Context: an optimization exercise on an open-source flow, tuned for small area and a short achievable clock period. The choices shown serve that exercise and are no tape-out recipe.
Where RTL was checked, it was by simulation tests only, not by an equivalence proof against the original.
The series may have gaps, and a smaller design here may also do less where the tests do not look.
No functional check of the RTL was part of runs 1 and 2.

===== flow/flow/run.sh =====
#!/bin/bash
# Layout flow: the standard flow (standard.sh, standard synthesis included)
# with two changes to how the layout is made, at the design's clock and
# constraints: the port buffers are buf_4 cells instead of the slow delay
# buffers buffer_ports picks by default, and timing repair aims for a setup
# slack margin so that it also speeds up paths that already meet the clock.
# make's full output goes to run_standard.log; each step's tool output is in
# orfs/logs/.
set -euo pipefail
bash standard.sh \
  "BUFFER_PORTS_ARGS=-buffer_cell sky130_fd_sc_hd__buf_4" \
  "SETUP_SLACK_MARGIN=21.5" \
  finish > run_standard.log 2>&1

===== flow/standard.sh =====
#!/bin/bash
# synth_recipe.tcl (not shown) runs the flow's synth.tcl, then flattens the netlist and writes it again
# the make line also repeats each setting of config.mk as NAME=value (left out here)
make -C /OpenROAD-flow-scripts/flow DESIGN_CONFIG=/design/flow/config.mk WORK_HOME=/design/flow/orfs CLKGATE_MAP_FILE= SYNTH_SCRIPT=/design/flow/synth_recipe.tcl "${@:-finish}"

===== flow/config.mk =====
export PLATFORM = sky130hd
export DESIGN_NAME = TopLevelCPU
export DESIGN_NICKNAME = TopLevelCPU
export VERILOG_FILES = /design/flow/design.v
export SDC_FILE = /design/flow/constraint.sdc
export NUM_CORES = 4
export LEC_CHECK = 0
export CAP_MARGIN = 20
export CORE_MARGIN = 2
export CORE_UTILIZATION = 60
export CTS_CLUSTER_DIAMETER = 100
export CTS_CLUSTER_SIZE = 30
export GPL_TIMING_DRIVEN = 0
export PLACE_DENSITY = 0.7
export SLEW_MARGIN = 20
export SYNTH_HIERARCHICAL = 1
export SYNTH_MINIMUM_KEEP_SIZE = 0

===== flow/constraint.sdc =====
create_clock -name core_clock -period 38.0 [get_ports {clk}]
set_input_delay 7.6000 -clock core_clock [delete_from_list [all_inputs] [get_ports {clk}]]
set_output_delay 7.6000 -clock core_clock [all_outputs]
set_load 0.01 [all_outputs]

===== flow/design.v =====
module ProgramCounter (
    input wire clk,
    input wire rst,
    input wire load,              
    input wire inc,               
    input wire [15:0] pc_in,
    output reg [15:0] pc_out
);
    always @(posedge clk or posedge rst) begin
        if (rst)
            pc_out <= 16'd0;
        else if (load)
            pc_out <= pc_in;
        else if (inc)
            pc_out <= pc_out + 16'd1;
    end
endmodule
module InstructionRegister (
    input wire clk,
    input wire rst,
    input wire load,
    input wire [15:0] instr_in,
    output reg [15:0] instr_out
);
    wire [15:0] d;
    wire hold = ~load;
    genvar b;
    generate
        for (b = 0; b < 16; b = b + 1) begin : bit_
            HoldMux hm (.ld(load), .hold(hold), .d(instr_in[b]), .q(instr_out[b]), .y(d[b]));
        end
    endgenerate
    always @(posedge clk or posedge rst) begin
        if (rst)
            instr_out <= 16'd0;
        else
            instr_out <= d;
    end
endmodule
module RfReadBit (
    input wire [7:1] sel,
    input wire [7:1] bits,
    output wire out
);
    wire g0, g1;
    Aoi222 u0 (.a0(sel[1]), .b0(bits[1]), .a1(sel[2]), .b1(bits[2]), .a2(sel[3]), .b2(bits[3]), .y(g0));
    Aoi222 u1 (.a0(sel[4]), .b0(bits[4]), .a1(sel[5]), .b1(bits[5]), .a2(sel[6]), .b2(bits[6]), .y(g1));
    assign out = ~(g0 & g1 & ~(sel[7] & bits[7]));
endmodule
module RfDebugBit (
    input wire [7:1] sel,
    input wire [7:1] bits,
    output wire out
);
    wire g0 = ~((sel[1] & bits[1]) | (sel[2] & bits[2]));
    wire g1 = ~((sel[3] & bits[3]) | (sel[4] & bits[4]));
    wire g2 = ~((sel[5] & bits[5]) | (sel[6] & bits[6]));
    wire g3 = ~(sel[7] & bits[7]);
    assign out = ~(g0 & g1 & g2 & g3);
endmodule
module RegisterFile (
    input wire clk,
    input wire we,
    input wire [2:0] raddr1,
    input wire [2:0] raddr2,
    input wire [2:0] waddr,
    input wire [15:0] wdata,
    input wire [2:0] reg_select,
    output wire [15:0] rdata1,
    output wire [15:0] rdata2,
    output wire [15:0] reg_data_selected
);
    reg [15:0] regs [1:7];
    wire [15:0] regs_d [1:7];
    wire [7:0] wsel = {8{we}} & (8'd1 << waddr);
    wire [7:0] rsel1 = 8'd1 << raddr1;
    wire [7:0] rsel2 = 8'd1 << raddr2;
    wire [7:0] dsel = 8'd1 << reg_select;
    genvar w, b;
    generate
        for (w = 1; w < 8; w = w + 1) begin : word
            wire hold = ~wsel[w];
            for (b = 0; b < 16; b = b + 1) begin : bit_
                HoldMux hm (.ld(wsel[w]), .hold(hold), .d(wdata[b]), .q(regs[w][b]), .y(regs_d[w][b]));
            end
        end
        for (b = 0; b < 16; b = b + 1) begin : rbit
            wire [7:1] col;
            for (w = 1; w < 8; w = w + 1) begin : c
                assign col[w] = regs[w][b];
            end
            RfReadBit ra (.sel(rsel1[7:1]), .bits(col), .out(rdata1[b]));
            RfReadBit rb (.sel(rsel2[7:1]), .bits(col), .out(rdata2[b]));
            RfDebugBit rd (.sel(dsel[7:1]), .bits(col), .out(reg_data_selected[b]));
        end
    endgenerate
    integer k;
    always @(posedge clk) begin
        for (k = 1; k < 8; k = k + 1)
            regs[k] <= regs_d[k];
    end
endmodule
module HoldMux (
    input wire ld,
    input wire hold,
    input wire d,
    input wire q,
    output wire y
);
    assign y = (ld & d) | (hold & q);
endmodule
module Aoi222 (
    input wire a0, b0, a1, b1, a2, b2,
    output wire y
);
    assign y = ~((a0 & b0) | (a1 & b1) | (a2 & b2));
endmodule
module Decode6 (
    input wire [5:0] a,
    input wire en,
    output wire [63:0] sel
);
    wire [7:0] lo = {8{en}} & (8'd1 << a[2:0]);
    wire [7:0] hi = 8'd1 << a[5:3];
    genvar k;
    generate
        for (k = 0; k < 64; k = k + 1) begin : g
            assign sel[k] = lo[k % 8] & hi[k / 8];
        end
    endgenerate
endmodule
module RamReadBit (
    input wire [63:0] sel,
    input wire [63:0] bits,
    output wire out
);
    wire [20:0] g;
    genvar i;
    generate
        for (i = 0; i < 21; i = i + 1) begin : t
            Aoi222 u (.a0(sel[3*i]), .b0(bits[3*i]), .a1(sel[3*i+1]), .b1(bits[3*i+1]),
                      .a2(sel[3*i+2]), .b2(bits[3*i+2]), .y(g[i]));
        end
    endgenerate
    assign out = ~(&g) | (sel[63] & bits[63]);
endmodule
module SimpleRAM (
    input wire clk,
    input wire we,
    input wire [5:0] addr,
    input wire [15:0] din,
    input wire prog_we,
    input wire [5:0] prog_addr,
    input wire [15:0] prog_data,
    output wire [15:0] dout
);
    reg [15:0] mem [0:63];
    wire [15:0] mem_d [0:63];
    reg [5:0] raddr;
    wire [5:0] waddr = prog_we ? prog_addr : addr;
    wire [15:0] wdata = prog_we ? prog_data : din;
    wire [63:0] wsel, rsel;
    Decode6 wdec (.a(waddr), .en(prog_we | we), .sel(wsel));
    Decode6 rdec (.a(raddr), .en(1'b1), .sel(rsel));
    genvar w, b;
    generate
        for (w = 0; w < 64; w = w + 1) begin : word
            wire hold = ~wsel[w];
            for (b = 0; b < 16; b = b + 1) begin : bit_
                HoldMux hm (.ld(wsel[w]), .hold(hold), .d(wdata[b]), .q(mem[w][b]), .y(mem_d[w][b]));
            end
        end
        for (b = 0; b < 16; b = b + 1) begin : rbit
            wire [63:0] col;
            for (w = 0; w < 64; w = w + 1) begin : c
                assign col[w] = mem[w][b];
            end
            RamReadBit rb (.sel(rsel), .bits(col), .out(dout[b]));
        end
    endgenerate
    integer k;
    always @(posedge clk) begin
        for (k = 0; k < 64; k = k + 1)
            mem[k] <= mem_d[k];
        raddr <= addr;
    end
endmodule
module SharedMultiplier (
    input wire [15:0] a,
    input wire [7:0] b,
    input wire [10:0] e,
    output wire [18:0] p
);
    wire [18:0] pn;
    assign p = ~pn;
    wire pp_0_0 = ~(a[0] & b[0]);
    wire pp_0_1 = ~(a[1] & b[0]);
    wire pp_0_2 = ~(a[2] & b[0]);
    wire pp_0_3 = ~(a[3] & b[0]);
    wire pp_0_4 = ~(a[4] & b[0]);
    wire pp_0_5 = ~(a[5] & b[0]);
    wire pp_0_6 = ~(a[6] & b[0]);
    wire pp_0_7 = ~(a[7] & b[0]);
    wire pp_0_8 = ~(a[8] & b[0]);
    wire pp_0_9 = ~(a[9] & b[0]);
    wire pp_0_10 = ~(a[10] & b[0]);
    wire pp_0_11 = ~(a[11] & b[0]);
    wire pp_0_12 = ~(a[12] & b[0]);
    wire pp_0_13 = ~(a[13] & b[0]);
    wire pp_0_14 = ~(a[14] & b[0]);
    wire pp_0_15 = ~(a[15] & b[0]);
    wire pp_1_0 = ~(a[0] & b[1]);
    wire pp_1_1 = ~(a[1] & b[1]);
    wire pp_1_2 = ~(a[2] & b[1]);
    wire pp_1_3 = ~(a[3] & b[1]);
    wire pp_1_4 = ~(a[4] & b[1]);
    wire pp_1_5 = ~(a[5] & b[1]);
    wire pp_1_6 = ~(a[6] & b[1]);
    wire pp_1_7 = ~(a[7] & b[1]);
    wire pp_1_8 = ~(a[8] & b[1]);
    wire pp_1_9 = ~(a[9] & b[1]);
    wire pp_1_10 = ~(a[10] & b[1]);
    wire pp_1_11 = ~(a[11] & b[1]);
    wire pp_1_12 = ~(a[12] & b[1]);
    wire pp_1_13 = ~(a[13] & b[1]);
    wire pp_1_14 = ~(a[14] & b[1]);
    wire pp_2_0 = ~(a[0] & b[2]);
    wire pp_2_1 = ~(a[1] & b[2]);
    wire pp_2_2 = ~(a[2] & b[2]);
    wire pp_2_3 = ~(a[3] & b[2]);
    wire pp_2_4 = ~(a[4] & b[2]);
    wire pp_2_5 = ~(a[5] & b[2]);
    wire pp_2_6 = ~(a[6] & b[2]);
    wire pp_2_7 = ~(a[7] & b[2]);
    wire pp_2_8 = ~(a[8] & b[2]);
    wire pp_2_9 = ~(a[9] & b[2]);
    wire pp_2_10 = ~(a[10] & b[2]);
    wire pp_2_11 = ~(a[11] & b[2]);
    wire pp_2_12 = ~(a[12] & b[2]);
    wire pp_2_13 = ~(a[13] & b[2]);
    wire pp_3_0 = ~(a[0] & b[3]);
    wire pp_3_1 = ~(a[1] & b[3]);
    wire pp_3_2 = ~(a[2] & b[3]);
    wire pp_3_3 = ~(a[3] & b[3]);
    wire pp_3_4 = ~(a[4] & b[3]);
    wire pp_3_5 = ~(a[5] & b[3]);
    wire pp_3_6 = ~(a[6] & b[3]);
    wire pp_3_7 = ~(a[7] & b[3]);
    wire pp_3_8 = ~(a[8] & b[3]);
    wire pp_3_9 = ~(a[9] & b[3]);
    wire pp_3_10 = ~(a[10] & b[3]);
    wire pp_3_11 = ~(a[11] & b[3]);
    wire pp_3_12 = ~(a[12] & b[3]);
    wire pp_4_0 = ~(a[0] & b[4]);
    wire pp_4_1 = ~(a[1] & b[4]);
    wire pp_4_2 = ~(a[2] & b[4]);
    wire pp_4_3 = ~(a[3] & b[4]);
    wire pp_4_4 = ~(a[4] & b[4]);
    wire pp_4_5 = ~(a[5] & b[4]);
    wire pp_4_6 = ~(a[6] & b[4]);
    wire pp_4_7 = ~(a[7] & b[4]);
    wire pp_4_8 = ~(a[8] & b[4]);
    wire pp_4_9 = ~(a[9] & b[4]);
    wire pp_4_10 = ~(a[10] & b[4]);
    wire pp_4_11 = ~(a[11] & b[4]);
    wire pp_5_0 = ~(a[0] & b[5]);
    wire pp_5_1 = ~(a[1] & b[5]);
    wire pp_5_2 = ~(a[2] & b[5]);
    wire pp_5_3 = ~(a[3] & b[5]);
    wire pp_5_4 = ~(a[4] & b[5]);
    wire pp_5_5 = ~(a[5] & b[5]);
    wire pp_5_6 = ~(a[6] & b[5]);
    wire pp_5_7 = ~(a[7] & b[5]);
    wire pp_5_8 = ~(a[8] & b[5]);
    wire pp_5_9 = ~(a[9] & b[5]);
    wire pp_5_10 = ~(a[10] & b[5]);
    wire pp_6_0 = ~(a[0] & b[6]);
    wire pp_6_1 = ~(a[1] & b[6]);
    wire pp_6_2 = ~(a[2] & b[6]);
    wire pp_6_3 = ~(a[3] & b[6]);
    wire pp_6_4 = ~(a[4] & b[6]);
    wire pp_6_5 = ~(a[5] & b[6]);
    wire pp_6_6 = ~(a[6] & b[6]);
    wire pp_6_7 = ~(a[7] & b[6]);
    wire pp_6_8 = ~(a[8] & b[6]);
    wire pp_6_9 = ~(a[9] & b[6]);
    wire pp_6_10 = ~(a[10] & b[6]);
    wire pp_7_0 = ~(a[0] & b[7]);
    wire pp_7_1 = ~(a[1] & b[7]);
    wire pp_7_2 = ~(a[2] & b[7]);
    wire pp_7_3 = ~(a[3] & b[7]);
    wire pp_7_4 = ~(a[4] & b[7]);
    wire pp_7_5 = ~(a[5] & b[7]);
    wire pp_7_6 = ~(a[6] & b[7]);
    wire pp_7_7 = ~(a[7] & b[7]);
    wire pp_7_8 = ~(a[8] & b[7]);
    wire pp_7_9 = ~(a[9] & b[7]);
    wire pp_7_10 = ~(a[10] & b[7]);
    wire ex_0 = ~e[0];
    wire ex_1 = ~e[1];
    wire ex_2 = ~e[2];
    wire ex_3 = ~e[3];
    wire ex_4 = ~e[4];
    wire ex_5 = ~e[5];
    wire ex_6 = ~e[6];
    wire ex_7 = ~e[7];
    wire ex_8 = ~e[8];
    wire ex_9 = ~e[9];
    wire ex_10 = ~e[10];
    wire s1, c2;
    FullAdd ha2 (.a(pp_0_5), .b(pp_1_4), .ci(1'b1), .s(s1), .co(c2));
    wire s3, c4;
    FullAdd fa4 (.a(pp_0_6), .b(pp_1_5), .ci(pp_2_4), .s(s3), .co(c4));
    wire s5, c6;
    FullAdd ha6 (.a(pp_3_3), .b(pp_4_2), .ci(1'b1), .s(s5), .co(c6));
    wire s7, c8;
    FullAdd fa8 (.a(pp_0_7), .b(pp_1_6), .ci(pp_2_5), .s(s7), .co(c8));
    wire s9, c10;
    FullAdd fa10 (.a(pp_3_4), .b(pp_4_3), .ci(pp_5_2), .s(s9), .co(c10));
    wire s11, c12;
    FullAdd ha12 (.a(pp_6_1), .b(pp_7_0), .ci(1'b1), .s(s11), .co(c12));
    wire s13, c14;
    FullAdd fa14 (.a(pp_0_8), .b(pp_1_7), .ci(pp_2_6), .s(s13), .co(c14));
    wire s15, c16;
    FullAdd fa16 (.a(pp_3_5), .b(pp_4_4), .ci(pp_5_3), .s(s15), .co(c16));
    wire s17, c18;
    FullAdd fa18 (.a(pp_6_2), .b(pp_7_1), .ci(ex_8), .s(s17), .co(c18));
    wire s19, c20;
    FullAdd fa20 (.a(pp_0_9), .b(pp_1_8), .ci(pp_2_7), .s(s19), .co(c20));
    wire s21, c22;
    FullAdd fa22 (.a(pp_3_6), .b(pp_4_5), .ci(pp_5_4), .s(s21), .co(c22));
    wire s23, c24;
    FullAdd fa24 (.a(pp_6_3), .b(pp_7_2), .ci(ex_9), .s(s23), .co(c24));
    wire s25, c26;
    FullAdd fa26 (.a(pp_0_10), .b(pp_1_9), .ci(pp_2_8), .s(s25), .co(c26));
    wire s27, c28;
    FullAdd fa28 (.a(pp_3_7), .b(pp_4_6), .ci(pp_5_5), .s(s27), .co(c28));
    wire s29, c30;
    FullAdd fa30 (.a(pp_6_4), .b(pp_7_3), .ci(ex_10), .s(s29), .co(c30));
    wire s31, c32;
    FullAdd fa32 (.a(pp_0_11), .b(pp_1_10), .ci(pp_2_9), .s(s31), .co(c32));
    wire s33, c34;
    FullAdd fa34 (.a(pp_3_8), .b(pp_4_7), .ci(pp_5_6), .s(s33), .co(c34));
    wire s35, c36;
    FullAdd ha36 (.a(pp_6_5), .b(pp_7_4), .ci(1'b1), .s(s35), .co(c36));
    wire s37, c38;
    FullAdd fa38 (.a(pp_0_12), .b(pp_1_11), .ci(pp_2_10), .s(s37), .co(c38));
    wire s39, c40;
    FullAdd fa40 (.a(pp_3_9), .b(pp_4_8), .ci(pp_5_7), .s(s39), .co(c40));
    wire s41, c42;
    FullAdd ha42 (.a(pp_6_6), .b(pp_7_5), .ci(1'b1), .s(s41), .co(c42));
    wire s43, c44;
    FullAdd fa44 (.a(pp_0_13), .b(pp_1_12), .ci(pp_2_11), .s(s43), .co(c44));
    wire s45, c46;
    FullAdd fa46 (.a(pp_3_10), .b(pp_4_9), .ci(pp_5_8), .s(s45), .co(c46));
    wire s47, c48;
    FullAdd ha48 (.a(pp_6_7), .b(pp_7_6), .ci(1'b1), .s(s47), .co(c48));
    wire s49, c50;
    FullAdd fa50 (.a(pp_0_14), .b(pp_1_13), .ci(pp_2_12), .s(s49), .co(c50));
    wire s51, c52;
    FullAdd fa52 (.a(pp_3_11), .b(pp_4_10), .ci(pp_5_9), .s(s51), .co(c52));
    wire s53, c54;
    FullAdd ha54 (.a(pp_6_8), .b(pp_7_7), .ci(1'b1), .s(s53), .co(c54));
    wire s55, c56;
    FullAdd fa56 (.a(pp_0_15), .b(pp_1_14), .ci(pp_2_13), .s(s55), .co(c56));
    wire s57, c58;
    FullAdd fa58 (.a(pp_3_12), .b(pp_4_11), .ci(pp_5_10), .s(s57), .co(c58));
    wire s59, c60;
    FullAdd ha60 (.a(pp_6_9), .b(pp_7_8), .ci(1'b1), .s(s59), .co(c60));
    wire s61, c62;
    FullAdd ha62 (.a(pp_0_3), .b(pp_1_2), .ci(1'b1), .s(s61), .co(c62));
    wire s63, c64;
    FullAdd fa64 (.a(pp_0_4), .b(pp_1_3), .ci(pp_2_2), .s(s63), .co(c64));
    wire s65, c66;
    FullAdd ha66 (.a(pp_3_1), .b(pp_4_0), .ci(1'b1), .s(s65), .co(c66));
    wire s67, c68;
    FullAdd fa68 (.a(s1), .b(pp_2_3), .ci(pp_3_2), .s(s67), .co(c68));
    wire s69, c70;
    FullAdd fa70 (.a(pp_4_1), .b(pp_5_0), .ci(ex_5), .s(s69), .co(c70));
    wire s71, c72;
    FullAdd fa72 (.a(c2), .b(s3), .ci(s5), .s(s71), .co(c72));
    wire s73, c74;
    FullAdd fa74 (.a(pp_5_1), .b(pp_6_0), .ci(ex_6), .s(s73), .co(c74));
    wire s75, c76;
    FullAdd fa76 (.a(c4), .b(c6), .ci(s7), .s(s75), .co(c76));
    wire s77, c78;
    FullAdd fa78 (.a(s9), .b(s11), .ci(ex_7), .s(s77), .co(c78));
    wire s79, c80;
    FullAdd fa80 (.a(c8), .b(c10), .ci(c12), .s(s79), .co(c80));
    wire s81, c82;
    FullAdd fa82 (.a(s13), .b(s15), .ci(s17), .s(s81), .co(c82));
    wire s83, c84;
    FullAdd fa84 (.a(c14), .b(c16), .ci(c18), .s(s83), .co(c84));
    wire s85, c86;
    FullAdd fa86 (.a(s19), .b(s21), .ci(s23), .s(s85), .co(c86));
    wire s87, c88;
    FullAdd fa88 (.a(c20), .b(c22), .ci(c24), .s(s87), .co(c88));
    wire s89, c90;
    FullAdd fa90 (.a(s25), .b(s27), .ci(s29), .s(s89), .co(c90));
    wire s91, c92;
    FullAdd fa92 (.a(c26), .b(c28), .ci(c30), .s(s91), .co(c92));
    wire s93, c94;
    FullAdd fa94 (.a(s31), .b(s33), .ci(s35), .s(s93), .co(c94));
    wire s95, c96;
    FullAdd fa96 (.a(c32), .b(c34), .ci(c36), .s(s95), .co(c96));
    wire s97, c98;
    FullAdd fa98 (.a(s37), .b(s39), .ci(s41), .s(s97), .co(c98));
    wire s99, c100;
    FullAdd fa100 (.a(c38), .b(c40), .ci(c42), .s(s99), .co(c100));
    wire s101, c102;
    FullAdd fa102 (.a(s43), .b(s45), .ci(s47), .s(s101), .co(c102));
    wire s103, c104;
    FullAdd fa104 (.a(c44), .b(c46), .ci(c48), .s(s103), .co(c104));
    wire s105, c106;
    FullAdd fa106 (.a(s49), .b(s51), .ci(s53), .s(s105), .co(c106));
    wire s107, c108;
    FullAdd fa108 (.a(c50), .b(c52), .ci(c54), .s(s107), .co(c108));
    wire s109, c110;
    FullAdd fa110 (.a(s55), .b(s57), .ci(s59), .s(s109), .co(c110));
    wire s111, c112;
    FullAdd fa112 (.a(c56), .b(c58), .ci(c60), .s(s111), .co(c112));
    wire s113, c114;
    FullAdd ha114 (.a(pp_6_10), .b(pp_7_9), .ci(1'b1), .s(s113), .co(c114));
    wire s115, c116;
    FullAdd ha116 (.a(pp_0_2), .b(pp_1_1), .ci(1'b1), .s(s115), .co(c116));
    wire s117, c118;
    FullAdd fa118 (.a(s61), .b(pp_2_1), .ci(pp_3_0), .s(s117), .co(c118));
    wire s119, c120;
    FullAdd fa120 (.a(c62), .b(s63), .ci(s65), .s(s119), .co(c120));
    wire s121, c122;
    FullAdd fa122 (.a(c64), .b(c66), .ci(s67), .s(s121), .co(c122));
    wire s123, c124;
    FullAdd fa124 (.a(c68), .b(c70), .ci(s71), .s(s123), .co(c124));
    wire s125, c126;
    FullAdd fa126 (.a(c72), .b(c74), .ci(s75), .s(s125), .co(c126));
    wire s127, c128;
    FullAdd fa128 (.a(c76), .b(c78), .ci(s79), .s(s127), .co(c128));
    wire s129, c130;
    FullAdd fa130 (.a(c80), .b(c82), .ci(s83), .s(s129), .co(c130));
    wire s131, c132;
    FullAdd fa132 (.a(c84), .b(c86), .ci(s87), .s(s131), .co(c132));
    wire s133, c134;
    FullAdd fa134 (.a(c88), .b(c90), .ci(s91), .s(s133), .co(c134));
    wire s135, c136;
    FullAdd fa136 (.a(c92), .b(c94), .ci(s95), .s(s135), .co(c136));
    wire s137, c138;
    FullAdd fa138 (.a(c96), .b(c98), .ci(s99), .s(s137), .co(c138));
    wire s139, c140;
    FullAdd fa140 (.a(c100), .b(c102), .ci(s103), .s(s139), .co(c140));
    wire s141, c142;
    FullAdd fa142 (.a(c104), .b(c106), .ci(s107), .s(s141), .co(c142));
    wire s143, c144;
    FullAdd fa144 (.a(c108), .b(c110), .ci(s111), .s(s143), .co(c144));
    wire s145, c146;
    FullAdd ha146 (.a(c112), .b(c114), .ci(1'b1), .s(s145), .co(c146));
    wire s147, c148;
    FullAdd ha148 (.a(pp_0_1), .b(pp_1_0), .ci(1'b1), .s(s147), .co(c148));
    wire s149, c150;
    FullAdd fa150 (.a(s115), .b(pp_2_0), .ci(ex_2), .s(s149), .co(c150));
    wire s151, c152;
    FullAdd fa152 (.a(c116), .b(s117), .ci(ex_3), .s(s151), .co(c152));
    wire s153, c154;
    FullAdd fa154 (.a(c118), .b(s119), .ci(ex_4), .s(s153), .co(c154));
    wire s155, c156;
    FullAdd fa156 (.a(c120), .b(s121), .ci(s69), .s(s155), .co(c156));
    wire s157, c158;
    FullAdd fa158 (.a(c122), .b(s123), .ci(s73), .s(s157), .co(c158));
    wire s159, c160;
    FullAdd fa160 (.a(c124), .b(s125), .ci(s77), .s(s159), .co(c160));
    wire s161, c162;
    FullAdd fa162 (.a(c126), .b(s127), .ci(s81), .s(s161), .co(c162));
    wire s163, c164;
    FullAdd fa164 (.a(c128), .b(s129), .ci(s85), .s(s163), .co(c164));
    wire s165, c166;
    FullAdd fa166 (.a(c130), .b(s131), .ci(s89), .s(s165), .co(c166));
    wire s167, c168;
    FullAdd fa168 (.a(c132), .b(s133), .ci(s93), .s(s167), .co(c168));
    wire s169, c170;
    FullAdd fa170 (.a(c134), .b(s135), .ci(s97), .s(s169), .co(c170));
    wire s171, c172;
    FullAdd fa172 (.a(c136), .b(s137), .ci(s101), .s(s171), .co(c172));
    wire s173, c174;
    FullAdd fa174 (.a(c138), .b(s139), .ci(s105), .s(s173), .co(c174));
    wire s175, c176;
    FullAdd fa176 (.a(c140), .b(s141), .ci(s109), .s(s175), .co(c176));
    wire s177, c178;
    FullAdd fa178 (.a(c142), .b(s143), .ci(s113), .s(s177), .co(c178));
    wire s179, c180;
    FullAdd fa180 (.a(c144), .b(s145), .ci(pp_7_10), .s(s179), .co(c180));
    wire r181;
    FullAdd ha181 (.a(pp_0_0), .b(ex_0), .ci(1'b1), .s(pn[0]), .co(r181));
    wire r182;
    FullAdd fa182 (.a(s147), .b(ex_1), .ci(r181), .s(pn[1]), .co(r182));
    wire r183;
    FullAdd fa183 (.a(c148), .b(s149), .ci(r182), .s(pn[2]), .co(r183));
    wire r184;
    FullAdd fa184 (.a(c150), .b(s151), .ci(r183), .s(pn[3]), .co(r184));
    wire r185;
    FullAdd fa185 (.a(c152), .b(s153), .ci(r184), .s(pn[4]), .co(r185));
    wire r186;
    FullAdd fa186 (.a(c154), .b(s155), .ci(r185), .s(pn[5]), .co(r186));
    wire r187;
    FullAdd fa187 (.a(c156), .b(s157), .ci(r186), .s(pn[6]), .co(r187));
    wire r188;
    FullAdd fa188 (.a(c158), .b(s159), .ci(r187), .s(pn[7]), .co(r188));
    wire r189;
    FullAdd fa189 (.a(c160), .b(s161), .ci(r188), .s(pn[8]), .co(r189));
    wire r190;
    FullAdd fa190 (.a(c162), .b(s163), .ci(r189), .s(pn[9]), .co(r190));
    wire r191;
    FullAdd fa191 (.a(c164), .b(s165), .ci(r190), .s(pn[10]), .co(r191));
    wire r192;
    FullAdd fa192 (.a(c166), .b(s167), .ci(r191), .s(pn[11]), .co(r192));
    wire r193;
    FullAdd fa193 (.a(c168), .b(s169), .ci(r192), .s(pn[12]), .co(r193));
    wire r194;
    FullAdd fa194 (.a(c170), .b(s171), .ci(r193), .s(pn[13]), .co(r194));
    wire r195;
    FullAdd fa195 (.a(c172), .b(s173), .ci(r194), .s(pn[14]), .co(r195));
    wire r196;
    FullAdd fa196 (.a(c174), .b(s175), .ci(r195), .s(pn[15]), .co(r196));
    wire r197;
    FullAdd fa197 (.a(c176), .b(s177), .ci(r196), .s(pn[16]), .co(r197));
    wire r198;
    FullAdd fa198 (.a(c178), .b(s179), .ci(r197), .s(pn[17]), .co(r198));
    wire r199;
    FullAdd fa199 (.a(c180), .b(c146), .ci(r198), .s(pn[18]), .co(r199));
endmodule
module FullAdd (
    input wire a,
    input wire b,
    input wire ci,
    output wire s,
    output wire co
);
    assign s = a ^ b ^ ci;
    assign co = (a & b) | (a & ci) | (b & ci);
endmodule
module HalfAdd (
    input wire a,
    input wire b,
    output wire s,
    output wire co
);
    assign s = a ^ b;
    assign co = a & b;
endmodule
module IntegerALU (
    input wire [15:0] op1,
    input wire [15:0] op2,
    input wire [2:0] shamt,
    input wire sub,
    input wire sra,
    output wire [15:0] sum,
    output wire [15:0] and_r,
    output wire [15:0] or_r,
    output wire [15:0] xor_r,
    output wire [15:0] shr
);
    RippleAdd #(16) add (.a(op1), .b(op2 ^ {16{sub}}), .ci(sub), .s(sum), .co());
    assign and_r = op1 & op2;
    assign or_r = op1 | op2;
    assign xor_r = op1 ^ op2;
    wire signed [16:0] shr_in = {sra & op1[15], op1};
    wire signed [16:0] shr_out = shr_in >>> shamt;
    assign shr = shr_out[15:0];
endmodule
module RippleAdd #(parameter W = 4) (
    input wire [W-1:0] a,
    input wire [W-1:0] b,
    input wire ci,
    output wire [W-1:0] s,
    output wire co
);
    wire [W:0] c;
    assign c[0] = ci;
    genvar i;
    generate
        for (i = 0; i < W; i = i + 1) begin : fa
            FullAdd u (.a(a[i]), .b(b[i]), .ci(c[i]), .s(s[i]), .co(c[i+1]));
        end
    endgenerate
    assign co = c[W];
endmodule
module FloatingPointALU (
    input wire [15:0] op1,
    input wire [15:0] op2,
    input wire [21:0] mant_mul,    
    output wire [15:0] fadd,
    output wire [15:0] fmul
);
    wire s1 = op1[15];
    wire s2 = op2[15];
    wire big1 = (op1[14:0] >= op2[14:0]);
    wire [4:0] eb = big1 ? op1[14:10] : op2[14:10];
    wire [9:0] fb = big1 ? op1[9:0] : op2[9:0];
    wire [9:0] fs = big1 ? op2[9:0] : op1[9:0];
    wire [4:0] d12, d21;
    RippleAdd #(5) dsub12 (.a(op1[14:10]), .b(~op2[14:10]), .ci(1'b1), .s(d12), .co());
    RippleAdd #(5) dsub21 (.a(op2[14:10]), .b(~op1[14:10]), .ci(1'b1), .s(d21), .co());
    wire [4:0] d = big1 ? d12 : d21;
    wire [10:0] a0 = {1'b1, fs};
    wire [10:0] a1 = d[0] ? {1'b0, a0[10:1]} : a0;
    wire [10:0] a2 = d[1] ? {2'b0, a1[10:2]} : a1;
    wire [10:0] a3 = d[2] ? {4'b0, a2[10:4]} : a2;
    wire [10:0] a4 = d[3] ? {8'b0, a3[10:8]} : a3;
    wire [10:0] msh = d[4] ? 11'd0 : a4;
    wire same = (s1 == s2);
    wire [10:0] addend = same ? msh : ~msh;
    wire [11:0] sum12;
    wire clo;
    wire [5:0] hi0, hi1;
    wire co0, co1;
    RippleAdd #(5) msum_lo (.a(fb[4:0]), .b(addend[4:0]), .ci(~same), .s(sum12[4:0]), .co(clo));
    RippleAdd #(6) msum_h0 (.a({1'b1, fb[9:5]}), .b(addend[10:5]), .ci(1'b0), .s(hi0), .co(co0));
    RippleAdd #(6) msum_h1 (.a({1'b1, fb[9:5]}), .b(addend[10:5]), .ci(1'b1), .s(hi1), .co(co1));
    assign sum12[11:5] = clo ? {co1, hi1} : {co0, hi0};
    wire ovf = same & sum12[11];
    wire [10:0] x0 = ovf ? sum12[11:1] : sum12[10:0];
    wire [4:0] ebm1 = eb - 5'd1;
    wire [4:0] e0 = ovf ? eb : ebm1;
    wire er_zero = ovf ? (eb == 5'd31) : (eb == 5'd0);
    wire x_zero = (x0 == 11'd0);
    wire c8 = (x0[10:3] == 8'd0) && (e0[4] || e0[3]);
    wire [10:0] x1 = c8 ? {x0[2:0], 8'd0} : x0;
    wire [4:0] e1 = c8 ? e0 - 5'd8 : e0;
    wire c4 = (x1[10:7] == 4'd0) && (e1[4] || e1[3] || e1[2]);
    wire [10:0] x2 = c4 ? {x1[6:0], 4'd0} : x1;
    wire [4:0] e2 = c4 ? e1 - 5'd4 : e1;
    wire c2 = (x2[10:9] == 2'd0) && (e2[4:1] != 4'd0);
    wire [10:0] x3 = c2 ? {x2[8:0], 2'd0} : x2;
    wire [4:0] e3 = c2 ? e2 - 5'd2 : e2;
    wire c1 = !x3[10] && (e3 != 5'd0);
    wire [9:0] x4 = c1 ? x3[8:0] << 1 : x3[9:0];
    wire [4:0] e4 = c1 ? e3 - 5'd1 : e3;
    wire [9:0] fadd_m = er_zero ? x0[10:1] : x4;
    wire [4:0] fadd_e = (er_zero || x_zero) ? 5'd0 : e4;
    assign fadd = {big1 ? s1 : s2, fadd_e, fadd_m};
    wire top = mant_mul[21];
    wire [4:0] fmul_e = op1[14:10] + op2[14:10] + 5'd17 + {4'd0, top};
    wire [9:0] fmul_m = top ? mant_mul[20:11] : mant_mul[19:10];
    assign fmul = {s1 ^ s2, fmul_e, fmul_m};
endmodule
module ControlUnit (
    input wire clk,
    input wire rst,
    input wire [3:0] opcode,
    output wire st_fetch,
    output wire st_decode,
    output wire st_exmem,      
    output wire st_wb,
    output wire st_branch
);
    localparam FETCH   = 3'b000,
               DECODE  = 3'b001,
               EXECUTE = 3'b011,
               MEM     = 3'b010,
               WB      = 3'b110,
               BRANCH  = 3'b100;
    reg [2:0] state;
    reg [2:0] next_state;
    wire op_branch = (opcode == 4'b1010) || (opcode == 4'b1110) || (opcode == 4'b1111);
    wire op_mem = (opcode == 4'b1100) || (opcode == 4'b1101);
    always @(posedge clk or posedge rst) begin
        if (rst)
            state <= FETCH;
        else
            state <= next_state;
    end
    always @(*) begin
        case (state)
            FETCH:   next_state = DECODE;
            DECODE:  next_state = op_branch ? BRANCH : EXECUTE;
            EXECUTE: next_state = op_mem ? MEM : WB;
            MEM:     next_state = WB;
            default: next_state = FETCH;
        endcase
    end
    assign st_fetch  = (state == FETCH);
    assign st_decode = (state == DECODE);
    assign st_exmem  = (state == EXECUTE) || (state == MEM);
    assign st_wb     = (state == WB);
    assign st_branch = (state == BRANCH);
endmodule
module TopLevelCPU (
    input wire clk,
    input wire rst,
    input wire mode_run,          
    input wire step,              
    input wire [2:0] reg_select,  
    input wire prog_we,           
    input wire [5:0] prog_addr,
    input wire [15:0] prog_data,
    output wire [15:0] pc_out,
    output wire [15:0] instr_out,
    output wire [15:0] reg_debug
);
    wire [15:0] instr;
    wire [15:0] mem_out;
    wire [3:0] opcode = instr[15:12];
    wire [2:0] rd = instr[11:9];
    wire [2:0] rs = instr[8:6];
    wire [2:0] rt = instr[5:3];
    wire [2:0] imm = instr[2:0];
    wire st_fetch, st_decode, st_exmem, st_wb, st_branch;
    ControlUnit CU (
        .clk(clk),
        .rst(rst),
        .opcode(opcode),
        .st_fetch(st_fetch),
        .st_decode(st_decode),
        .st_exmem(st_exmem),
        .st_wb(st_wb),
        .st_branch(st_branch)
    );
    wire [15:0] op1, op2;
    wire [15:0] write_data;
    wire rf_we = st_wb && (opcode != 4'b1101);
    RegisterFile RF (
        .clk(clk),
        .we(rf_we),
        .raddr1(rs),
        .raddr2(rt),
        .waddr(rd),
        .wdata(write_data),
        .reg_select(reg_select),
        .rdata1(op1),
        .rdata2(op2),
        .reg_data_selected(reg_debug)
    );
    wire [15:0] xor_r;
    wire equal = (xor_r == 16'd0);
    wire pc_load = st_branch && (!opcode[2] || (opcode[0] ? !equal : equal));
    ProgramCounter PC (
        .clk(clk),
        .rst(rst),
        .load(pc_load),
        .inc(st_fetch),
        .pc_in({4'b0000, instr[11:0]}),
        .pc_out(pc_out)
    );
    SimpleRAM RAM (
        .clk(clk),
        .we(st_exmem && opcode == 4'b1101),
        .addr(pc_out[5:0]),
        .din(op2),
        .prog_we(prog_we),
        .prog_addr(prog_addr),
        .prog_data(prog_data),
        .dout(mem_out)
    );
    InstructionRegister IR (
        .clk(clk),
        .rst(rst),
        .load(st_fetch),
        .instr_in(mem_out),
        .instr_out(instr)
    );
    wire op_fmul = (opcode == 4'b1011);
    wire op_sll = (opcode == 4'b0110);
    wire [15:0] mul_a = op_fmul ? {5'd0, 1'b1, op1[9:0]} : op1;
    wire [15:0] mul_b = op_fmul ? {5'd0, 1'b1, op2[9:0]} :
                        op_sll  ? {8'd0, 8'd1 << imm} : op2;
    reg [18:0] mul_acc;
    wire [18:0] mul_arr;
    SharedMultiplier MUL (
        .a(mul_a),
        .b(st_wb ? mul_b[15:8] : mul_b[7:0]),
        .e({11{st_wb}} & mul_acc[18:8]),
        .p(mul_arr)
    );
    always @(posedge clk)
        mul_acc <= mul_arr;
    wire [21:0] prod = {mul_arr[13:0], mul_acc[7:0]};
    wire [15:0] sum, and_r, or_r, shr;
    IntegerALU ALU (
        .op1(op1),
        .op2(op2),
        .shamt(imm),
        .sub(opcode[0]),
        .sra(opcode[3]),
        .sum(sum),
        .and_r(and_r),
        .or_r(or_r),
        .xor_r(xor_r),
        .shr(shr)
    );
    wire [15:0] fadd, fmul;
    FloatingPointALU FPU (
        .op1(op1),
        .op2(op2),
        .mant_mul(prod),
        .fadd(fadd),
        .fmul(fmul)
    );
    reg [15:0] result;
    always @(*) begin
        case (opcode)
            4'b0000, 4'b0001: result = sum;
            4'b0010: result = and_r;
            4'b0011: result = or_r;
            4'b0100: result = xor_r;
            4'b0101, 4'b0110: result = prod[15:0];
            4'b0111, 4'b1000: result = shr;
            4'b1001: result = fadd;
            4'b1011: result = fmul;
            default: result = mem_out;
        endcase
    end
    assign write_data = result;
    assign instr_out = instr;
endmodule

Figure 1. Supply network (run 1).
Pins as bars on the die edge.
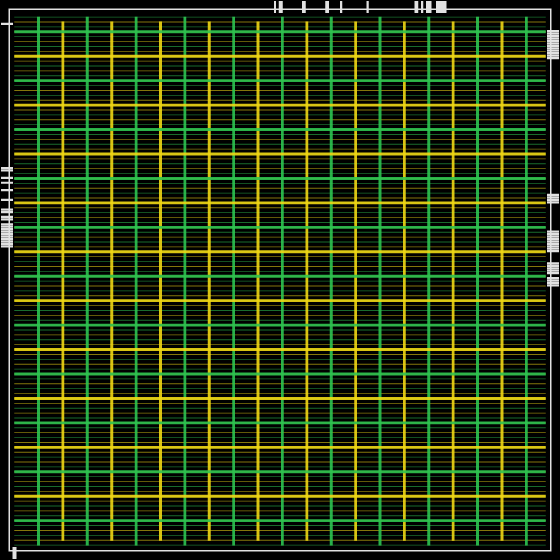
VSS -> green
VDD -> yellow
rows = 108
met4 straps = 21
met1 rails = 109
signal pins = 78

Figure 2. Placement by cell class (run 1).
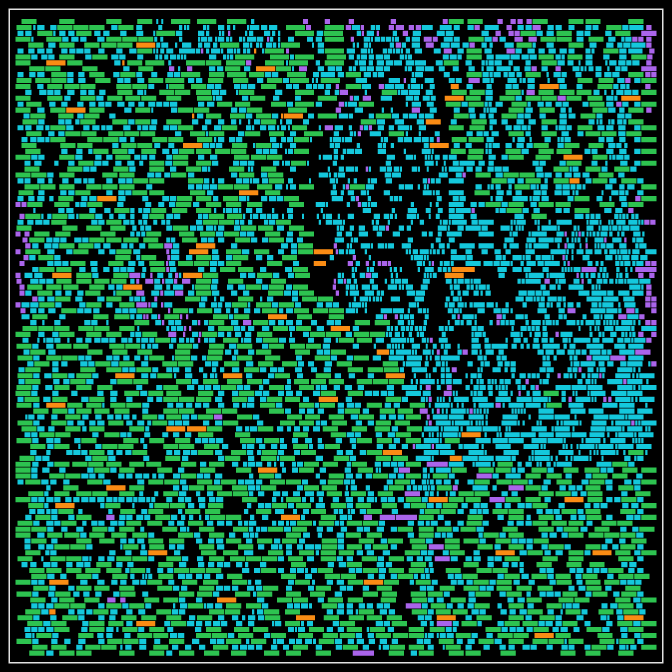
remaining buffers and delay cells -> purple  # cells 246, share of their area 3.5%
remaining logic cells -> cyan  # cells 3,429, share of their area 51%
clock drivers and dummy loads -> orange  # cells 60, share of their area 2.4%
registers -> green  # cells 1,196, share of their area 43%

Figure 3. Clock network drawn from the DEF (run 1).
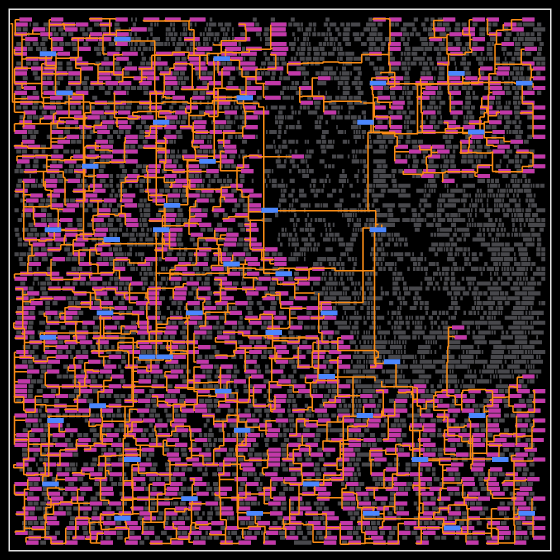
clock-net drivers -> blue  # count 47
clock wires -> orange  # length 11,800 um
flip-flops -> magenta  # count 1,196
flops lie = widely spread
later-pin clock latency in the skew report: 680 ps
clock tree skew after final layout: 35.0 ps

==> run_results.csv, run 1 <==
group,metric,value,unit
layout,postLayoutCoreUtil,66.1,%
floorplan,placementRows,108,
yosys,adder_cell_fraction_of_synth_area,7.21,%
detailed_routing,routed_wl,195000,um
sta,report.final.setup_viol,0,
detailed_routing,viasPerCell,7.62,
sta,fin_hold_ws,480,ps
yosys,sequential_fraction_of_the_synthesis_area,45.7,%
layout,register_with_the_most_flip_flops,"RAM.mem",
detailed_routing,route.vias.total,46379,
detailed_routing,drtIter0Drc,7909,
layout,drive_gt1_share,10.8,%
yosys,syn-instance-count,4733,
setup_path,critPathLaunch,"reg_select[0]",
detailed_routing,met2_length,83500,um
layout,proportion_of_cell_area_spent_on_the_clock_network,2.35,%
global_route,grt_overflow_total,0,
place,hpwl,131000,um
setup_path,path_depth,5,
global_route,met1_usage,57.6,%
clock_network,ctsHtreeMaxLevel,2,
layout,biggestRegsByFlops,"RAM.mem x1024, RF.regs x112, mul_acc x19",
place,post-place-cells,6019,
yosys,postSynth.topFlopCell,"sky130_fd_sc_hd__dfxtp_1",
detailed_routing,route.antenna.remaining_nets,0,
setup_path,r2r-start,"IR.instr_out[8]",
run_status,status,"finished clean",
sta,rsz0062_at_grt,"false",
clock_network,post_cts_resized,5,
place,gp_routability_congestion,1.00,
floorplan,taps,1155,
floorplan,start_util,60.7,%
yosys,syn-cell-area,52700,sq um
sta,max_transition_margin,16.7,%
layout,layout.cell_area.non_filler,57400,sq um
yosys,netlist.area_leader.share,44.1,%
sta,post-route-period-util,43.4,%
Figure 4. The clock network (run 1).
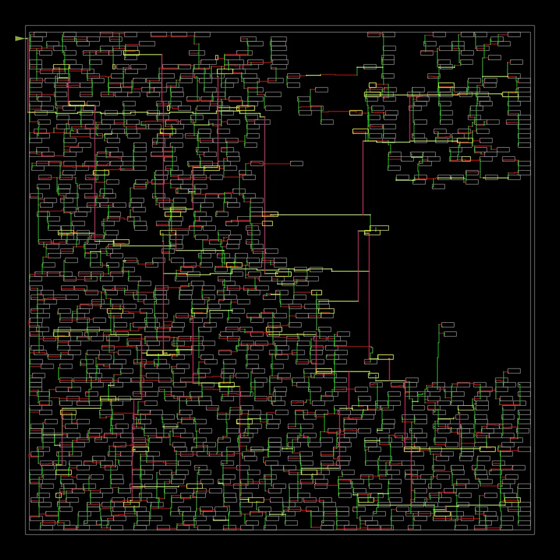

--- run 2 (diff from run 1) ---
--- a/flow/flow/run.sh
+++ b/flow/flow/run.sh
@@ -9,5 +9,5 @@
 set -euo pipefail
 bash standard.sh \
   "BUFFER_PORTS_ARGS=-buffer_cell sky130_fd_sc_hd__buf_4" \
-  "SETUP_SLACK_MARGIN=21.5" \
+  "SETUP_SLACK_MARGIN=22" \
   finish > run_standard.log 2>&1
--- a/flow/config.mk
+++ b/flow/config.mk
@@ -7,11 +7,10 @@
 export LEC_CHECK = 0
 export CAP_MARGIN = 20
 export CORE_MARGIN = 2
-export CORE_UTILIZATION = 60
+export CORE_UTILIZATION = 70
 export CTS_CLUSTER_DIAMETER = 100
 export CTS_CLUSTER_SIZE = 30
-export GPL_TIMING_DRIVEN = 0
-export PLACE_DENSITY = 0.7
+export PLACE_DENSITY = 0.78
 export SLEW_MARGIN = 20
 export SYNTH_HIERARCHICAL = 1
 export SYNTH_MINIMUM_KEEP_SIZE = 0
Figure 5. The clock network (run 2).
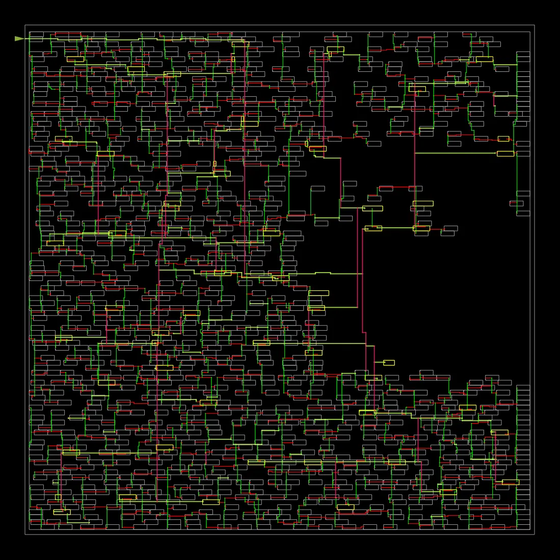
clock tree skew after final layout: 41.2 ps
num sequential: 1,196
number of sinks driven by the clock tree: 1,196

Figure 6. Clock network drawn from the DEF (run 2).
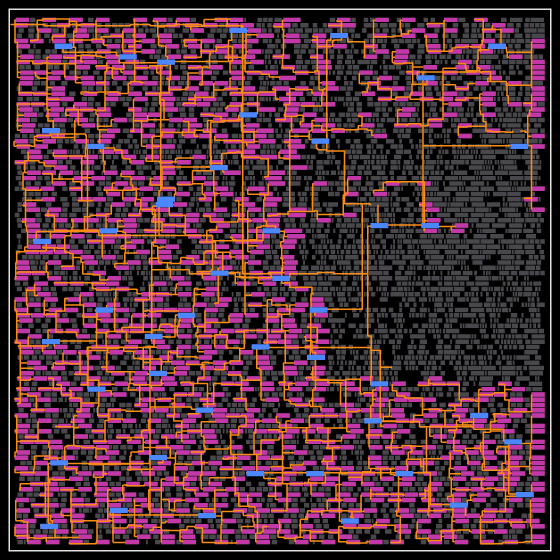
clock-net drivers -> blue  # count 47
flip-flops -> magenta  # count 1,196
clock wires -> orange  # length 11,100 um
routed clock nets = 48

==> run 2 against run 1 <==
Effect of this change: still clean; core utilization increased by 11 points; critical path depth unchanged; via count increased by 0.55%; clock skew increased by 6.2 ps; synthesized cell count unchanged; hold slack got worse by 2.2 ps; sequential share of layout area increased by 0.24 points; clock-buffer cell count unchanged.
==> run_results.csv, run 2 <==
group,metric,value,unit
setup_path,critPathLaunch,"reg_select[1]",
layout,multi_input_area_share,48.1,%
clock_network,clk-insertion-delay-late,680,ps
sta,max_transition_margin,11.3,%
layout,register_with_the_most_flip_flops,"RAM.mem",
place,post-place-cells,5857,
layout,n_clock_buffer,53,
floorplan,placementRows,100,
layout,largest_register_ffs,1024,
layout,drive_gt1_share,9.91,%
floorplan,start_util,70.8,%
yosys,syn-cell-area,52700,sq um
layout,postLayoutCoreUtil,76.7,%
clock_network,ctsHtreeMaxLevel,2,
run_status,status,"finished clean",
sta,report.final.setup_viol,0,
floorplan,taps,969,
setup_path,cp-end-kind,"output pin",
yosys,postSynth.topFlopCell,"sky130_fd_sc_hd__dfxtp_1",
sta,fin_hold_ws,478,ps
layout,layout.cell_area.non_filler,57100,sq um
global_route,grt_overflow_total,0,
place,gp_routability_congestion,0.990,
detailed_routing,routed_wl,183000,um
setup_path,timing.critical_path.slowest_cell_delay,380,ps
layout,proportion_of_cell_area_spent_on_the_clock_network,2.34,%
yosys,adder_cell_fraction_of_synth_area,7.21,%
detailed_routing,route.vias.total,46636,
sta,hold_viol_final,0,
global_route,met1_usage,63.8,%
detailed_routing,drtIter0Drc,9282,
layout,signal_buffer_area_fraction,3.89,%
yosys,sequential_fraction_of_the_synthesis_area,45.7,%
detailed_routing,viasPerCell,7.86,
setup_path,endpoint_of_the_most_critical_register_to_register_path,"RF.regs[1][10]",
yosys,netlist.area_leader.share,44.1,%
yosys,syn-instance-count,4733,
detailed_routing,route.antenna.remaining_nets,0,
detailed_routing,met2_length,75100,um
sta,rsz0062_at_grt,"true",
layout,finish.net_count,5195,
yosys,synth_most_common_cell,"sky130_fd_sc_hd__dfxtp_1",
place,hpwl,116000,um
setup_path,r2r-start,"IR.instr_out[5]",
clock_network,post_cts_resized,18,
layout,diodes,1,
setup_path,path_depth,5,
sta,post-route-period-util,43.3,%
sta,finalMaxSlewViolations,0,
Figure 7. Wiring by layer (run 2).
The bar under the picture is 100 um long.
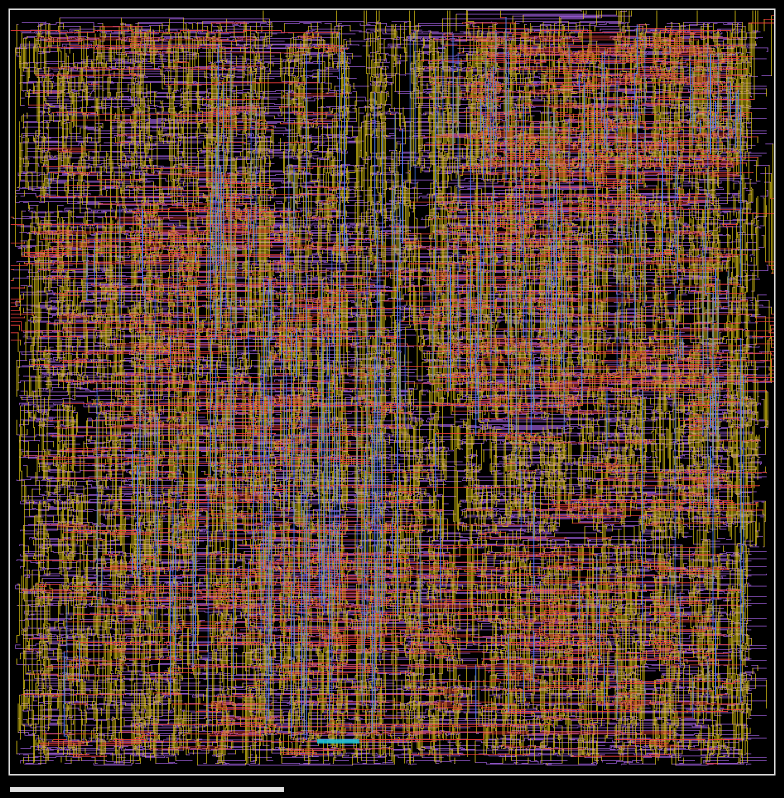
M4 -> blue  # wire length 10,800 um
M2 -> yellow  # wire length 75.1 mm
M1 -> purple  # wire length 69.2 mm
M5 -> cyan  # wire length 13.8 um
M3 -> red  # wire length 27.7 mm

Figure 8. Placement by cell class (run 2).
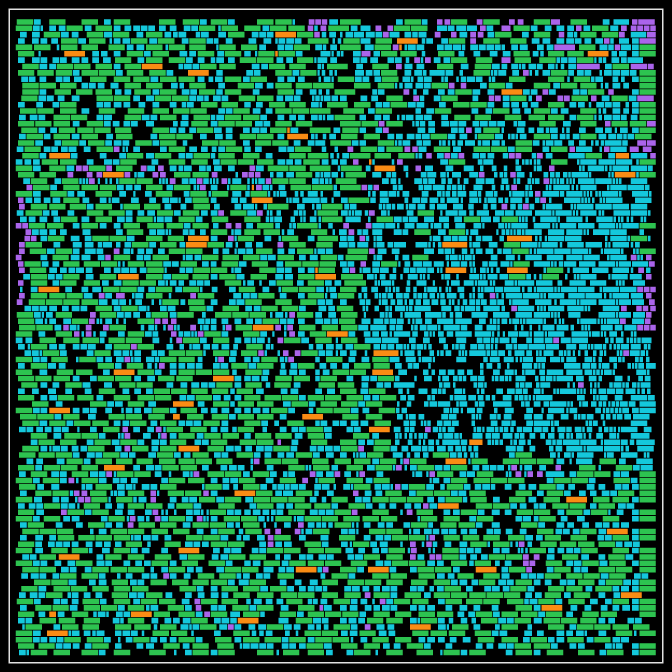

--- run 3 (changed files replaced; the others as in run 2) ---
==> flow/design.v <==
module ProgramCounter (
    input wire clk,
    input wire rst,
    input wire load,              
    input wire inc,               
    input wire [15:0] pc_in,
    output reg [15:0] pc_out
);
    always @(posedge clk or posedge rst) begin
        if (rst)
            pc_out <= 16'd0;
        else if (load)
            pc_out <= pc_in;
        else if (inc)
            pc_out <= pc_out + 16'd1;
    end
endmodule
module InstructionRegister (
    input wire clk,
    input wire rst,
    input wire load,
    input wire [15:0] instr_in,
    output reg [15:0] instr_out
);
    wire [15:0] d;
    wire hold = ~load;
    genvar b;
    generate
        for (b = 0; b < 16; b = b + 1) begin : bit_
            HoldMux hm (.ld(load), .hold(hold), .d(instr_in[b]), .q(instr_out[b]), .y(d[b]));
        end
    endgenerate
    always @(posedge clk or posedge rst) begin
        if (rst)
            instr_out <= 16'd0;
        else
            instr_out <= d;
    end
endmodule
module RfReadBit (
    input wire [7:1] sel,
    input wire [7:1] bits,
    output wire out
);
    wire g0, g1;
    Aoi222 u0 (.a0(sel[1]), .b0(bits[1]), .a1(sel[2]), .b1(bits[2]), .a2(sel[3]), .b2(bits[3]), .y(g0));
    Aoi222 u1 (.a0(sel[4]), .b0(bits[4]), .a1(sel[5]), .b1(bits[5]), .a2(sel[6]), .b2(bits[6]), .y(g1));
    assign out = ~(g0 & g1 & ~(sel[7] & bits[7]));
endmodule
module RfDebugBit (
    input wire [7:1] sel,
    input wire [7:1] bits,
    output wire out
);
    wire g0 = ~((sel[1] & bits[1]) | (sel[2] & bits[2]));
    wire g1 = ~((sel[3] & bits[3]) | (sel[4] & bits[4]));
    wire g2 = ~((sel[5] & bits[5]) | (sel[6] & bits[6]));
    wire g3 = ~(sel[7] & bits[7]);
    assign out = ~(g0 & g1 & g2 & g3);
endmodule
module RegisterFile (
    input wire clk,
    input wire we,
    input wire [2:0] raddr1,
    input wire [2:0] raddr2,
    input wire [2:0] waddr,
    input wire [15:0] wdata,
    input wire [2:0] reg_select,
    output wire [15:0] rdata1,
    output wire [15:0] rdata2,
    output wire [15:0] reg_data_selected
);
    reg [15:0] regs [1:7];
    wire [15:0] regs_d [1:7];
    wire [7:0] wsel = {8{we}} & (8'd1 << waddr);
    wire [7:0] rsel1 = 8'd1 << raddr1;
    wire [7:0] rsel2 = 8'd1 << raddr2;
    wire [7:0] dsel = 8'd1 << reg_select;
    genvar w, b;
    generate
        for (w = 1; w < 8; w = w + 1) begin : word
            wire hold = ~wsel[w];
            for (b = 0; b < 16; b = b + 1) begin : bit_
                HoldMux hm (.ld(wsel[w]), .hold(hold), .d(wdata[b]), .q(regs[w][b]), .y(regs_d[w][b]));
            end
        end
        for (b = 0; b < 16; b = b + 1) begin : rbit
            wire [7:1] col;
            for (w = 1; w < 8; w = w + 1) begin : c
                assign col[w] = regs[w][b];
            end
            RfReadBit ra (.sel(rsel1[7:1]), .bits(col), .out(rdata1[b]));
            RfReadBit rb (.sel(rsel2[7:1]), .bits(col), .out(rdata2[b]));
            RfDebugBit rd (.sel(dsel[7:1]), .bits(col), .out(reg_data_selected[b]));
        end
    endgenerate
    integer k;
    always @(posedge clk) begin
        for (k = 1; k < 8; k = k + 1)
            regs[k] <= regs_d[k];
    end
endmodule
module HoldMux (
    input wire ld,
    input wire hold,
    input wire d,
    input wire q,
    output wire y
);
    assign y = (ld & d) | (hold & q);
endmodule
module Aoi222 (
    input wire a0, b0, a1, b1, a2, b2,
    output wire y
);
    assign y = ~((a0 & b0) | (a1 & b1) | (a2 & b2));
endmodule
module Decode6 (
    input wire [5:0] a,
    input wire en,
    output wire [63:0] sel
);
    wire [7:0] lo = {8{en}} & (8'd1 << a[2:0]);
    wire [7:0] hi = 8'd1 << a[5:3];
    genvar k;
    generate
        for (k = 0; k < 64; k = k + 1) begin : g
            assign sel[k] = lo[k % 8] & hi[k / 8];
        end
    endgenerate
endmodule
module RamReadBit (
    input wire [63:0] sel,
    input wire [63:0] bits,
    output wire out
);
    wire [20:0] g;
    genvar i;
    generate
        for (i = 0; i < 21; i = i + 1) begin : t
            Aoi222 u (.a0(sel[3*i]), .b0(bits[3*i]), .a1(sel[3*i+1]), .b1(bits[3*i+1]),
                      .a2(sel[3*i+2]), .b2(bits[3*i+2]), .y(g[i]));
        end
    endgenerate
    assign out = ~(&g) | (sel[63] & bits[63]);
endmodule
module SimpleRAM (
    input wire clk,
    input wire we,
    input wire [5:0] addr,
    input wire [15:0] din,
    input wire prog_we,
    input wire [5:0] prog_addr,
    input wire [15:0] prog_data,
    output wire [15:0] dout
);
    reg [15:0] mem [0:63];
    wire [15:0] mem_d [0:63];
    reg [5:0] raddr;
    wire [5:0] waddr = prog_we ? prog_addr : addr;
    wire [15:0] wdata = prog_we ? prog_data : din;
    wire [63:0] wsel, rsel;
    Decode6 wdec (.a(waddr), .en(prog_we | we), .sel(wsel));
    Decode6 rdec (.a(raddr), .en(1'b1), .sel(rsel));
    genvar w, b;
    generate
        for (w = 0; w < 64; w = w + 1) begin : word
            wire hold = ~wsel[w];
            for (b = 0; b < 16; b = b + 1) begin : bit_
                HoldMux hm (.ld(wsel[w]), .hold(hold), .d(wdata[b]), .q(mem[w][b]), .y(mem_d[w][b]));
            end
        end
        for (b = 0; b < 16; b = b + 1) begin : rbit
            wire [63:0] col;
            for (w = 0; w < 64; w = w + 1) begin : c
                assign col[w] = mem[w][b];
            end
            RamReadBit rb (.sel(rsel), .bits(col), .out(dout[b]));
        end
    endgenerate
    integer k;
    always @(posedge clk) begin
        for (k = 0; k < 64; k = k + 1)
            mem[k] <= mem_d[k];
        raddr <= addr;
    end
endmodule
module SharedMultiplier (
    input wire [15:0] a,
    input wire [5:0] b,
    input wire [10:0] e,
    output wire [16:0] p
);
    wire [16:0] pn;
    assign p = ~pn;
    wire pp_0_0 = ~(a[0] & b[0]);
    wire pp_0_1 = ~(a[1] & b[0]);
    wire pp_0_2 = ~(a[2] & b[0]);
    wire pp_0_3 = ~(a[3] & b[0]);
    wire pp_0_4 = ~(a[4] & b[0]);
    wire pp_0_5 = ~(a[5] & b[0]);
    wire pp_0_6 = ~(a[6] & b[0]);
    wire pp_0_7 = ~(a[7] & b[0]);
    wire pp_0_8 = ~(a[8] & b[0]);
    wire pp_0_9 = ~(a[9] & b[0]);
    wire pp_0_10 = ~(a[10] & b[0]);
    wire pp_0_11 = ~(a[11] & b[0]);
    wire pp_0_12 = ~(a[12] & b[0]);
    wire pp_0_13 = ~(a[13] & b[0]);
    wire pp_0_14 = ~(a[14] & b[0]);
    wire pp_0_15 = ~(a[15] & b[0]);
    wire pp_1_0 = ~(a[0] & b[1]);
    wire pp_1_1 = ~(a[1] & b[1]);
    wire pp_1_2 = ~(a[2] & b[1]);
    wire pp_1_3 = ~(a[3] & b[1]);
    wire pp_1_4 = ~(a[4] & b[1]);
    wire pp_1_5 = ~(a[5] & b[1]);
    wire pp_1_6 = ~(a[6] & b[1]);
    wire pp_1_7 = ~(a[7] & b[1]);
    wire pp_1_8 = ~(a[8] & b[1]);
    wire pp_1_9 = ~(a[9] & b[1]);
    wire pp_1_10 = ~(a[10] & b[1]);
    wire pp_1_11 = ~(a[11] & b[1]);
    wire pp_1_12 = ~(a[12] & b[1]);
    wire pp_1_13 = ~(a[13] & b[1]);
    wire pp_1_14 = ~(a[14] & b[1]);
    wire pp_2_0 = ~(a[0] & b[2]);
    wire pp_2_1 = ~(a[1] & b[2]);
    wire pp_2_2 = ~(a[2] & b[2]);
    wire pp_2_3 = ~(a[3] & b[2]);
    wire pp_2_4 = ~(a[4] & b[2]);
    wire pp_2_5 = ~(a[5] & b[2]);
    wire pp_2_6 = ~(a[6] & b[2]);
    wire pp_2_7 = ~(a[7] & b[2]);
    wire pp_2_8 = ~(a[8] & b[2]);
    wire pp_2_9 = ~(a[9] & b[2]);
    wire pp_2_10 = ~(a[10] & b[2]);
    wire pp_2_11 = ~(a[11] & b[2]);
    wire pp_2_12 = ~(a[12] & b[2]);
    wire pp_2_13 = ~(a[13] & b[2]);
    wire pp_3_0 = ~(a[0] & b[3]);
    wire pp_3_1 = ~(a[1] & b[3]);
    wire pp_3_2 = ~(a[2] & b[3]);
    wire pp_3_3 = ~(a[3] & b[3]);
    wire pp_3_4 = ~(a[4] & b[3]);
    wire pp_3_5 = ~(a[5] & b[3]);
    wire pp_3_6 = ~(a[6] & b[3]);
    wire pp_3_7 = ~(a[7] & b[3]);
    wire pp_3_8 = ~(a[8] & b[3]);
    wire pp_3_9 = ~(a[9] & b[3]);
    wire pp_3_10 = ~(a[10] & b[3]);
    wire pp_3_11 = ~(a[11] & b[3]);
    wire pp_3_12 = ~(a[12] & b[3]);
    wire pp_4_0 = ~(a[0] & b[4]);
    wire pp_4_1 = ~(a[1] & b[4]);
    wire pp_4_2 = ~(a[2] & b[4]);
    wire pp_4_3 = ~(a[3] & b[4]);
    wire pp_4_4 = ~(a[4] & b[4]);
    wire pp_4_5 = ~(a[5] & b[4]);
    wire pp_4_6 = ~(a[6] & b[4]);
    wire pp_4_7 = ~(a[7] & b[4]);
    wire pp_4_8 = ~(a[8] & b[4]);
    wire pp_4_9 = ~(a[9] & b[4]);
    wire pp_4_10 = ~(a[10] & b[4]);
    wire pp_4_11 = ~(a[11] & b[4]);
    wire pp_5_0 = ~(a[0] & b[5]);
    wire pp_5_1 = ~(a[1] & b[5]);
    wire pp_5_2 = ~(a[2] & b[5]);
    wire pp_5_3 = ~(a[3] & b[5]);
    wire pp_5_4 = ~(a[4] & b[5]);
    wire pp_5_5 = ~(a[5] & b[5]);
    wire pp_5_6 = ~(a[6] & b[5]);
    wire pp_5_7 = ~(a[7] & b[5]);
    wire pp_5_8 = ~(a[8] & b[5]);
    wire pp_5_9 = ~(a[9] & b[5]);
    wire pp_5_10 = ~(a[10] & b[5]);
    wire ex_0 = ~e[0];
    wire ex_1 = ~e[1];
    wire ex_2 = ~e[2];
    wire ex_3 = ~e[3];
    wire ex_4 = ~e[4];
    wire ex_5 = ~e[5];
    wire ex_6 = ~e[6];
    wire ex_7 = ~e[7];
    wire ex_8 = ~e[8];
    wire ex_9 = ~e[9];
    wire ex_10 = ~e[10];
    wire s1, c2;
    FullAdd ha2 (.a(pp_0_5), .b(pp_1_4), .ci(1'b1), .s(s1), .co(c2));
    wire s3, c4;
    FullAdd fa4 (.a(pp_0_6), .b(pp_1_5), .ci(pp_2_4), .s(s3), .co(c4));
    wire s5, c6;
    FullAdd fa6 (.a(pp_0_7), .b(pp_1_6), .ci(pp_2_5), .s(s5), .co(c6));
    wire s7, c8;
    FullAdd fa8 (.a(pp_0_8), .b(pp_1_7), .ci(pp_2_6), .s(s7), .co(c8));
    wire s9, c10;
    FullAdd fa10 (.a(pp_0_9), .b(pp_1_8), .ci(pp_2_7), .s(s9), .co(c10));
    wire s11, c12;
    FullAdd fa12 (.a(pp_0_10), .b(pp_1_9), .ci(pp_2_8), .s(s11), .co(c12));
    wire s13, c14;
    FullAdd ha14 (.a(pp_0_11), .b(pp_1_10), .ci(1'b1), .s(s13), .co(c14));
    wire s15, c16;
    FullAdd ha16 (.a(pp_0_12), .b(pp_1_11), .ci(1'b1), .s(s15), .co(c16));
    wire s17, c18;
    FullAdd ha18 (.a(pp_0_13), .b(pp_1_12), .ci(1'b1), .s(s17), .co(c18));
    wire s19, c20;
    FullAdd ha20 (.a(pp_0_14), .b(pp_1_13), .ci(1'b1), .s(s19), .co(c20));
    wire s21, c22;
    FullAdd ha22 (.a(pp_0_15), .b(pp_1_14), .ci(1'b1), .s(s21), .co(c22));
    wire s23, c24;
    FullAdd ha24 (.a(pp_0_3), .b(pp_1_2), .ci(1'b1), .s(s23), .co(c24));
    wire s25, c26;
    FullAdd fa26 (.a(pp_0_4), .b(pp_1_3), .ci(pp_2_2), .s(s25), .co(c26));
    wire s27, c28;
    FullAdd ha28 (.a(pp_3_1), .b(pp_4_0), .ci(1'b1), .s(s27), .co(c28));
    wire s29, c30;
    FullAdd fa30 (.a(s1), .b(pp_2_3), .ci(pp_3_2), .s(s29), .co(c30));
    wire s31, c32;
    FullAdd fa32 (.a(pp_4_1), .b(pp_5_0), .ci(ex_5), .s(s31), .co(c32));
    wire s33, c34;
    FullAdd fa34 (.a(c2), .b(s3), .ci(pp_3_3), .s(s33), .co(c34));
    wire s35, c36;
    FullAdd fa36 (.a(pp_4_2), .b(pp_5_1), .ci(ex_6), .s(s35), .co(c36));
    wire s37, c38;
    FullAdd fa38 (.a(c4), .b(s5), .ci(pp_3_4), .s(s37), .co(c38));
    wire s39, c40;
    FullAdd fa40 (.a(pp_4_3), .b(pp_5_2), .ci(ex_7), .s(s39), .co(c40));
    wire s41, c42;
    FullAdd fa42 (.a(c6), .b(s7), .ci(pp_3_5), .s(s41), .co(c42));
    wire s43, c44;
    FullAdd fa44 (.a(pp_4_4), .b(pp_5_3), .ci(ex_8), .s(s43), .co(c44));
    wire s45, c46;
    FullAdd fa46 (.a(c8), .b(s9), .ci(pp_3_6), .s(s45), .co(c46));
    wire s47, c48;
    FullAdd fa48 (.a(pp_4_5), .b(pp_5_4), .ci(ex_9), .s(s47), .co(c48));
    wire s49, c50;
    FullAdd fa50 (.a(c10), .b(s11), .ci(pp_3_7), .s(s49), .co(c50));
    wire s51, c52;
    FullAdd fa52 (.a(pp_4_6), .b(pp_5_5), .ci(ex_10), .s(s51), .co(c52));
    wire s53, c54;
    FullAdd fa54 (.a(c12), .b(s13), .ci(pp_2_9), .s(s53), .co(c54));
    wire s55, c56;
    FullAdd fa56 (.a(pp_3_8), .b(pp_4_7), .ci(pp_5_6), .s(s55), .co(c56));
    wire s57, c58;
    FullAdd fa58 (.a(c14), .b(s15), .ci(pp_2_10), .s(s57), .co(c58));
    wire s59, c60;
    FullAdd fa60 (.a(pp_3_9), .b(pp_4_8), .ci(pp_5_7), .s(s59), .co(c60));
    wire s61, c62;
    FullAdd fa62 (.a(c16), .b(s17), .ci(pp_2_11), .s(s61), .co(c62));
    wire s63, c64;
    FullAdd fa64 (.a(pp_3_10), .b(pp_4_9), .ci(pp_5_8), .s(s63), .co(c64));
    wire s65, c66;
    FullAdd fa66 (.a(c18), .b(s19), .ci(pp_2_12), .s(s65), .co(c66));
    wire s67, c68;
    FullAdd fa68 (.a(pp_3_11), .b(pp_4_10), .ci(pp_5_9), .s(s67), .co(c68));
    wire s69, c70;
    FullAdd fa70 (.a(c20), .b(s21), .ci(pp_2_13), .s(s69), .co(c70));
    wire s71, c72;
    FullAdd fa72 (.a(pp_3_12), .b(pp_4_11), .ci(pp_5_10), .s(s71), .co(c72));
    wire s73, c74;
    FullAdd ha74 (.a(pp_0_2), .b(pp_1_1), .ci(1'b1), .s(s73), .co(c74));
    wire s75, c76;
    FullAdd fa76 (.a(s23), .b(pp_2_1), .ci(pp_3_0), .s(s75), .co(c76));
    wire s77, c78;
    FullAdd fa78 (.a(c24), .b(s25), .ci(s27), .s(s77), .co(c78));
    wire s79, c80;
    FullAdd fa80 (.a(c26), .b(c28), .ci(s29), .s(s79), .co(c80));
    wire s81, c82;
    FullAdd fa82 (.a(c30), .b(c32), .ci(s33), .s(s81), .co(c82));
    wire s83, c84;
    FullAdd fa84 (.a(c34), .b(c36), .ci(s37), .s(s83), .co(c84));
    wire s85, c86;
    FullAdd fa86 (.a(c38), .b(c40), .ci(s41), .s(s85), .co(c86));
    wire s87, c88;
    FullAdd fa88 (.a(c42), .b(c44), .ci(s45), .s(s87), .co(c88));
    wire s89, c90;
    FullAdd fa90 (.a(c46), .b(c48), .ci(s49), .s(s89), .co(c90));
    wire s91, c92;
    FullAdd fa92 (.a(c50), .b(c52), .ci(s53), .s(s91), .co(c92));
    wire s93, c94;
    FullAdd fa94 (.a(c54), .b(c56), .ci(s57), .s(s93), .co(c94));
    wire s95, c96;
    FullAdd fa96 (.a(c58), .b(c60), .ci(s61), .s(s95), .co(c96));
    wire s97, c98;
    FullAdd fa98 (.a(c62), .b(c64), .ci(s65), .s(s97), .co(c98));
    wire s99, c100;
    FullAdd fa100 (.a(c66), .b(c68), .ci(s69), .s(s99), .co(c100));
    wire s101, c102;
    FullAdd ha102 (.a(c70), .b(c72), .ci(1'b1), .s(s101), .co(c102));
    wire s103, c104;
    FullAdd ha104 (.a(pp_0_1), .b(pp_1_0), .ci(1'b1), .s(s103), .co(c104));
    wire s105, c106;
    FullAdd fa106 (.a(s73), .b(pp_2_0), .ci(ex_2), .s(s105), .co(c106));
    wire s107, c108;
    FullAdd fa108 (.a(c74), .b(s75), .ci(ex_3), .s(s107), .co(c108));
    wire s109, c110;
    FullAdd fa110 (.a(c76), .b(s77), .ci(ex_4), .s(s109), .co(c110));
    wire s111, c112;
    FullAdd fa112 (.a(c78), .b(s79), .ci(s31), .s(s111), .co(c112));
    wire s113, c114;
    FullAdd fa114 (.a(c80), .b(s81), .ci(s35), .s(s113), .co(c114));
    wire s115, c116;
    FullAdd fa116 (.a(c82), .b(s83), .ci(s39), .s(s115), .co(c116));
    wire s117, c118;
    FullAdd fa118 (.a(c84), .b(s85), .ci(s43), .s(s117), .co(c118));
    wire s119, c120;
    FullAdd fa120 (.a(c86), .b(s87), .ci(s47), .s(s119), .co(c120));
    wire s121, c122;
    FullAdd fa122 (.a(c88), .b(s89), .ci(s51), .s(s121), .co(c122));
    wire s123, c124;
    FullAdd fa124 (.a(c90), .b(s91), .ci(s55), .s(s123), .co(c124));
    wire s125, c126;
    FullAdd fa126 (.a(c92), .b(s93), .ci(s59), .s(s125), .co(c126));
    wire s127, c128;
    FullAdd fa128 (.a(c94), .b(s95), .ci(s63), .s(s127), .co(c128));
    wire s129, c130;
    FullAdd fa130 (.a(c96), .b(s97), .ci(s67), .s(s129), .co(c130));
    wire s131, c132;
    FullAdd fa132 (.a(c98), .b(s99), .ci(s71), .s(s131), .co(c132));
    wire s133, c134;
    FullAdd fa134 (.a(c100), .b(s101), .ci(c22), .s(s133), .co(c134));
    wire r135;
    FullAdd ha135 (.a(pp_0_0), .b(ex_0), .ci(1'b1), .s(pn[0]), .co(r135));
    wire r136;
    FullAdd fa136 (.a(s103), .b(ex_1), .ci(r135), .s(pn[1]), .co(r136));
    wire r137;
    FullAdd fa137 (.a(c104), .b(s105), .ci(r136), .s(pn[2]), .co(r137));
    wire r138;
    FullAdd fa138 (.a(c106), .b(s107), .ci(r137), .s(pn[3]), .co(r138));
    wire r139;
    FullAdd fa139 (.a(c108), .b(s109), .ci(r138), .s(pn[4]), .co(r139));
    wire r140;
    FullAdd fa140 (.a(c110), .b(s111), .ci(r139), .s(pn[5]), .co(r140));
    wire r141;
    FullAdd fa141 (.a(c112), .b(s113), .ci(r140), .s(pn[6]), .co(r141));
    wire r142;
    FullAdd fa142 (.a(c114), .b(s115), .ci(r141), .s(pn[7]), .co(r142));
    wire r143;
    FullAdd fa143 (.a(c116), .b(s117), .ci(r142), .s(pn[8]), .co(r143));
    wire r144;
    FullAdd fa144 (.a(c118), .b(s119), .ci(r143), .s(pn[9]), .co(r144));
    wire r145;
    FullAdd fa145 (.a(c120), .b(s121), .ci(r144), .s(pn[10]), .co(r145));
    wire r146;
    FullAdd fa146 (.a(c122), .b(s123), .ci(r145), .s(pn[11]), .co(r146));
    wire r147;
    FullAdd fa147 (.a(c124), .b(s125), .ci(r146), .s(pn[12]), .co(r147));
    wire r148;
    FullAdd fa148 (.a(c126), .b(s127), .ci(r147), .s(pn[13]), .co(r148));
    wire r149;
    FullAdd fa149 (.a(c128), .b(s129), .ci(r148), .s(pn[14]), .co(r149));
    wire r150;
    FullAdd fa150 (.a(c130), .b(s131), .ci(r149), .s(pn[15]), .co(r150));
    wire r151;
    FullAdd fa151 (.a(c132), .b(s133), .ci(r150), .s(pn[16]), .co(r151));
endmodule
module FullAdd (
    input wire a,
    input wire b,
    input wire ci,
    output wire s,
    output wire co
);
    assign s = a ^ b ^ ci;
    assign co = (a & b) | (a & ci) | (b & ci);
endmodule
module HalfAdd (
    input wire a,
    input wire b,
    output wire s,
    output wire co
);
    assign s = a ^ b;
    assign co = a & b;
endmodule
module LogicBit (
    input wire a,
    input wire b,
    input wire t12,
    input wire t3,
    output wire y
);
    assign y = (a & b) ? t3 : ((a | b) ? t12 : 1'b0);
endmodule
module IntegerALU (
    input wire [15:0] op1,
    input wire [15:0] op2,
    input wire [2:0] shamt,
    input wire sub,
    input wire sra,
    input wire [3:0] opcode,
    output wire [15:0] sum,
    output wire [15:0] logic_r,
    output wire [15:0] shr
);
    RippleAdd #(16) add (.a(op1), .b(op2 ^ {16{sub}}), .ci(sub), .s(sum), .co());
    wire t12 = (opcode != 4'b0010);
    wire t3 = (opcode == 4'b0010) || (opcode == 4'b0011);
    genvar i;
    generate
        for (i = 0; i < 16; i = i + 1) begin : lb
            LogicBit u (.a(op1[i]), .b(op2[i]), .t12(t12), .t3(t3), .y(logic_r[i]));
        end
    endgenerate
    wire signed [16:0] shr_in = {sra & op1[15], op1};
    wire signed [16:0] shr_out = shr_in >>> shamt;
    assign shr = shr_out[15:0];
endmodule
module RippleAdd #(parameter W = 4) (
    input wire [W-1:0] a,
    input wire [W-1:0] b,
    input wire ci,
    output wire [W-1:0] s,
    output wire co
);
    wire [W:0] c;
    assign c[0] = ci;
    genvar i;
    generate
        for (i = 0; i < W; i = i + 1) begin : fa
            FullAdd u (.a(a[i]), .b(b[i]), .ci(c[i]), .s(s[i]), .co(c[i+1]));
        end
    endgenerate
    assign co = c[W];
endmodule
module FloatingPointALU (
    input wire [15:0] op1,
    input wire [15:0] op2,
    input wire [21:0] mant_mul,    
    output wire [15:0] fadd,
    output wire [15:0] fmul
);
    wire s1 = op1[15];
    wire s2 = op2[15];
    wire big1 = (op1[14:0] >= op2[14:0]);
    wire [4:0] eb = big1 ? op1[14:10] : op2[14:10];
    wire [9:0] fb = big1 ? op1[9:0] : op2[9:0];
    wire [9:0] fs = big1 ? op2[9:0] : op1[9:0];
    wire [4:0] d12, d21;
    RippleAdd #(5) dsub12 (.a(op1[14:10]), .b(~op2[14:10]), .ci(1'b1), .s(d12), .co());
    RippleAdd #(5) dsub21 (.a(op2[14:10]), .b(~op1[14:10]), .ci(1'b1), .s(d21), .co());
    wire [4:0] d = big1 ? d12 : d21;
    wire [10:0] a0 = {1'b1, fs};
    wire [10:0] a1 = d[0] ? {1'b0, a0[10:1]} : a0;
    wire [10:0] a2 = d[1] ? {2'b0, a1[10:2]} : a1;
    wire [10:0] a3 = d[2] ? {4'b0, a2[10:4]} : a2;
    wire [10:0] a4 = d[3] ? {8'b0, a3[10:8]} : a3;
    wire [10:0] msh = d[4] ? 11'd0 : a4;
    wire same = (s1 == s2);
    wire [10:0] addend = same ? msh : ~msh;
    wire [11:0] sum12;
    wire clo;
    wire [5:0] hi0, hi1;
    wire co0, co1;
    RippleAdd #(5) msum_lo (.a(fb[4:0]), .b(addend[4:0]), .ci(~same), .s(sum12[4:0]), .co(clo));
    RippleAdd #(6) msum_h0 (.a({1'b1, fb[9:5]}), .b(addend[10:5]), .ci(1'b0), .s(hi0), .co(co0));
    RippleAdd #(6) msum_h1 (.a({1'b1, fb[9:5]}), .b(addend[10:5]), .ci(1'b1), .s(hi1), .co(co1));
    assign sum12[11:5] = clo ? {co1, hi1} : {co0, hi0};
    wire ovf = same & sum12[11];
    wire [10:0] x0 = ovf ? sum12[11:1] : sum12[10:0];
    wire [4:0] ebm1 = eb - 5'd1;
    wire [4:0] e0 = ovf ? eb : ebm1;
    wire er_zero = ovf ? (eb == 5'd31) : (eb == 5'd0);
    wire x_zero = (x0 == 11'd0);
    wire c8 = (x0[10:3] == 8'd0) && (e0[4] || e0[3]);
    wire [10:0] x1 = c8 ? {x0[2:0], 8'd0} : x0;
    wire [4:0] e1 = c8 ? e0 - 5'd8 : e0;
    wire c4 = (x1[10:7] == 4'd0) && (e1[4] || e1[3] || e1[2]);
    wire [10:0] x2 = c4 ? {x1[6:0], 4'd0} : x1;
    wire [4:0] e2 = c4 ? e1 - 5'd4 : e1;
    wire c2 = (x2[10:9] == 2'd0) && (e2[4:1] != 4'd0);
    wire [10:0] x3 = c2 ? {x2[8:0], 2'd0} : x2;
    wire [4:0] e3 = c2 ? e2 - 5'd2 : e2;
    wire c1 = !x3[10] && (e3 != 5'd0);
    wire [9:0] x4 = c1 ? x3[8:0] << 1 : x3[9:0];
    wire [4:0] e4 = c1 ? e3 - 5'd1 : e3;
    wire [9:0] fadd_m = er_zero ? x0[10:1] : x4;
    wire [4:0] fadd_e = (er_zero || x_zero) ? 5'd0 : e4;
    assign fadd = {big1 ? s1 : s2, fadd_e, fadd_m};
    wire top = mant_mul[21];
    wire [4:0] fmul_e = op1[14:10] + op2[14:10] + 5'd17 + {4'd0, top};
    wire [9:0] fmul_m = top ? mant_mul[20:11] : mant_mul[19:10];
    assign fmul = {s1 ^ s2, fmul_e, fmul_m};
endmodule
module ControlUnit (
    input wire clk,
    input wire rst,
    input wire [3:0] opcode,
    output wire st_fetch,
    output wire st_decode,
    output wire st_exmem,      
    output wire st_wb,
    output wire st_branch
);
    localparam FETCH   = 3'b000,
               DECODE  = 3'b001,
               EXECUTE = 3'b011,
               MEM     = 3'b010,
               WB      = 3'b110,
               BRANCH  = 3'b100;
    reg [2:0] state;
    reg [2:0] next_state;
    wire op_branch = (opcode == 4'b1010) || (opcode == 4'b1110) || (opcode == 4'b1111);
    wire op_mem = (opcode == 4'b1100) || (opcode == 4'b1101);
    always @(posedge clk or posedge rst) begin
        if (rst)
            state <= FETCH;
        else
            state <= next_state;
    end
    always @(*) begin
        case (state)
            FETCH:   next_state = DECODE;
            DECODE:  next_state = op_branch ? BRANCH : EXECUTE;
            EXECUTE: next_state = op_mem ? MEM : WB;
            MEM:     next_state = WB;
            default: next_state = FETCH;
        endcase
    end
    assign st_fetch  = (state == FETCH);
    assign st_decode = (state == DECODE);
    assign st_exmem  = (state == EXECUTE) || (state == MEM);
    assign st_wb     = (state == WB);
    assign st_branch = (state == BRANCH);
endmodule
module TopLevelCPU (
    input wire clk,
    input wire rst,
    input wire mode_run,          
    input wire step,              
    input wire [2:0] reg_select,  
    input wire prog_we,           
    input wire [5:0] prog_addr,
    input wire [15:0] prog_data,
    output wire [15:0] pc_out,
    output wire [15:0] instr_out,
    output wire [15:0] reg_debug
);
    wire [15:0] instr;
    wire [15:0] mem_out;
    wire [3:0] opcode = instr[15:12];
    wire [2:0] rd = instr[11:9];
    wire [2:0] rs = instr[8:6];
    wire [2:0] rt = instr[5:3];
    wire [2:0] imm = instr[2:0];
    wire st_fetch, st_decode, st_exmem, st_wb, st_branch;
    ControlUnit CU (
        .clk(clk),
        .rst(rst),
        .opcode(opcode),
        .st_fetch(st_fetch),
        .st_decode(st_decode),
        .st_exmem(st_exmem),
        .st_wb(st_wb),
        .st_branch(st_branch)
    );
    wire [15:0] op1, op2;
    wire [15:0] write_data;
    wire rf_we = st_wb && (opcode != 4'b1101);
    RegisterFile RF (
        .clk(clk),
        .we(rf_we),
        .raddr1(rs),
        .raddr2(rt),
        .waddr(rd),
        .wdata(write_data),
        .reg_select(reg_select),
        .rdata1(op1),
        .rdata2(op2),
        .reg_data_selected(reg_debug)
    );
    wire [15:0] logic_r;
    wire equal = (logic_r == 16'd0);
    wire pc_load = st_branch && (!opcode[2] || (opcode[0] ? !equal : equal));
    ProgramCounter PC (
        .clk(clk),
        .rst(rst),
        .load(pc_load),
        .inc(st_fetch),
        .pc_in({4'b0000, instr[11:0]}),
        .pc_out(pc_out)
    );
    SimpleRAM RAM (
        .clk(clk),
        .we(st_exmem && opcode == 4'b1101),
        .addr(pc_out[5:0]),
        .din(op2),
        .prog_we(prog_we),
        .prog_addr(prog_addr),
        .prog_data(prog_data),
        .dout(mem_out)
    );
    InstructionRegister IR (
        .clk(clk),
        .rst(rst),
        .load(st_fetch),
        .instr_in(mem_out),
        .instr_out(instr)
    );
    wire op_fmul = (opcode == 4'b1011);
    wire op_sll = (opcode == 4'b0110);
    wire [15:0] mul_a = op_fmul ? {5'd0, 1'b1, op1[9:0]} : op1;
    wire [15:0] mul_b = op_fmul ? {5'd0, 1'b1, op2[9:0]} :
                        op_sll  ? {8'd0, 8'd1 << imm} : op2;
    reg [16:0] mul_acc;
    reg [5:0] mul_low;
    wire [16:0] mul_arr;
    wire [5:0] mul_bpass = st_decode ? mul_b[5:0] :
                           st_wb     ? {2'b00, mul_b[15:12]} : mul_b[11:6];
    SharedMultiplier MUL (
        .a(mul_a),
        .b(mul_bpass),
        .e({11{!st_decode}} & mul_acc[16:6]),
        .p(mul_arr)
    );
    always @(posedge clk) begin
        mul_acc <= mul_arr;
        mul_low <= mul_acc[5:0];
    end
    wire [21:0] prod = {mul_arr[9:0], mul_acc[5:0], mul_low};
    wire [15:0] sum, shr;
    IntegerALU ALU (
        .op1(op1),
        .op2(op2),
        .shamt(imm),
        .sub(opcode[0]),
        .sra(opcode[3]),
        .opcode(opcode),
        .sum(sum),
        .logic_r(logic_r),
        .shr(shr)
    );
    wire [15:0] fadd, fmul;
    FloatingPointALU FPU (
        .op1(op1),
        .op2(op2),
        .mant_mul(prod),
        .fadd(fadd),
        .fmul(fmul)
    );
    reg [15:0] result;
    always @(*) begin
        case (opcode)
            4'b0000, 4'b0001: result = sum;
            4'b0010, 4'b0011, 4'b0100: result = logic_r;
            4'b0101, 4'b0110: result = prod[15:0];
            4'b0111, 4'b1000: result = shr;
            4'b1001: result = fadd;
            4'b1011: result = fmul;
            default: result = mem_out;
        endcase
    end
    assign write_data = result;
    assign instr_out = instr;
endmodule
==> flow/config.mk <==
export PLATFORM = sky130hd
export DESIGN_NAME = TopLevelCPU
export DESIGN_NICKNAME = TopLevelCPU
export VERILOG_FILES = /design/flow/design.v
export SDC_FILE = /design/flow/constraint.sdc
export NUM_CORES = 4
export LEC_CHECK = 0
export CAP_MARGIN = 20
export CORE_MARGIN = 2
export CORE_UTILIZATION = 60
export CTS_CLUSTER_DIAMETER = 100
export CTS_CLUSTER_SIZE = 30
export GPL_TIMING_DRIVEN = 0
export PLACE_DENSITY = 0.7
export SLEW_MARGIN = 20
export SYNTH_HIERARCHICAL = 1
export SYNTH_MINIMUM_KEEP_SIZE = 0
Figure 9. Placement by cell class (run 3).
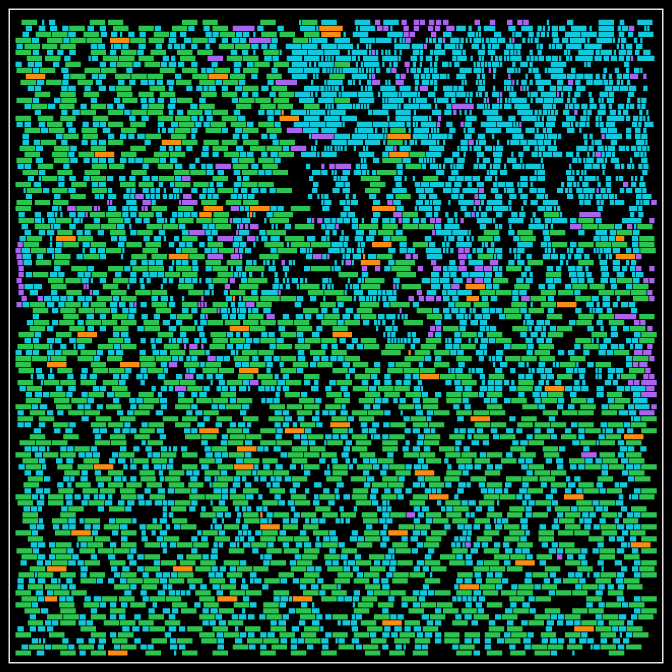
clock drivers and dummy loads -> orange  # cells 62, share of their area 2.6%
registers -> green  # cells 1,200, share of their area 45%
remaining logic cells -> cyan  # cells 3,203, share of their area 49%
remaining buffers and delay cells -> purple  # cells 217, share of their area 3.5%

Figure 10. Supply network (run 3).
Pins as bars on the die edge.
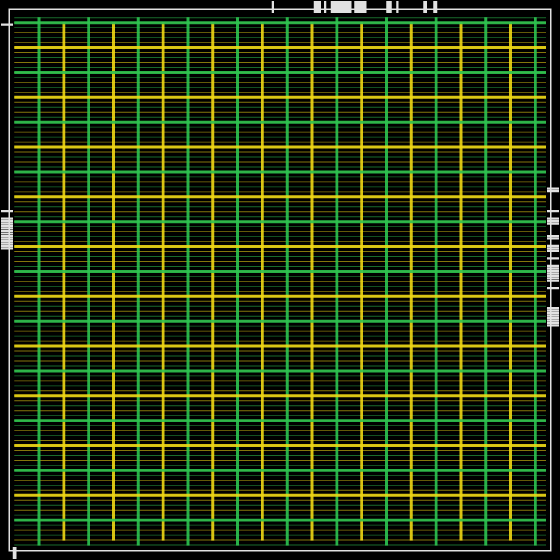
VSS -> green
VDD -> yellow
rows = 106
met5 straps = 21
signal pins = 78

Figure 11. The clock network (run 3).
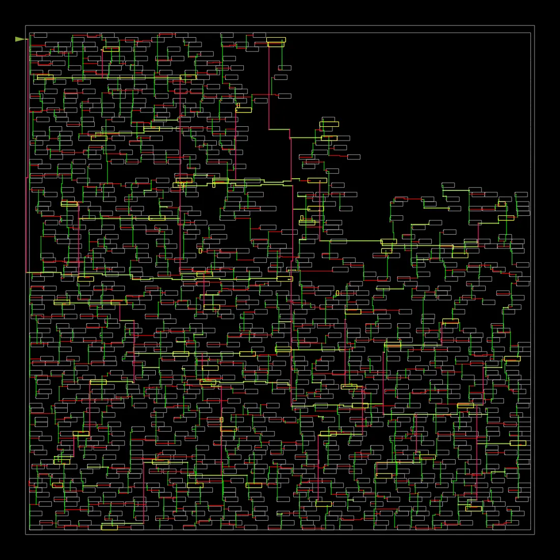
number of CTS-inserted buffers: 48

==> run 3 against run 2 <==
Effect of this change: core utilization is 10 points lower; global-route usage is 6.0 points lower; maximum frequency hardly changed; critical path type unchanged.
==> run_results.csv, run 3 <==
group,metric,value,unit
detailed_routing,met2_length,75000,um
layout,seq_cells,1200,
sta,hold_viol_final,0,
global_route,grt_overflow_total,0,
setup_path,critPathLaunch,"reg_select[0]",
detailed_routing,route.antenna.remaining_nets,0,
clock_network,clk-insertion-delay-late,690,ps
clock_network,post_cts_resized,12,
place,post-place-cells,5744,
yosys,syn-cell-area,50900,sq um
detailed_routing,viasPerCell,7.52,
sta,finalMaxSlewViolations,0,
yosys,sequential_fraction_of_the_synthesis_area,47.5,%
run_status,status,"finished clean",
layout,drive_gt1_share,10.0,%
layout,layout.cell_area.non_filler,55600,sq um
detailed_routing,drtIter0Drc,7780,
sta,fin_hold_ws,377,ps
yosys,syn-instance-count,4477,
sta,post-route-period-util,43.3,%
yosys,synth_most_common_cell,"sky130_fd_sc_hd__dfxtp_1",
sta,report.final.setup_viol,0,
sta,max_transition_margin,12.6,%
global_route,pin_count_of_the_biggest_net_entering_global_routing,51,
clock_network,clock_sink_count,1200,
layout,postLayoutCoreUtil,66.4,%
setup_path,endpoint_of_the_most_critical_register_to_register_path,"RF.regs[2][3]",
clock_network,ctsHtreeMaxLevel,2,
layout,largest_register_ffs,1024,
layout,diodes,1,
setup_path,cp-end-kind,"output pin",
layout,proportion_of_cell_area_spent_on_the_clock_network,2.51,%
floorplan,taps,1134,
floorplan,start_util,60.7,%
yosys,netlist.area_leader.share,45.8,%
layout,multi_input_area_share,47.1,%
layout,register_with_the_most_flip_flops,"RAM.mem",
setup_path,timing.critical_path.slowest_cell_delay,300,ps
floorplan,placementRows,106,
detailed_routing,routed_wl,178000,um
place,hpwl,118000,um
Figure 12. Wiring by layer (run 3).
The bar under the picture is 100 um long.
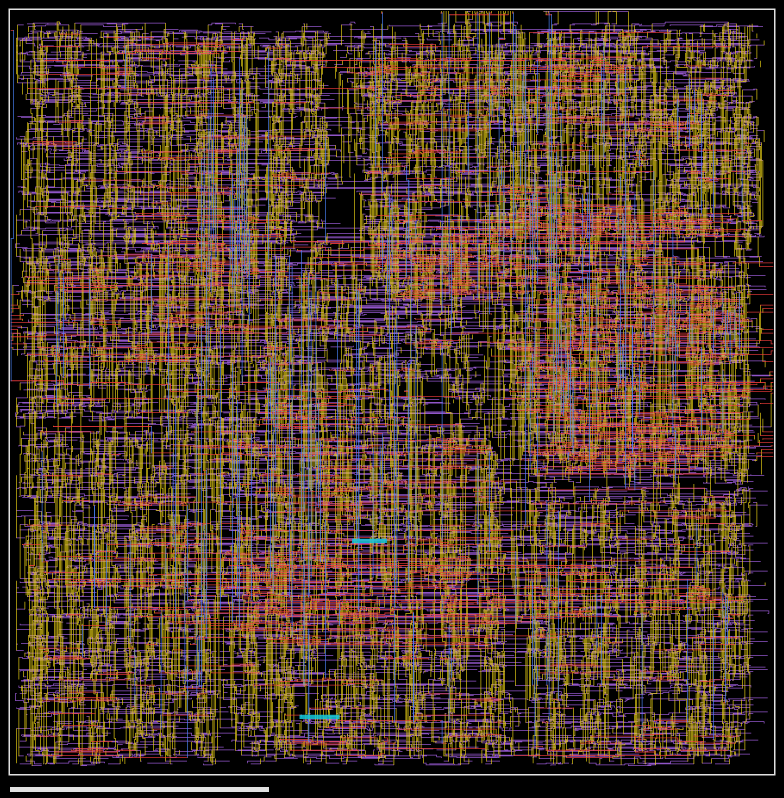

--- run 4 (diff from run 3) ---
--- a/flow/config.mk
+++ b/flow/config.mk
@@ -5,13 +5,13 @@
 export SDC_FILE = /design/flow/constraint.sdc
 export NUM_CORES = 4
 export LEC_CHECK = 0
-export CAP_MARGIN = 20
+export CAP_MARGIN = 5
 export CORE_MARGIN = 2
 export CORE_UTILIZATION = 60
 export CTS_CLUSTER_DIAMETER = 100
 export CTS_CLUSTER_SIZE = 30
 export GPL_TIMING_DRIVEN = 0
 export PLACE_DENSITY = 0.7
-export SLEW_MARGIN = 20
+export SLEW_MARGIN = 5
 export SYNTH_HIERARCHICAL = 1
 export SYNTH_MINIMUM_KEEP_SIZE = 0
Figure 13. Wiring by layer (run 4).
The bar under the picture is 100 um long.
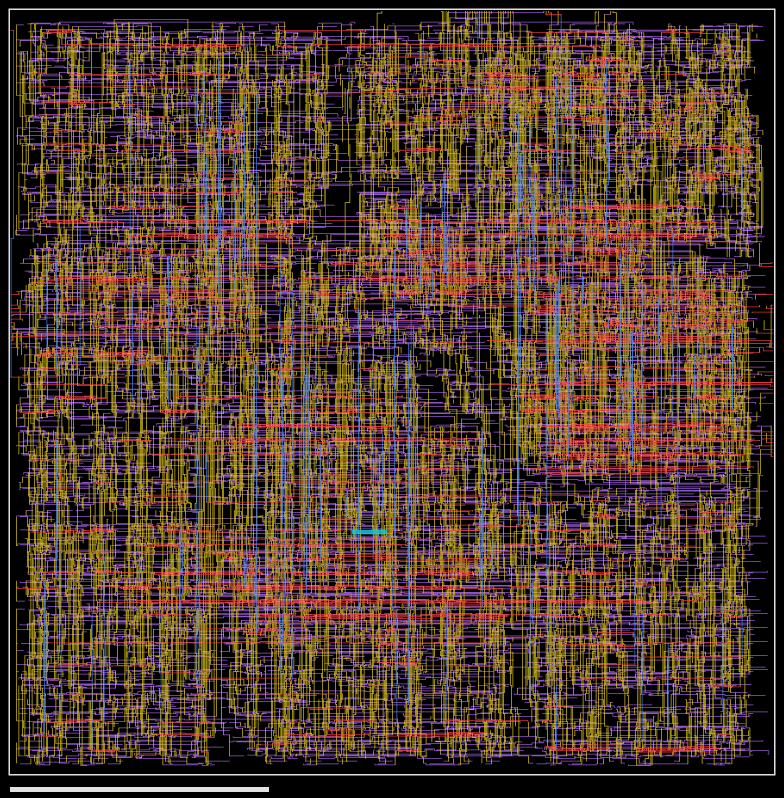
M2 -> yellow  # wire length 74.6 mm
M4 -> blue  # wire length 9,380 um
M5 -> cyan  # wire length 12.0 um
M1 -> purple  # wire length 72.1 mm
M3 -> red  # wire length 21.4 mm
GRT Util Overall: 39.3%
aggregate routed wire length: 178,000 um
total number of vias: 43,821

Figure 14. Clock network drawn from the DEF (run 4).
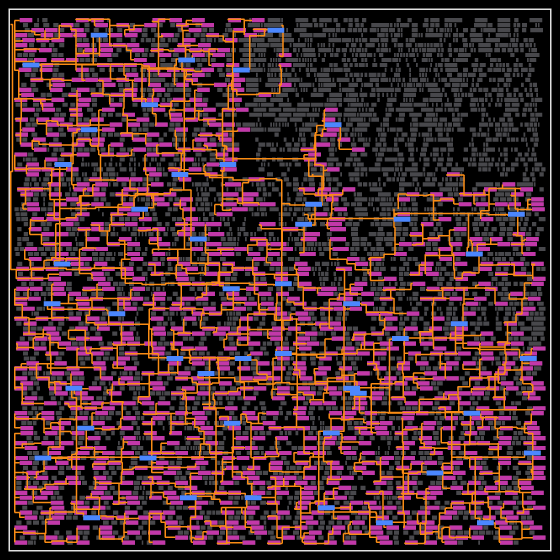
clock wires -> orange  # length 11,700 um
flip-flops -> magenta  # count 1,200
clock-net drivers -> blue  # count 48
routed clock nets = 49

==> run 4 against run 3 <==
Effect of this change: still clean on timing, DRC and antenna; die area did not move; global-route usage fell by 0.18 points; non-clock buffer count fell by 10; setup slack improved by 2.5 ps; synthesized cell count did not move; core utilization fell by 0.28 points; synthesized area did not move; via count rose by 0.19%; critical path depth fell by 1; maximum frequency barely moved.
==> run_results.csv, run 4 <==
group,metric,value,unit
run_status,status,"finished clean",
yosys,netlist.area_leader.share,45.8,%
yosys,sequential_fraction_of_the_synthesis_area,47.5,%
yosys,syn-instance-count,4477,
yosys,syn_avg_cell_area,11.4,sq um
layout,seq_cells,1200,
detailed_routing,viasPerCell,7.54,
sta,report.final.setup_viol,0,
layout,largest_register_ffs,1024,
yosys,post_synth_and_or_nand_nor_area_fraction,8.27,%
sta,post-route-period-util,43.3,%
layout,layout.cells.largest_class,"multi-input combinational cells",
layout,proportion_of_cell_area_spent_on_the_clock_network,2.55,%
detailed_routing,met2_length,74600,um
layout,layout.cell_area.non_filler,55400,sq um
clock_network,ctsHtreeMaxLevel,2,
sta,worstMarginPinSlew,1410,ps
floorplan,start_util,60.7,%
detailed_routing,route.antenna.remaining_nets,0,
yosys,synth_most_common_cell,"sky130_fd_sc_hd__dfxtp_1",
setup_path,critPathLaunch,"reg_select[2]",
global_route,pin_count_of_the_biggest_net_entering_global_routing,54,
detailed_routing,drtIter0Drc,7329,
global_route,grt_overflow_total,0,
layout,inverters_excl_clock,141,
clock_network,post_cts_resized,12,
layout,postLayoutCoreUtil,66.1,%
setup_path,timing.critical_path.fanout_max,8,
floorplan,taps,1134,
worst_hold_path,holdPathStages,0,
sta,rsz0062_at_grt,"true",
layout,nonClockBufferCount,207,
sta,hold_viol_final,0,
clock_network,cts_buffers,48,
sta,max_transition_margin,5.18,%
yosys,synthXorXnorAreaFrac,0.961,%
layout,signal_buffer_area_fraction,3.30,%
place,post-place-cells,5728,
setup_path,timing.critical_path.slowest_cell_delay,340,ps
yosys,syn-cell-area,50900,sq um
layout,multi_input_area_share,46.9,%
sta,finalMaxSlewViolations,0,
yosys,synthDominantAreaCellType,"sky130_fd_sc_hd__dfxtp_1",
floorplan,placementRows,106,
sta,fin_hold_ws,380,ps
setup_path,worstPathBufferInverterCount,3,
layout,drive_gt1_share,7.90,%
layout,register_with_the_most_flip_flops,"RAM.mem",
layout,diodes,3,
setup_path,cp-end-kind,"output pin",
place,hpwl,116000,um
layout,flow.area_growth_from_synthesis,8.82,%
setup_path,endpoint_of_the_most_critical_register_to_register_path,"RF.regs[2][3]",
Figure 15. The clock network (run 4).
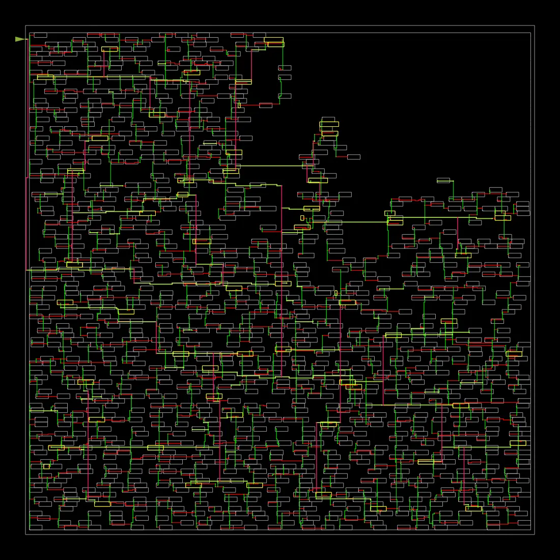
clock tree skew after final layout: 71.3 ps
number of sinks driven by the clock tree: 1,200
later-pin clock latency in the skew report: 690 ps

Figure 16. Placement by cell class (run 4).
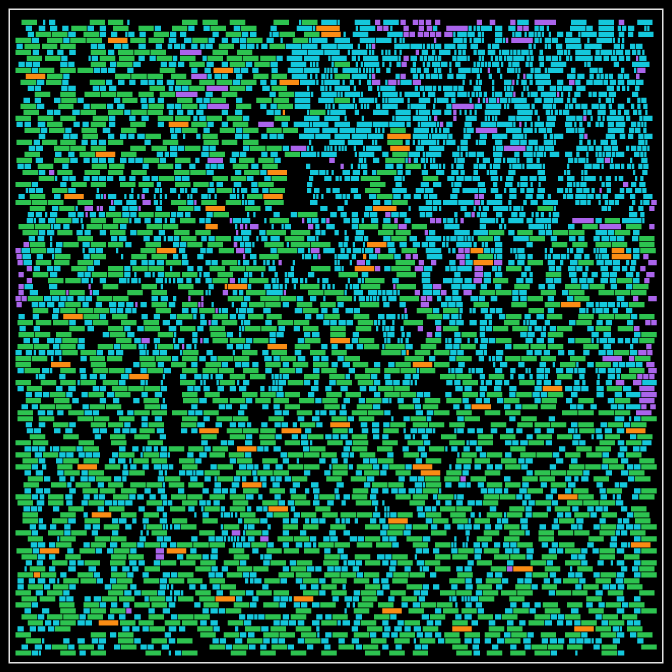

--- run 5 (diff from run 4) ---
--- a/flow/design.v
+++ b/flow/design.v
@@ -6,13 +6,20 @@
     input wire [15:0] pc_in,
     output reg [15:0] pc_out
 );
+    wire [15:0] pc_next;
+    wire [16:0] c;
+    assign c[0] = inc;
+    genvar i;
+    generate
+        for (i = 0; i < 16; i = i + 1) begin : inc_
+            HalfAdd u (.a(pc_out[i]), .b(c[i]), .s(pc_next[i]), .co(c[i+1]));
+        end
+    endgenerate
     always @(posedge clk or posedge rst) begin
         if (rst)
             pc_out <= 16'd0;
-        else if (load)
-            pc_out <= pc_in;
-        else if (inc)
-            pc_out <= pc_out + 16'd1;
+        else
+            pc_out <= load ? pc_in : pc_next;
     end
 endmodule
 module InstructionRegister (
Figure 17. Placement by cell class (run 5).
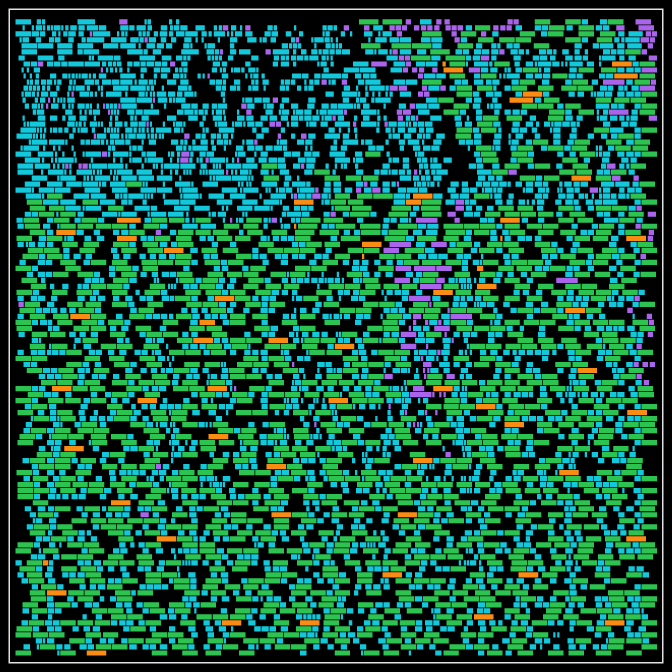
remaining logic cells -> cyan  # cells 3,155, share of their area 49%
registers -> green  # cells 1,200, share of their area 45%
remaining buffers and delay cells -> purple  # cells 200, share of their area 3.3%
clock drivers and dummy loads -> orange  # cells 58, share of their area 2.5%

Figure 18. Clock network drawn from the DEF (run 5).
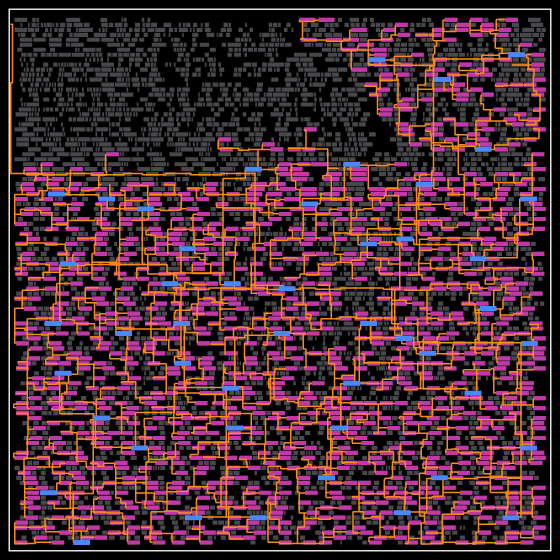
clock wires -> orange  # length 11,700 um
clock-net drivers -> blue  # count 47
flip-flops -> magenta  # count 1,200
flops lie = widely spread
routed clock nets = 48

==> run 5 against run 4 <==
Effect of this change: the layout now fails its checks (max-capacitance violations); hold slack got worse by 14 ps; via count decreased by 0.31%; critical endpoint is now reg_debug[9].
==> run_results.csv, run 5 <==
group,metric,value,unit
run_status,status,"failed layout checks",
run_status,failed_checks,"max-capacitance violations",
yosys,syn-cell-area,50800,sq um
yosys,synthDominantAreaCellType,"sky130_fd_sc_hd__dfxtp_1",
detailed_routing,route.antenna.remaining_nets,0,
layout,flow.area_growth_from_synthesis,8.78,%
global_route,pin_count_of_the_biggest_net_entering_global_routing,62,
clock_network,clock_sink_count,1200,
setup_path,cp-end-kind,"output pin",
setup_path,timing.critical_path.fanout_max,16,
floorplan,placementRows,106,
setup_path,critPathLaunch,"reg_select[1]",
layout,proportion_of_cell_area_spent_on_the_clock_network,2.42,%
sta,rsz0062_at_grt,"true",
global_route,grt_use_total,39.1,%
sta,fin_hold_ws,366,ps
floorplan,start_util,60.6,%
layout,diodes,1,
layout,postLayoutCoreUtil,66.0,%
detailed_routing,met2_length,73900,um
yosys,syn_avg_cell_area,11.5,sq um
setup_path,worstPathBufferInverterCount,2,
sta,post-route-period-util,43.2,%
sta,hold_viol_final,0,
layout,layout.cells.largest_class,"multi-input combinational cells",
detailed_routing,route.vias.total,43686,
layout,multi_input_area_share,47.1,%
place,hpwl,116000,um
layout,largest_register_ffs,1024,
sta,fin_worst_skew,56.6,ps
yosys,netlist.area_leader.share,45.9,%
clock_network,post_cts_resized,13,
run,cap_violations,1,
clock_network,clk-insertion-delay-late,650,ps
Figure 19. Supply network (run 5).
Pins as bars on the die edge.
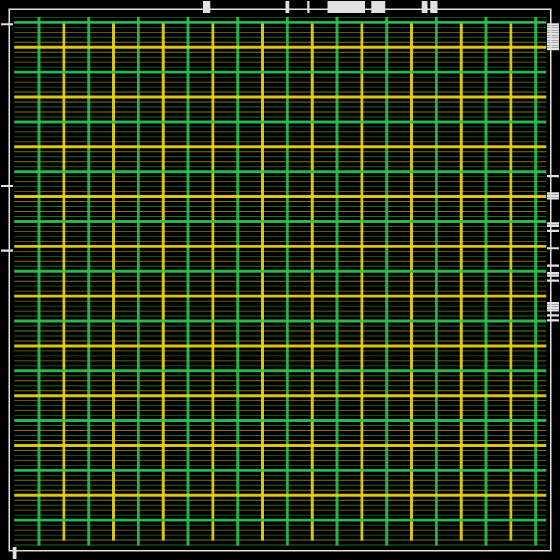
VSS -> green
VDD -> yellow
met5 straps = 21
met1 rails = 107

Figure 20. Wiring by layer (run 5).
The bar under the picture is 100 um long.
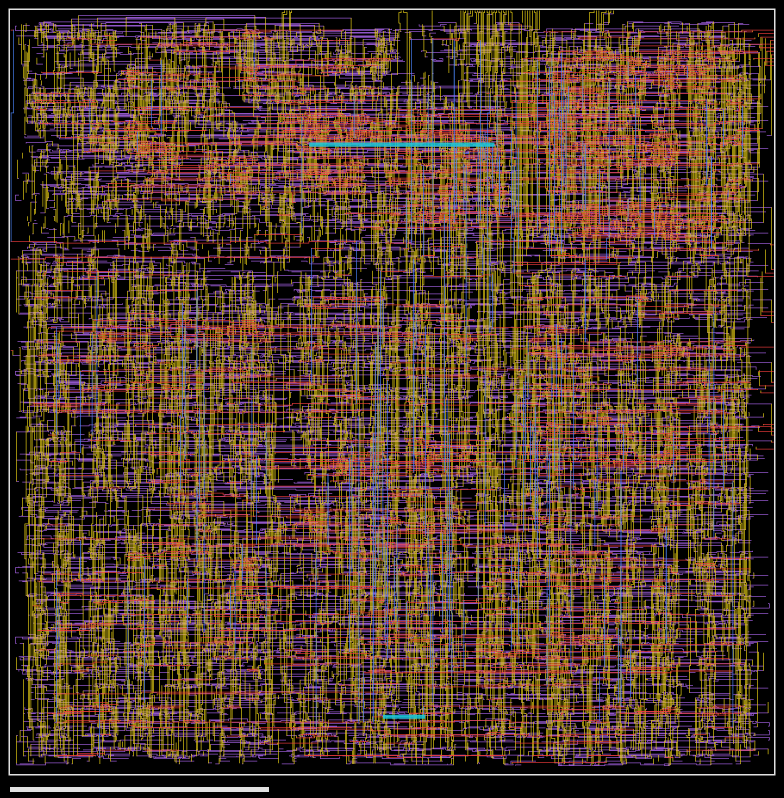

--- run 6 (diff from run 5) ---
--- a/flow/config.mk
+++ b/flow/config.mk
@@ -5,7 +5,7 @@
 export SDC_FILE = /design/flow/constraint.sdc
 export NUM_CORES = 4
 export LEC_CHECK = 0
-export CAP_MARGIN = 5
+export CAP_MARGIN = 20
 export CORE_MARGIN = 2
 export CORE_UTILIZATION = 60
 export CTS_CLUSTER_DIAMETER = 100
Figure 21. Wiring by layer (run 6).
The bar under the picture is 100 um long.
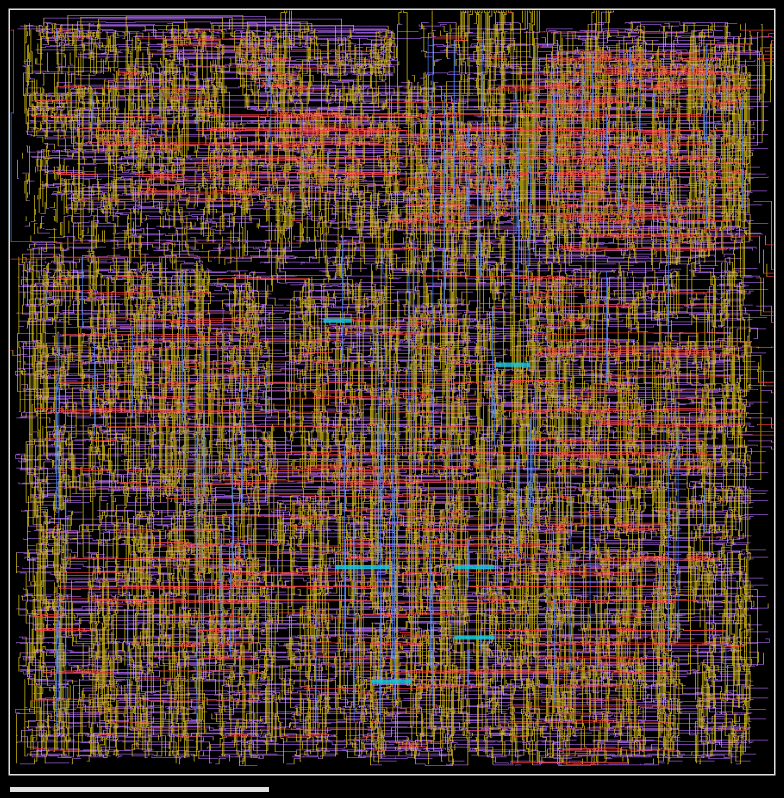
M2 -> yellow  # wire length 74.0 mm
M4 -> blue  # wire length 6,860 um
M3 -> red  # wire length 22.9 mm
M1 -> purple  # wire length 74.4 mm
M5 -> cyan  # wire length 81.9 um
total number of vias: 44,125
post-DR wirelength/cell: 30.4 um
GRT Util Overall: 39.4%

Figure 22. Placement by cell class (run 6).
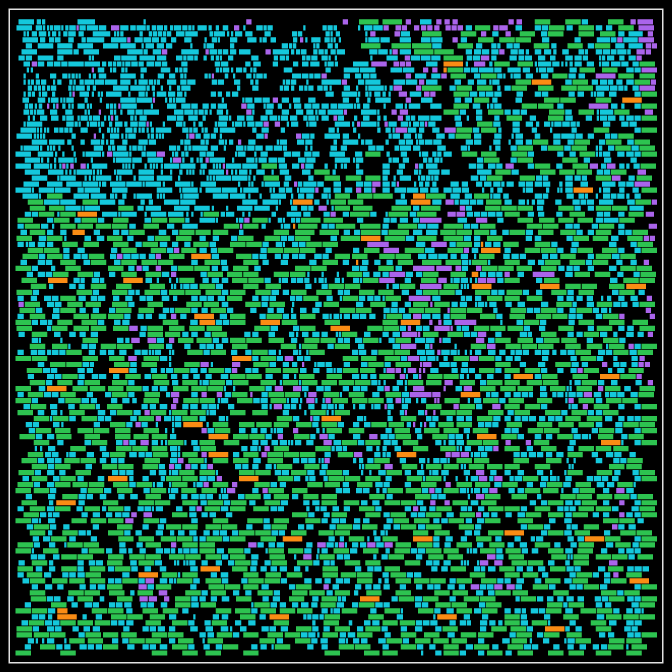
remaining buffers and delay cells -> purple  # cells 327, share of their area 5.5%
registers -> green  # cells 1,200, share of their area 44%
clock drivers and dummy loads -> orange  # cells 56, share of their area 2.3%
remaining logic cells -> cyan  # cells 3,155, share of their area 48%

Figure 23. Clock network drawn from the DEF (run 6).
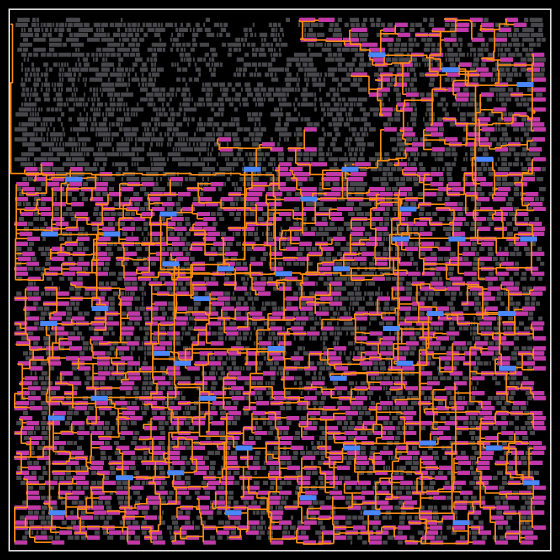
clock-net drivers -> blue  # count 46
clock wires -> orange  # length 11,700 um
flip-flops -> magenta  # count 1,200
routed clock nets = 47

==> run 6 against run 5 <==
Effect of this change: via count is 1.0% higher; the run now finishes clean; non-clock buffer count is 127 higher; critical path depth is 1 higher; final area is 2.0% higher; synthesized area stayed put; cell count is 2.2% higher; sequential share of layout area is 0.87 points lower; critical path type unchanged; die area stayed put.
==> run_results.csv, run 6 <==
group,metric,value,unit
run,cap_violations,0,
floorplan,start_util,60.6,%
sta,fin_worst_skew,41.7,ps
setup_path,endpoint_of_the_most_critical_register_to_register_path,"RF.regs[5][9]",
sta,post-route-period-util,43.2,%
layout,flow.area_growth_from_synthesis,11.0,%
clock_network,clock_sink_count,1200,
clock_network,post_cts_resized,12,
run_status,status,"finished clean",
sta,fin_setup_tns,0,ps
layout,postLayoutCoreUtil,67.3,%
clock_network,cts_tree,"yes",
setup_path,timing.critical_path.slowest_cell_delay,310,ps
sta,worst_path_setup_slack_after_routing,21600,ps
global_route,pin_count_of_the_biggest_net_entering_global_routing,62,
detailed_routing,drtIter0Drc,8140,
layout,largest_register_ffs,1024,
setup_path,kind_of_critical_path,"in2out",
setup_path,critPathLaunch,"reg_select[2]",
layout,diodes,0,
layout,register_with_the_most_flip_flops,"RAM.mem",
floorplan,taps,1134,
place,post-place-ws,21280,ps
setup_path,cp-end-kind,"output pin",
yosys,netlist.area_leader.share,45.9,%
setup_path,worstPathBufferInverterCount,3,
sta,rsz0062_at_grt,"true",
layout,drive_gt1_share,10.6,%
yosys,syn_avg_cell_area,11.5,sq um
place,hpwl,119000,um
setup_path,timing.critical_path.arrival,8800,ps
yosys,synth_enable_flop_cells,0,
yosys,synthXorXnorAreaFrac,0.738,%
detailed_routing,met2_length,74000,um
layout,multi_input_area_share,46.1,%
setup_path,timing.critical_path.fanout_max,8,
layout,comb.multi_input.count,3017,
layout,layout.cells.largest_class,"multi-input combinational cells",
sta,fin_hold_ws,376,ps
yosys,synthDominantAreaCellType,"sky130_fd_sc_hd__dfxtp_1",
clock_network,clk-insertion-delay-late,670,ps
sta,hold_viol_final,0,
layout,proportion_of_cell_area_spent_on_the_clock_network,2.25,%
floorplan,placementRows,106,
detailed_routing,route.antenna.remaining_nets,0,
yosys,synth_most_common_cell,"sky130_fd_sc_hd__dfxtp_1",
detailed_routing,viasPerCell,7.51,
yosys,syn-cell-area,50800,sq um
Figure 24. The clock network (run 6).
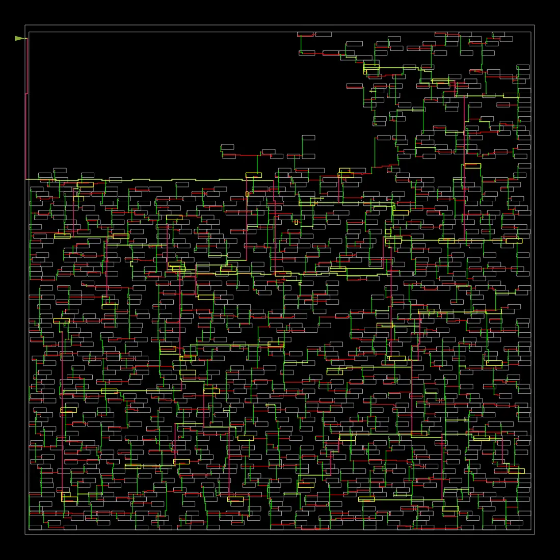

--- run 7 (diff from run 6) ---
--- a/flow/config.mk
+++ b/flow/config.mk
@@ -5,13 +5,13 @@
 export SDC_FILE = /design/flow/constraint.sdc
 export NUM_CORES = 4
 export LEC_CHECK = 0
-export CAP_MARGIN = 20
+export CAP_MARGIN = 10
 export CORE_MARGIN = 2
 export CORE_UTILIZATION = 60
 export CTS_CLUSTER_DIAMETER = 100
 export CTS_CLUSTER_SIZE = 30
 export GPL_TIMING_DRIVEN = 0
 export PLACE_DENSITY = 0.7
-export SLEW_MARGIN = 5
+export SLEW_MARGIN = 10
 export SYNTH_HIERARCHICAL = 1
 export SYNTH_MINIMUM_KEEP_SIZE = 0
Figure 25. The clock network (run 7).
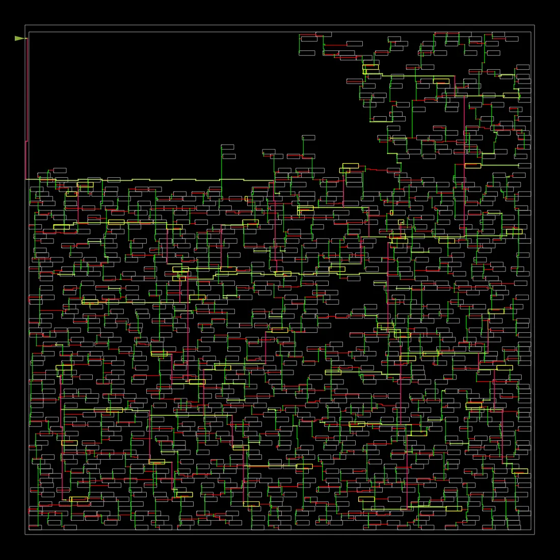
num sequential: 1,200
clock buffer instance count of the final layout: 51

Figure 26. Wiring by layer (run 7).
The bar under the picture is 100 um long.
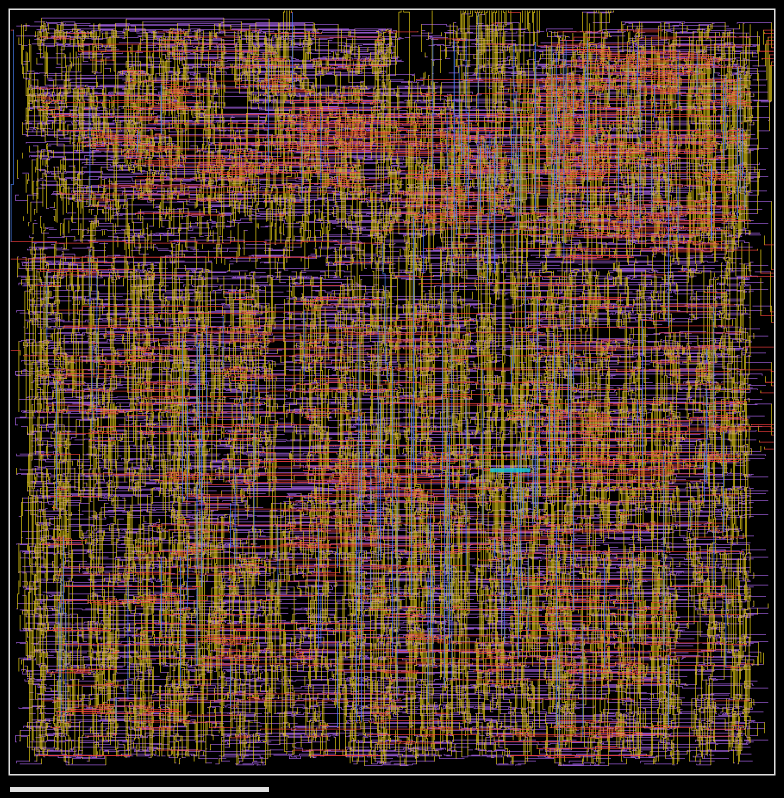
M1 -> purple  # wire length 73.3 mm
M2 -> yellow  # wire length 73.9 mm
M5 -> cyan  # wire length 13.8 um
M4 -> blue  # wire length 6,330 um
M3 -> red  # wire length 23.6 mm

Figure 27. Clock network drawn from the DEF (run 7).
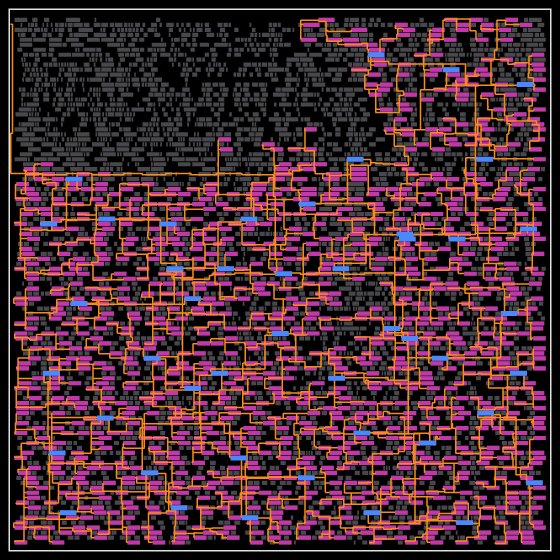
clock wires -> orange  # length 11,700 um
clock-net drivers -> blue  # count 46
flip-flops -> magenta  # count 1,200
flops lie = widely spread

==> run 7 against run 6 <==
Effect of this change: clock-buffer cell count stayed put; synthesized cell count stayed put; synthesized area stayed put; routed wire length is 0.56% lower; via count is 1.1% lower; final area is 1.9% lower; core utilization is 1.3 points lower; critical path depth is 1 lower; global-route usage is 0.13 points lower.
==> run_results.csv, run 7 <==
group,metric,value,unit
run_status,status,"finished clean",
yosys,synthDominantAreaCellType,"sky130_fd_sc_hd__dfxtp_1",
global_route,pin_count_of_the_biggest_net_entering_global_routing,59,
sta,fin_worst_skew,46.7,ps
yosys,syn-cell-area,50800,sq um
layout,flow.area_growth_from_synthesis,8.84,%
yosys,synthXorXnorAreaFrac,0.738,%
sta,hold_viol_final,0,
yosys,synth_most_common_cell,"sky130_fd_sc_hd__dfxtp_1",
clock_network,post_cts_resized,13,
floorplan,taps,1134,
yosys,netlist.area_leader.share,45.9,%
setup_path,timing.critical_path.slowest_cell_delay,380,ps
floorplan,placementRows,106,
setup_path,kind_of_critical_path,"in2out",
clock_network,clock_sink_count,1200,
layout,multi_input_area_share,47.2,%
setup_path,endpoint_of_the_most_critical_register_to_register_path,"RF.regs[1][5]",
sta,post-route-period-util,43.2,%
floorplan,die_w,295,um
setup_path,cp-end-kind,"output pin",
layout,comb.multi_input.count,3017,
place,port_buffers,75,
place,post-place-ws,21260,ps
setup_path,critPathLaunch,"reg_select[1]",
detailed_routing,route.vias.total,43622,
layout,layout.cells.largest_class,"multi-input combinational cells",
layout,register_with_the_most_flip_flops,"RAM.mem",
floorplan,start_util,60.6,%
layout,largest_register_ffs,1024,
yosys,synth_seq_cells,1200,
clock_network,clk-insertion-delay-late,650,ps
layout,proportion_of_cell_area_spent_on_the_clock_network,2.27,%
layout,postLayoutCoreUtil,66.0,%
run,cap_violations,0,
sta,worst_path_setup_slack_after_routing,21570,ps
sta,fin_setup_tns,0,ps
layout,diodes,1,
detailed_routing,route.antenna.remaining_nets,0,
setup_path,worstPathBufferInverterCount,2,
detailed_routing,routed_wire_length_per_instance,30.8,um
worst_hold_path,holdPathStages,0,
layout,layout.cell_area.non_filler,55300,sq um
detailed_routing,routed_wl,177000,um
detailed_routing,viasPerCell,7.58,
clock_network,cts_tree,"yes",
yosys,synth_enable_flop_cells,0,
setup_path,timing.critical_path.arrival,8830,ps

## re-timing with driven ports
The flow's constraints put no driver on any port. The routed layouts listed below were extracted and timed again, unchanged, in two steps. Step 1 assumes that a clkbuf_16 drives the clock port and a buf_2 every other input. Step 2 adds t to the input delays and takes it off the output delays; t is the mean of the earliest and latest rising clock arrival at the registers after step 1. Input paths then give back, and output paths get back, about the clock's delay inside the block. Slacks: ideal / step 1 / step 2; pairs: ideal / step 1.
| run | shift t [ns] | setup WS [ns] | worst hold slack (ns) | cell pins on the clock port's net |
|---|---|---|---|---|
| run 1 | 0.738 | 21.500 / 21.470 / 21.470 | 0.480 / 0.480 / 0.480 | 1 |
| run 2 | 0.738 | 21.559 / 21.510 / 21.510 | 0.478 / 0.478 / 0.478 | 1 |
| run 3 | 0.728 | 21.552 / 21.503 / 21.503 | 0.377 / 0.377 / 0.377 | 1 |
| run 4 | 0.724 | 21.554 / 21.508 / 21.508 | 0.380 / 0.380 / 0.380 | 1 |
| run 5 | 0.695 | 21.592 / 21.539 / 21.539 | 0.366 / 0.366 / 0.366 | 1 |
| run 6 | 0.709 | 21.600 / 21.543 / 21.543 | 0.376 / 0.376 / 0.376 | 1 |
| run 7 | 0.703 | 21.575 / 21.535 / 21.535 | 0.359 / 0.359 / 0.359 | 1 |
The setup slack of run 6, which loses most, moves by -0.057 ns with the drivers and by -0.057 ns with both steps.
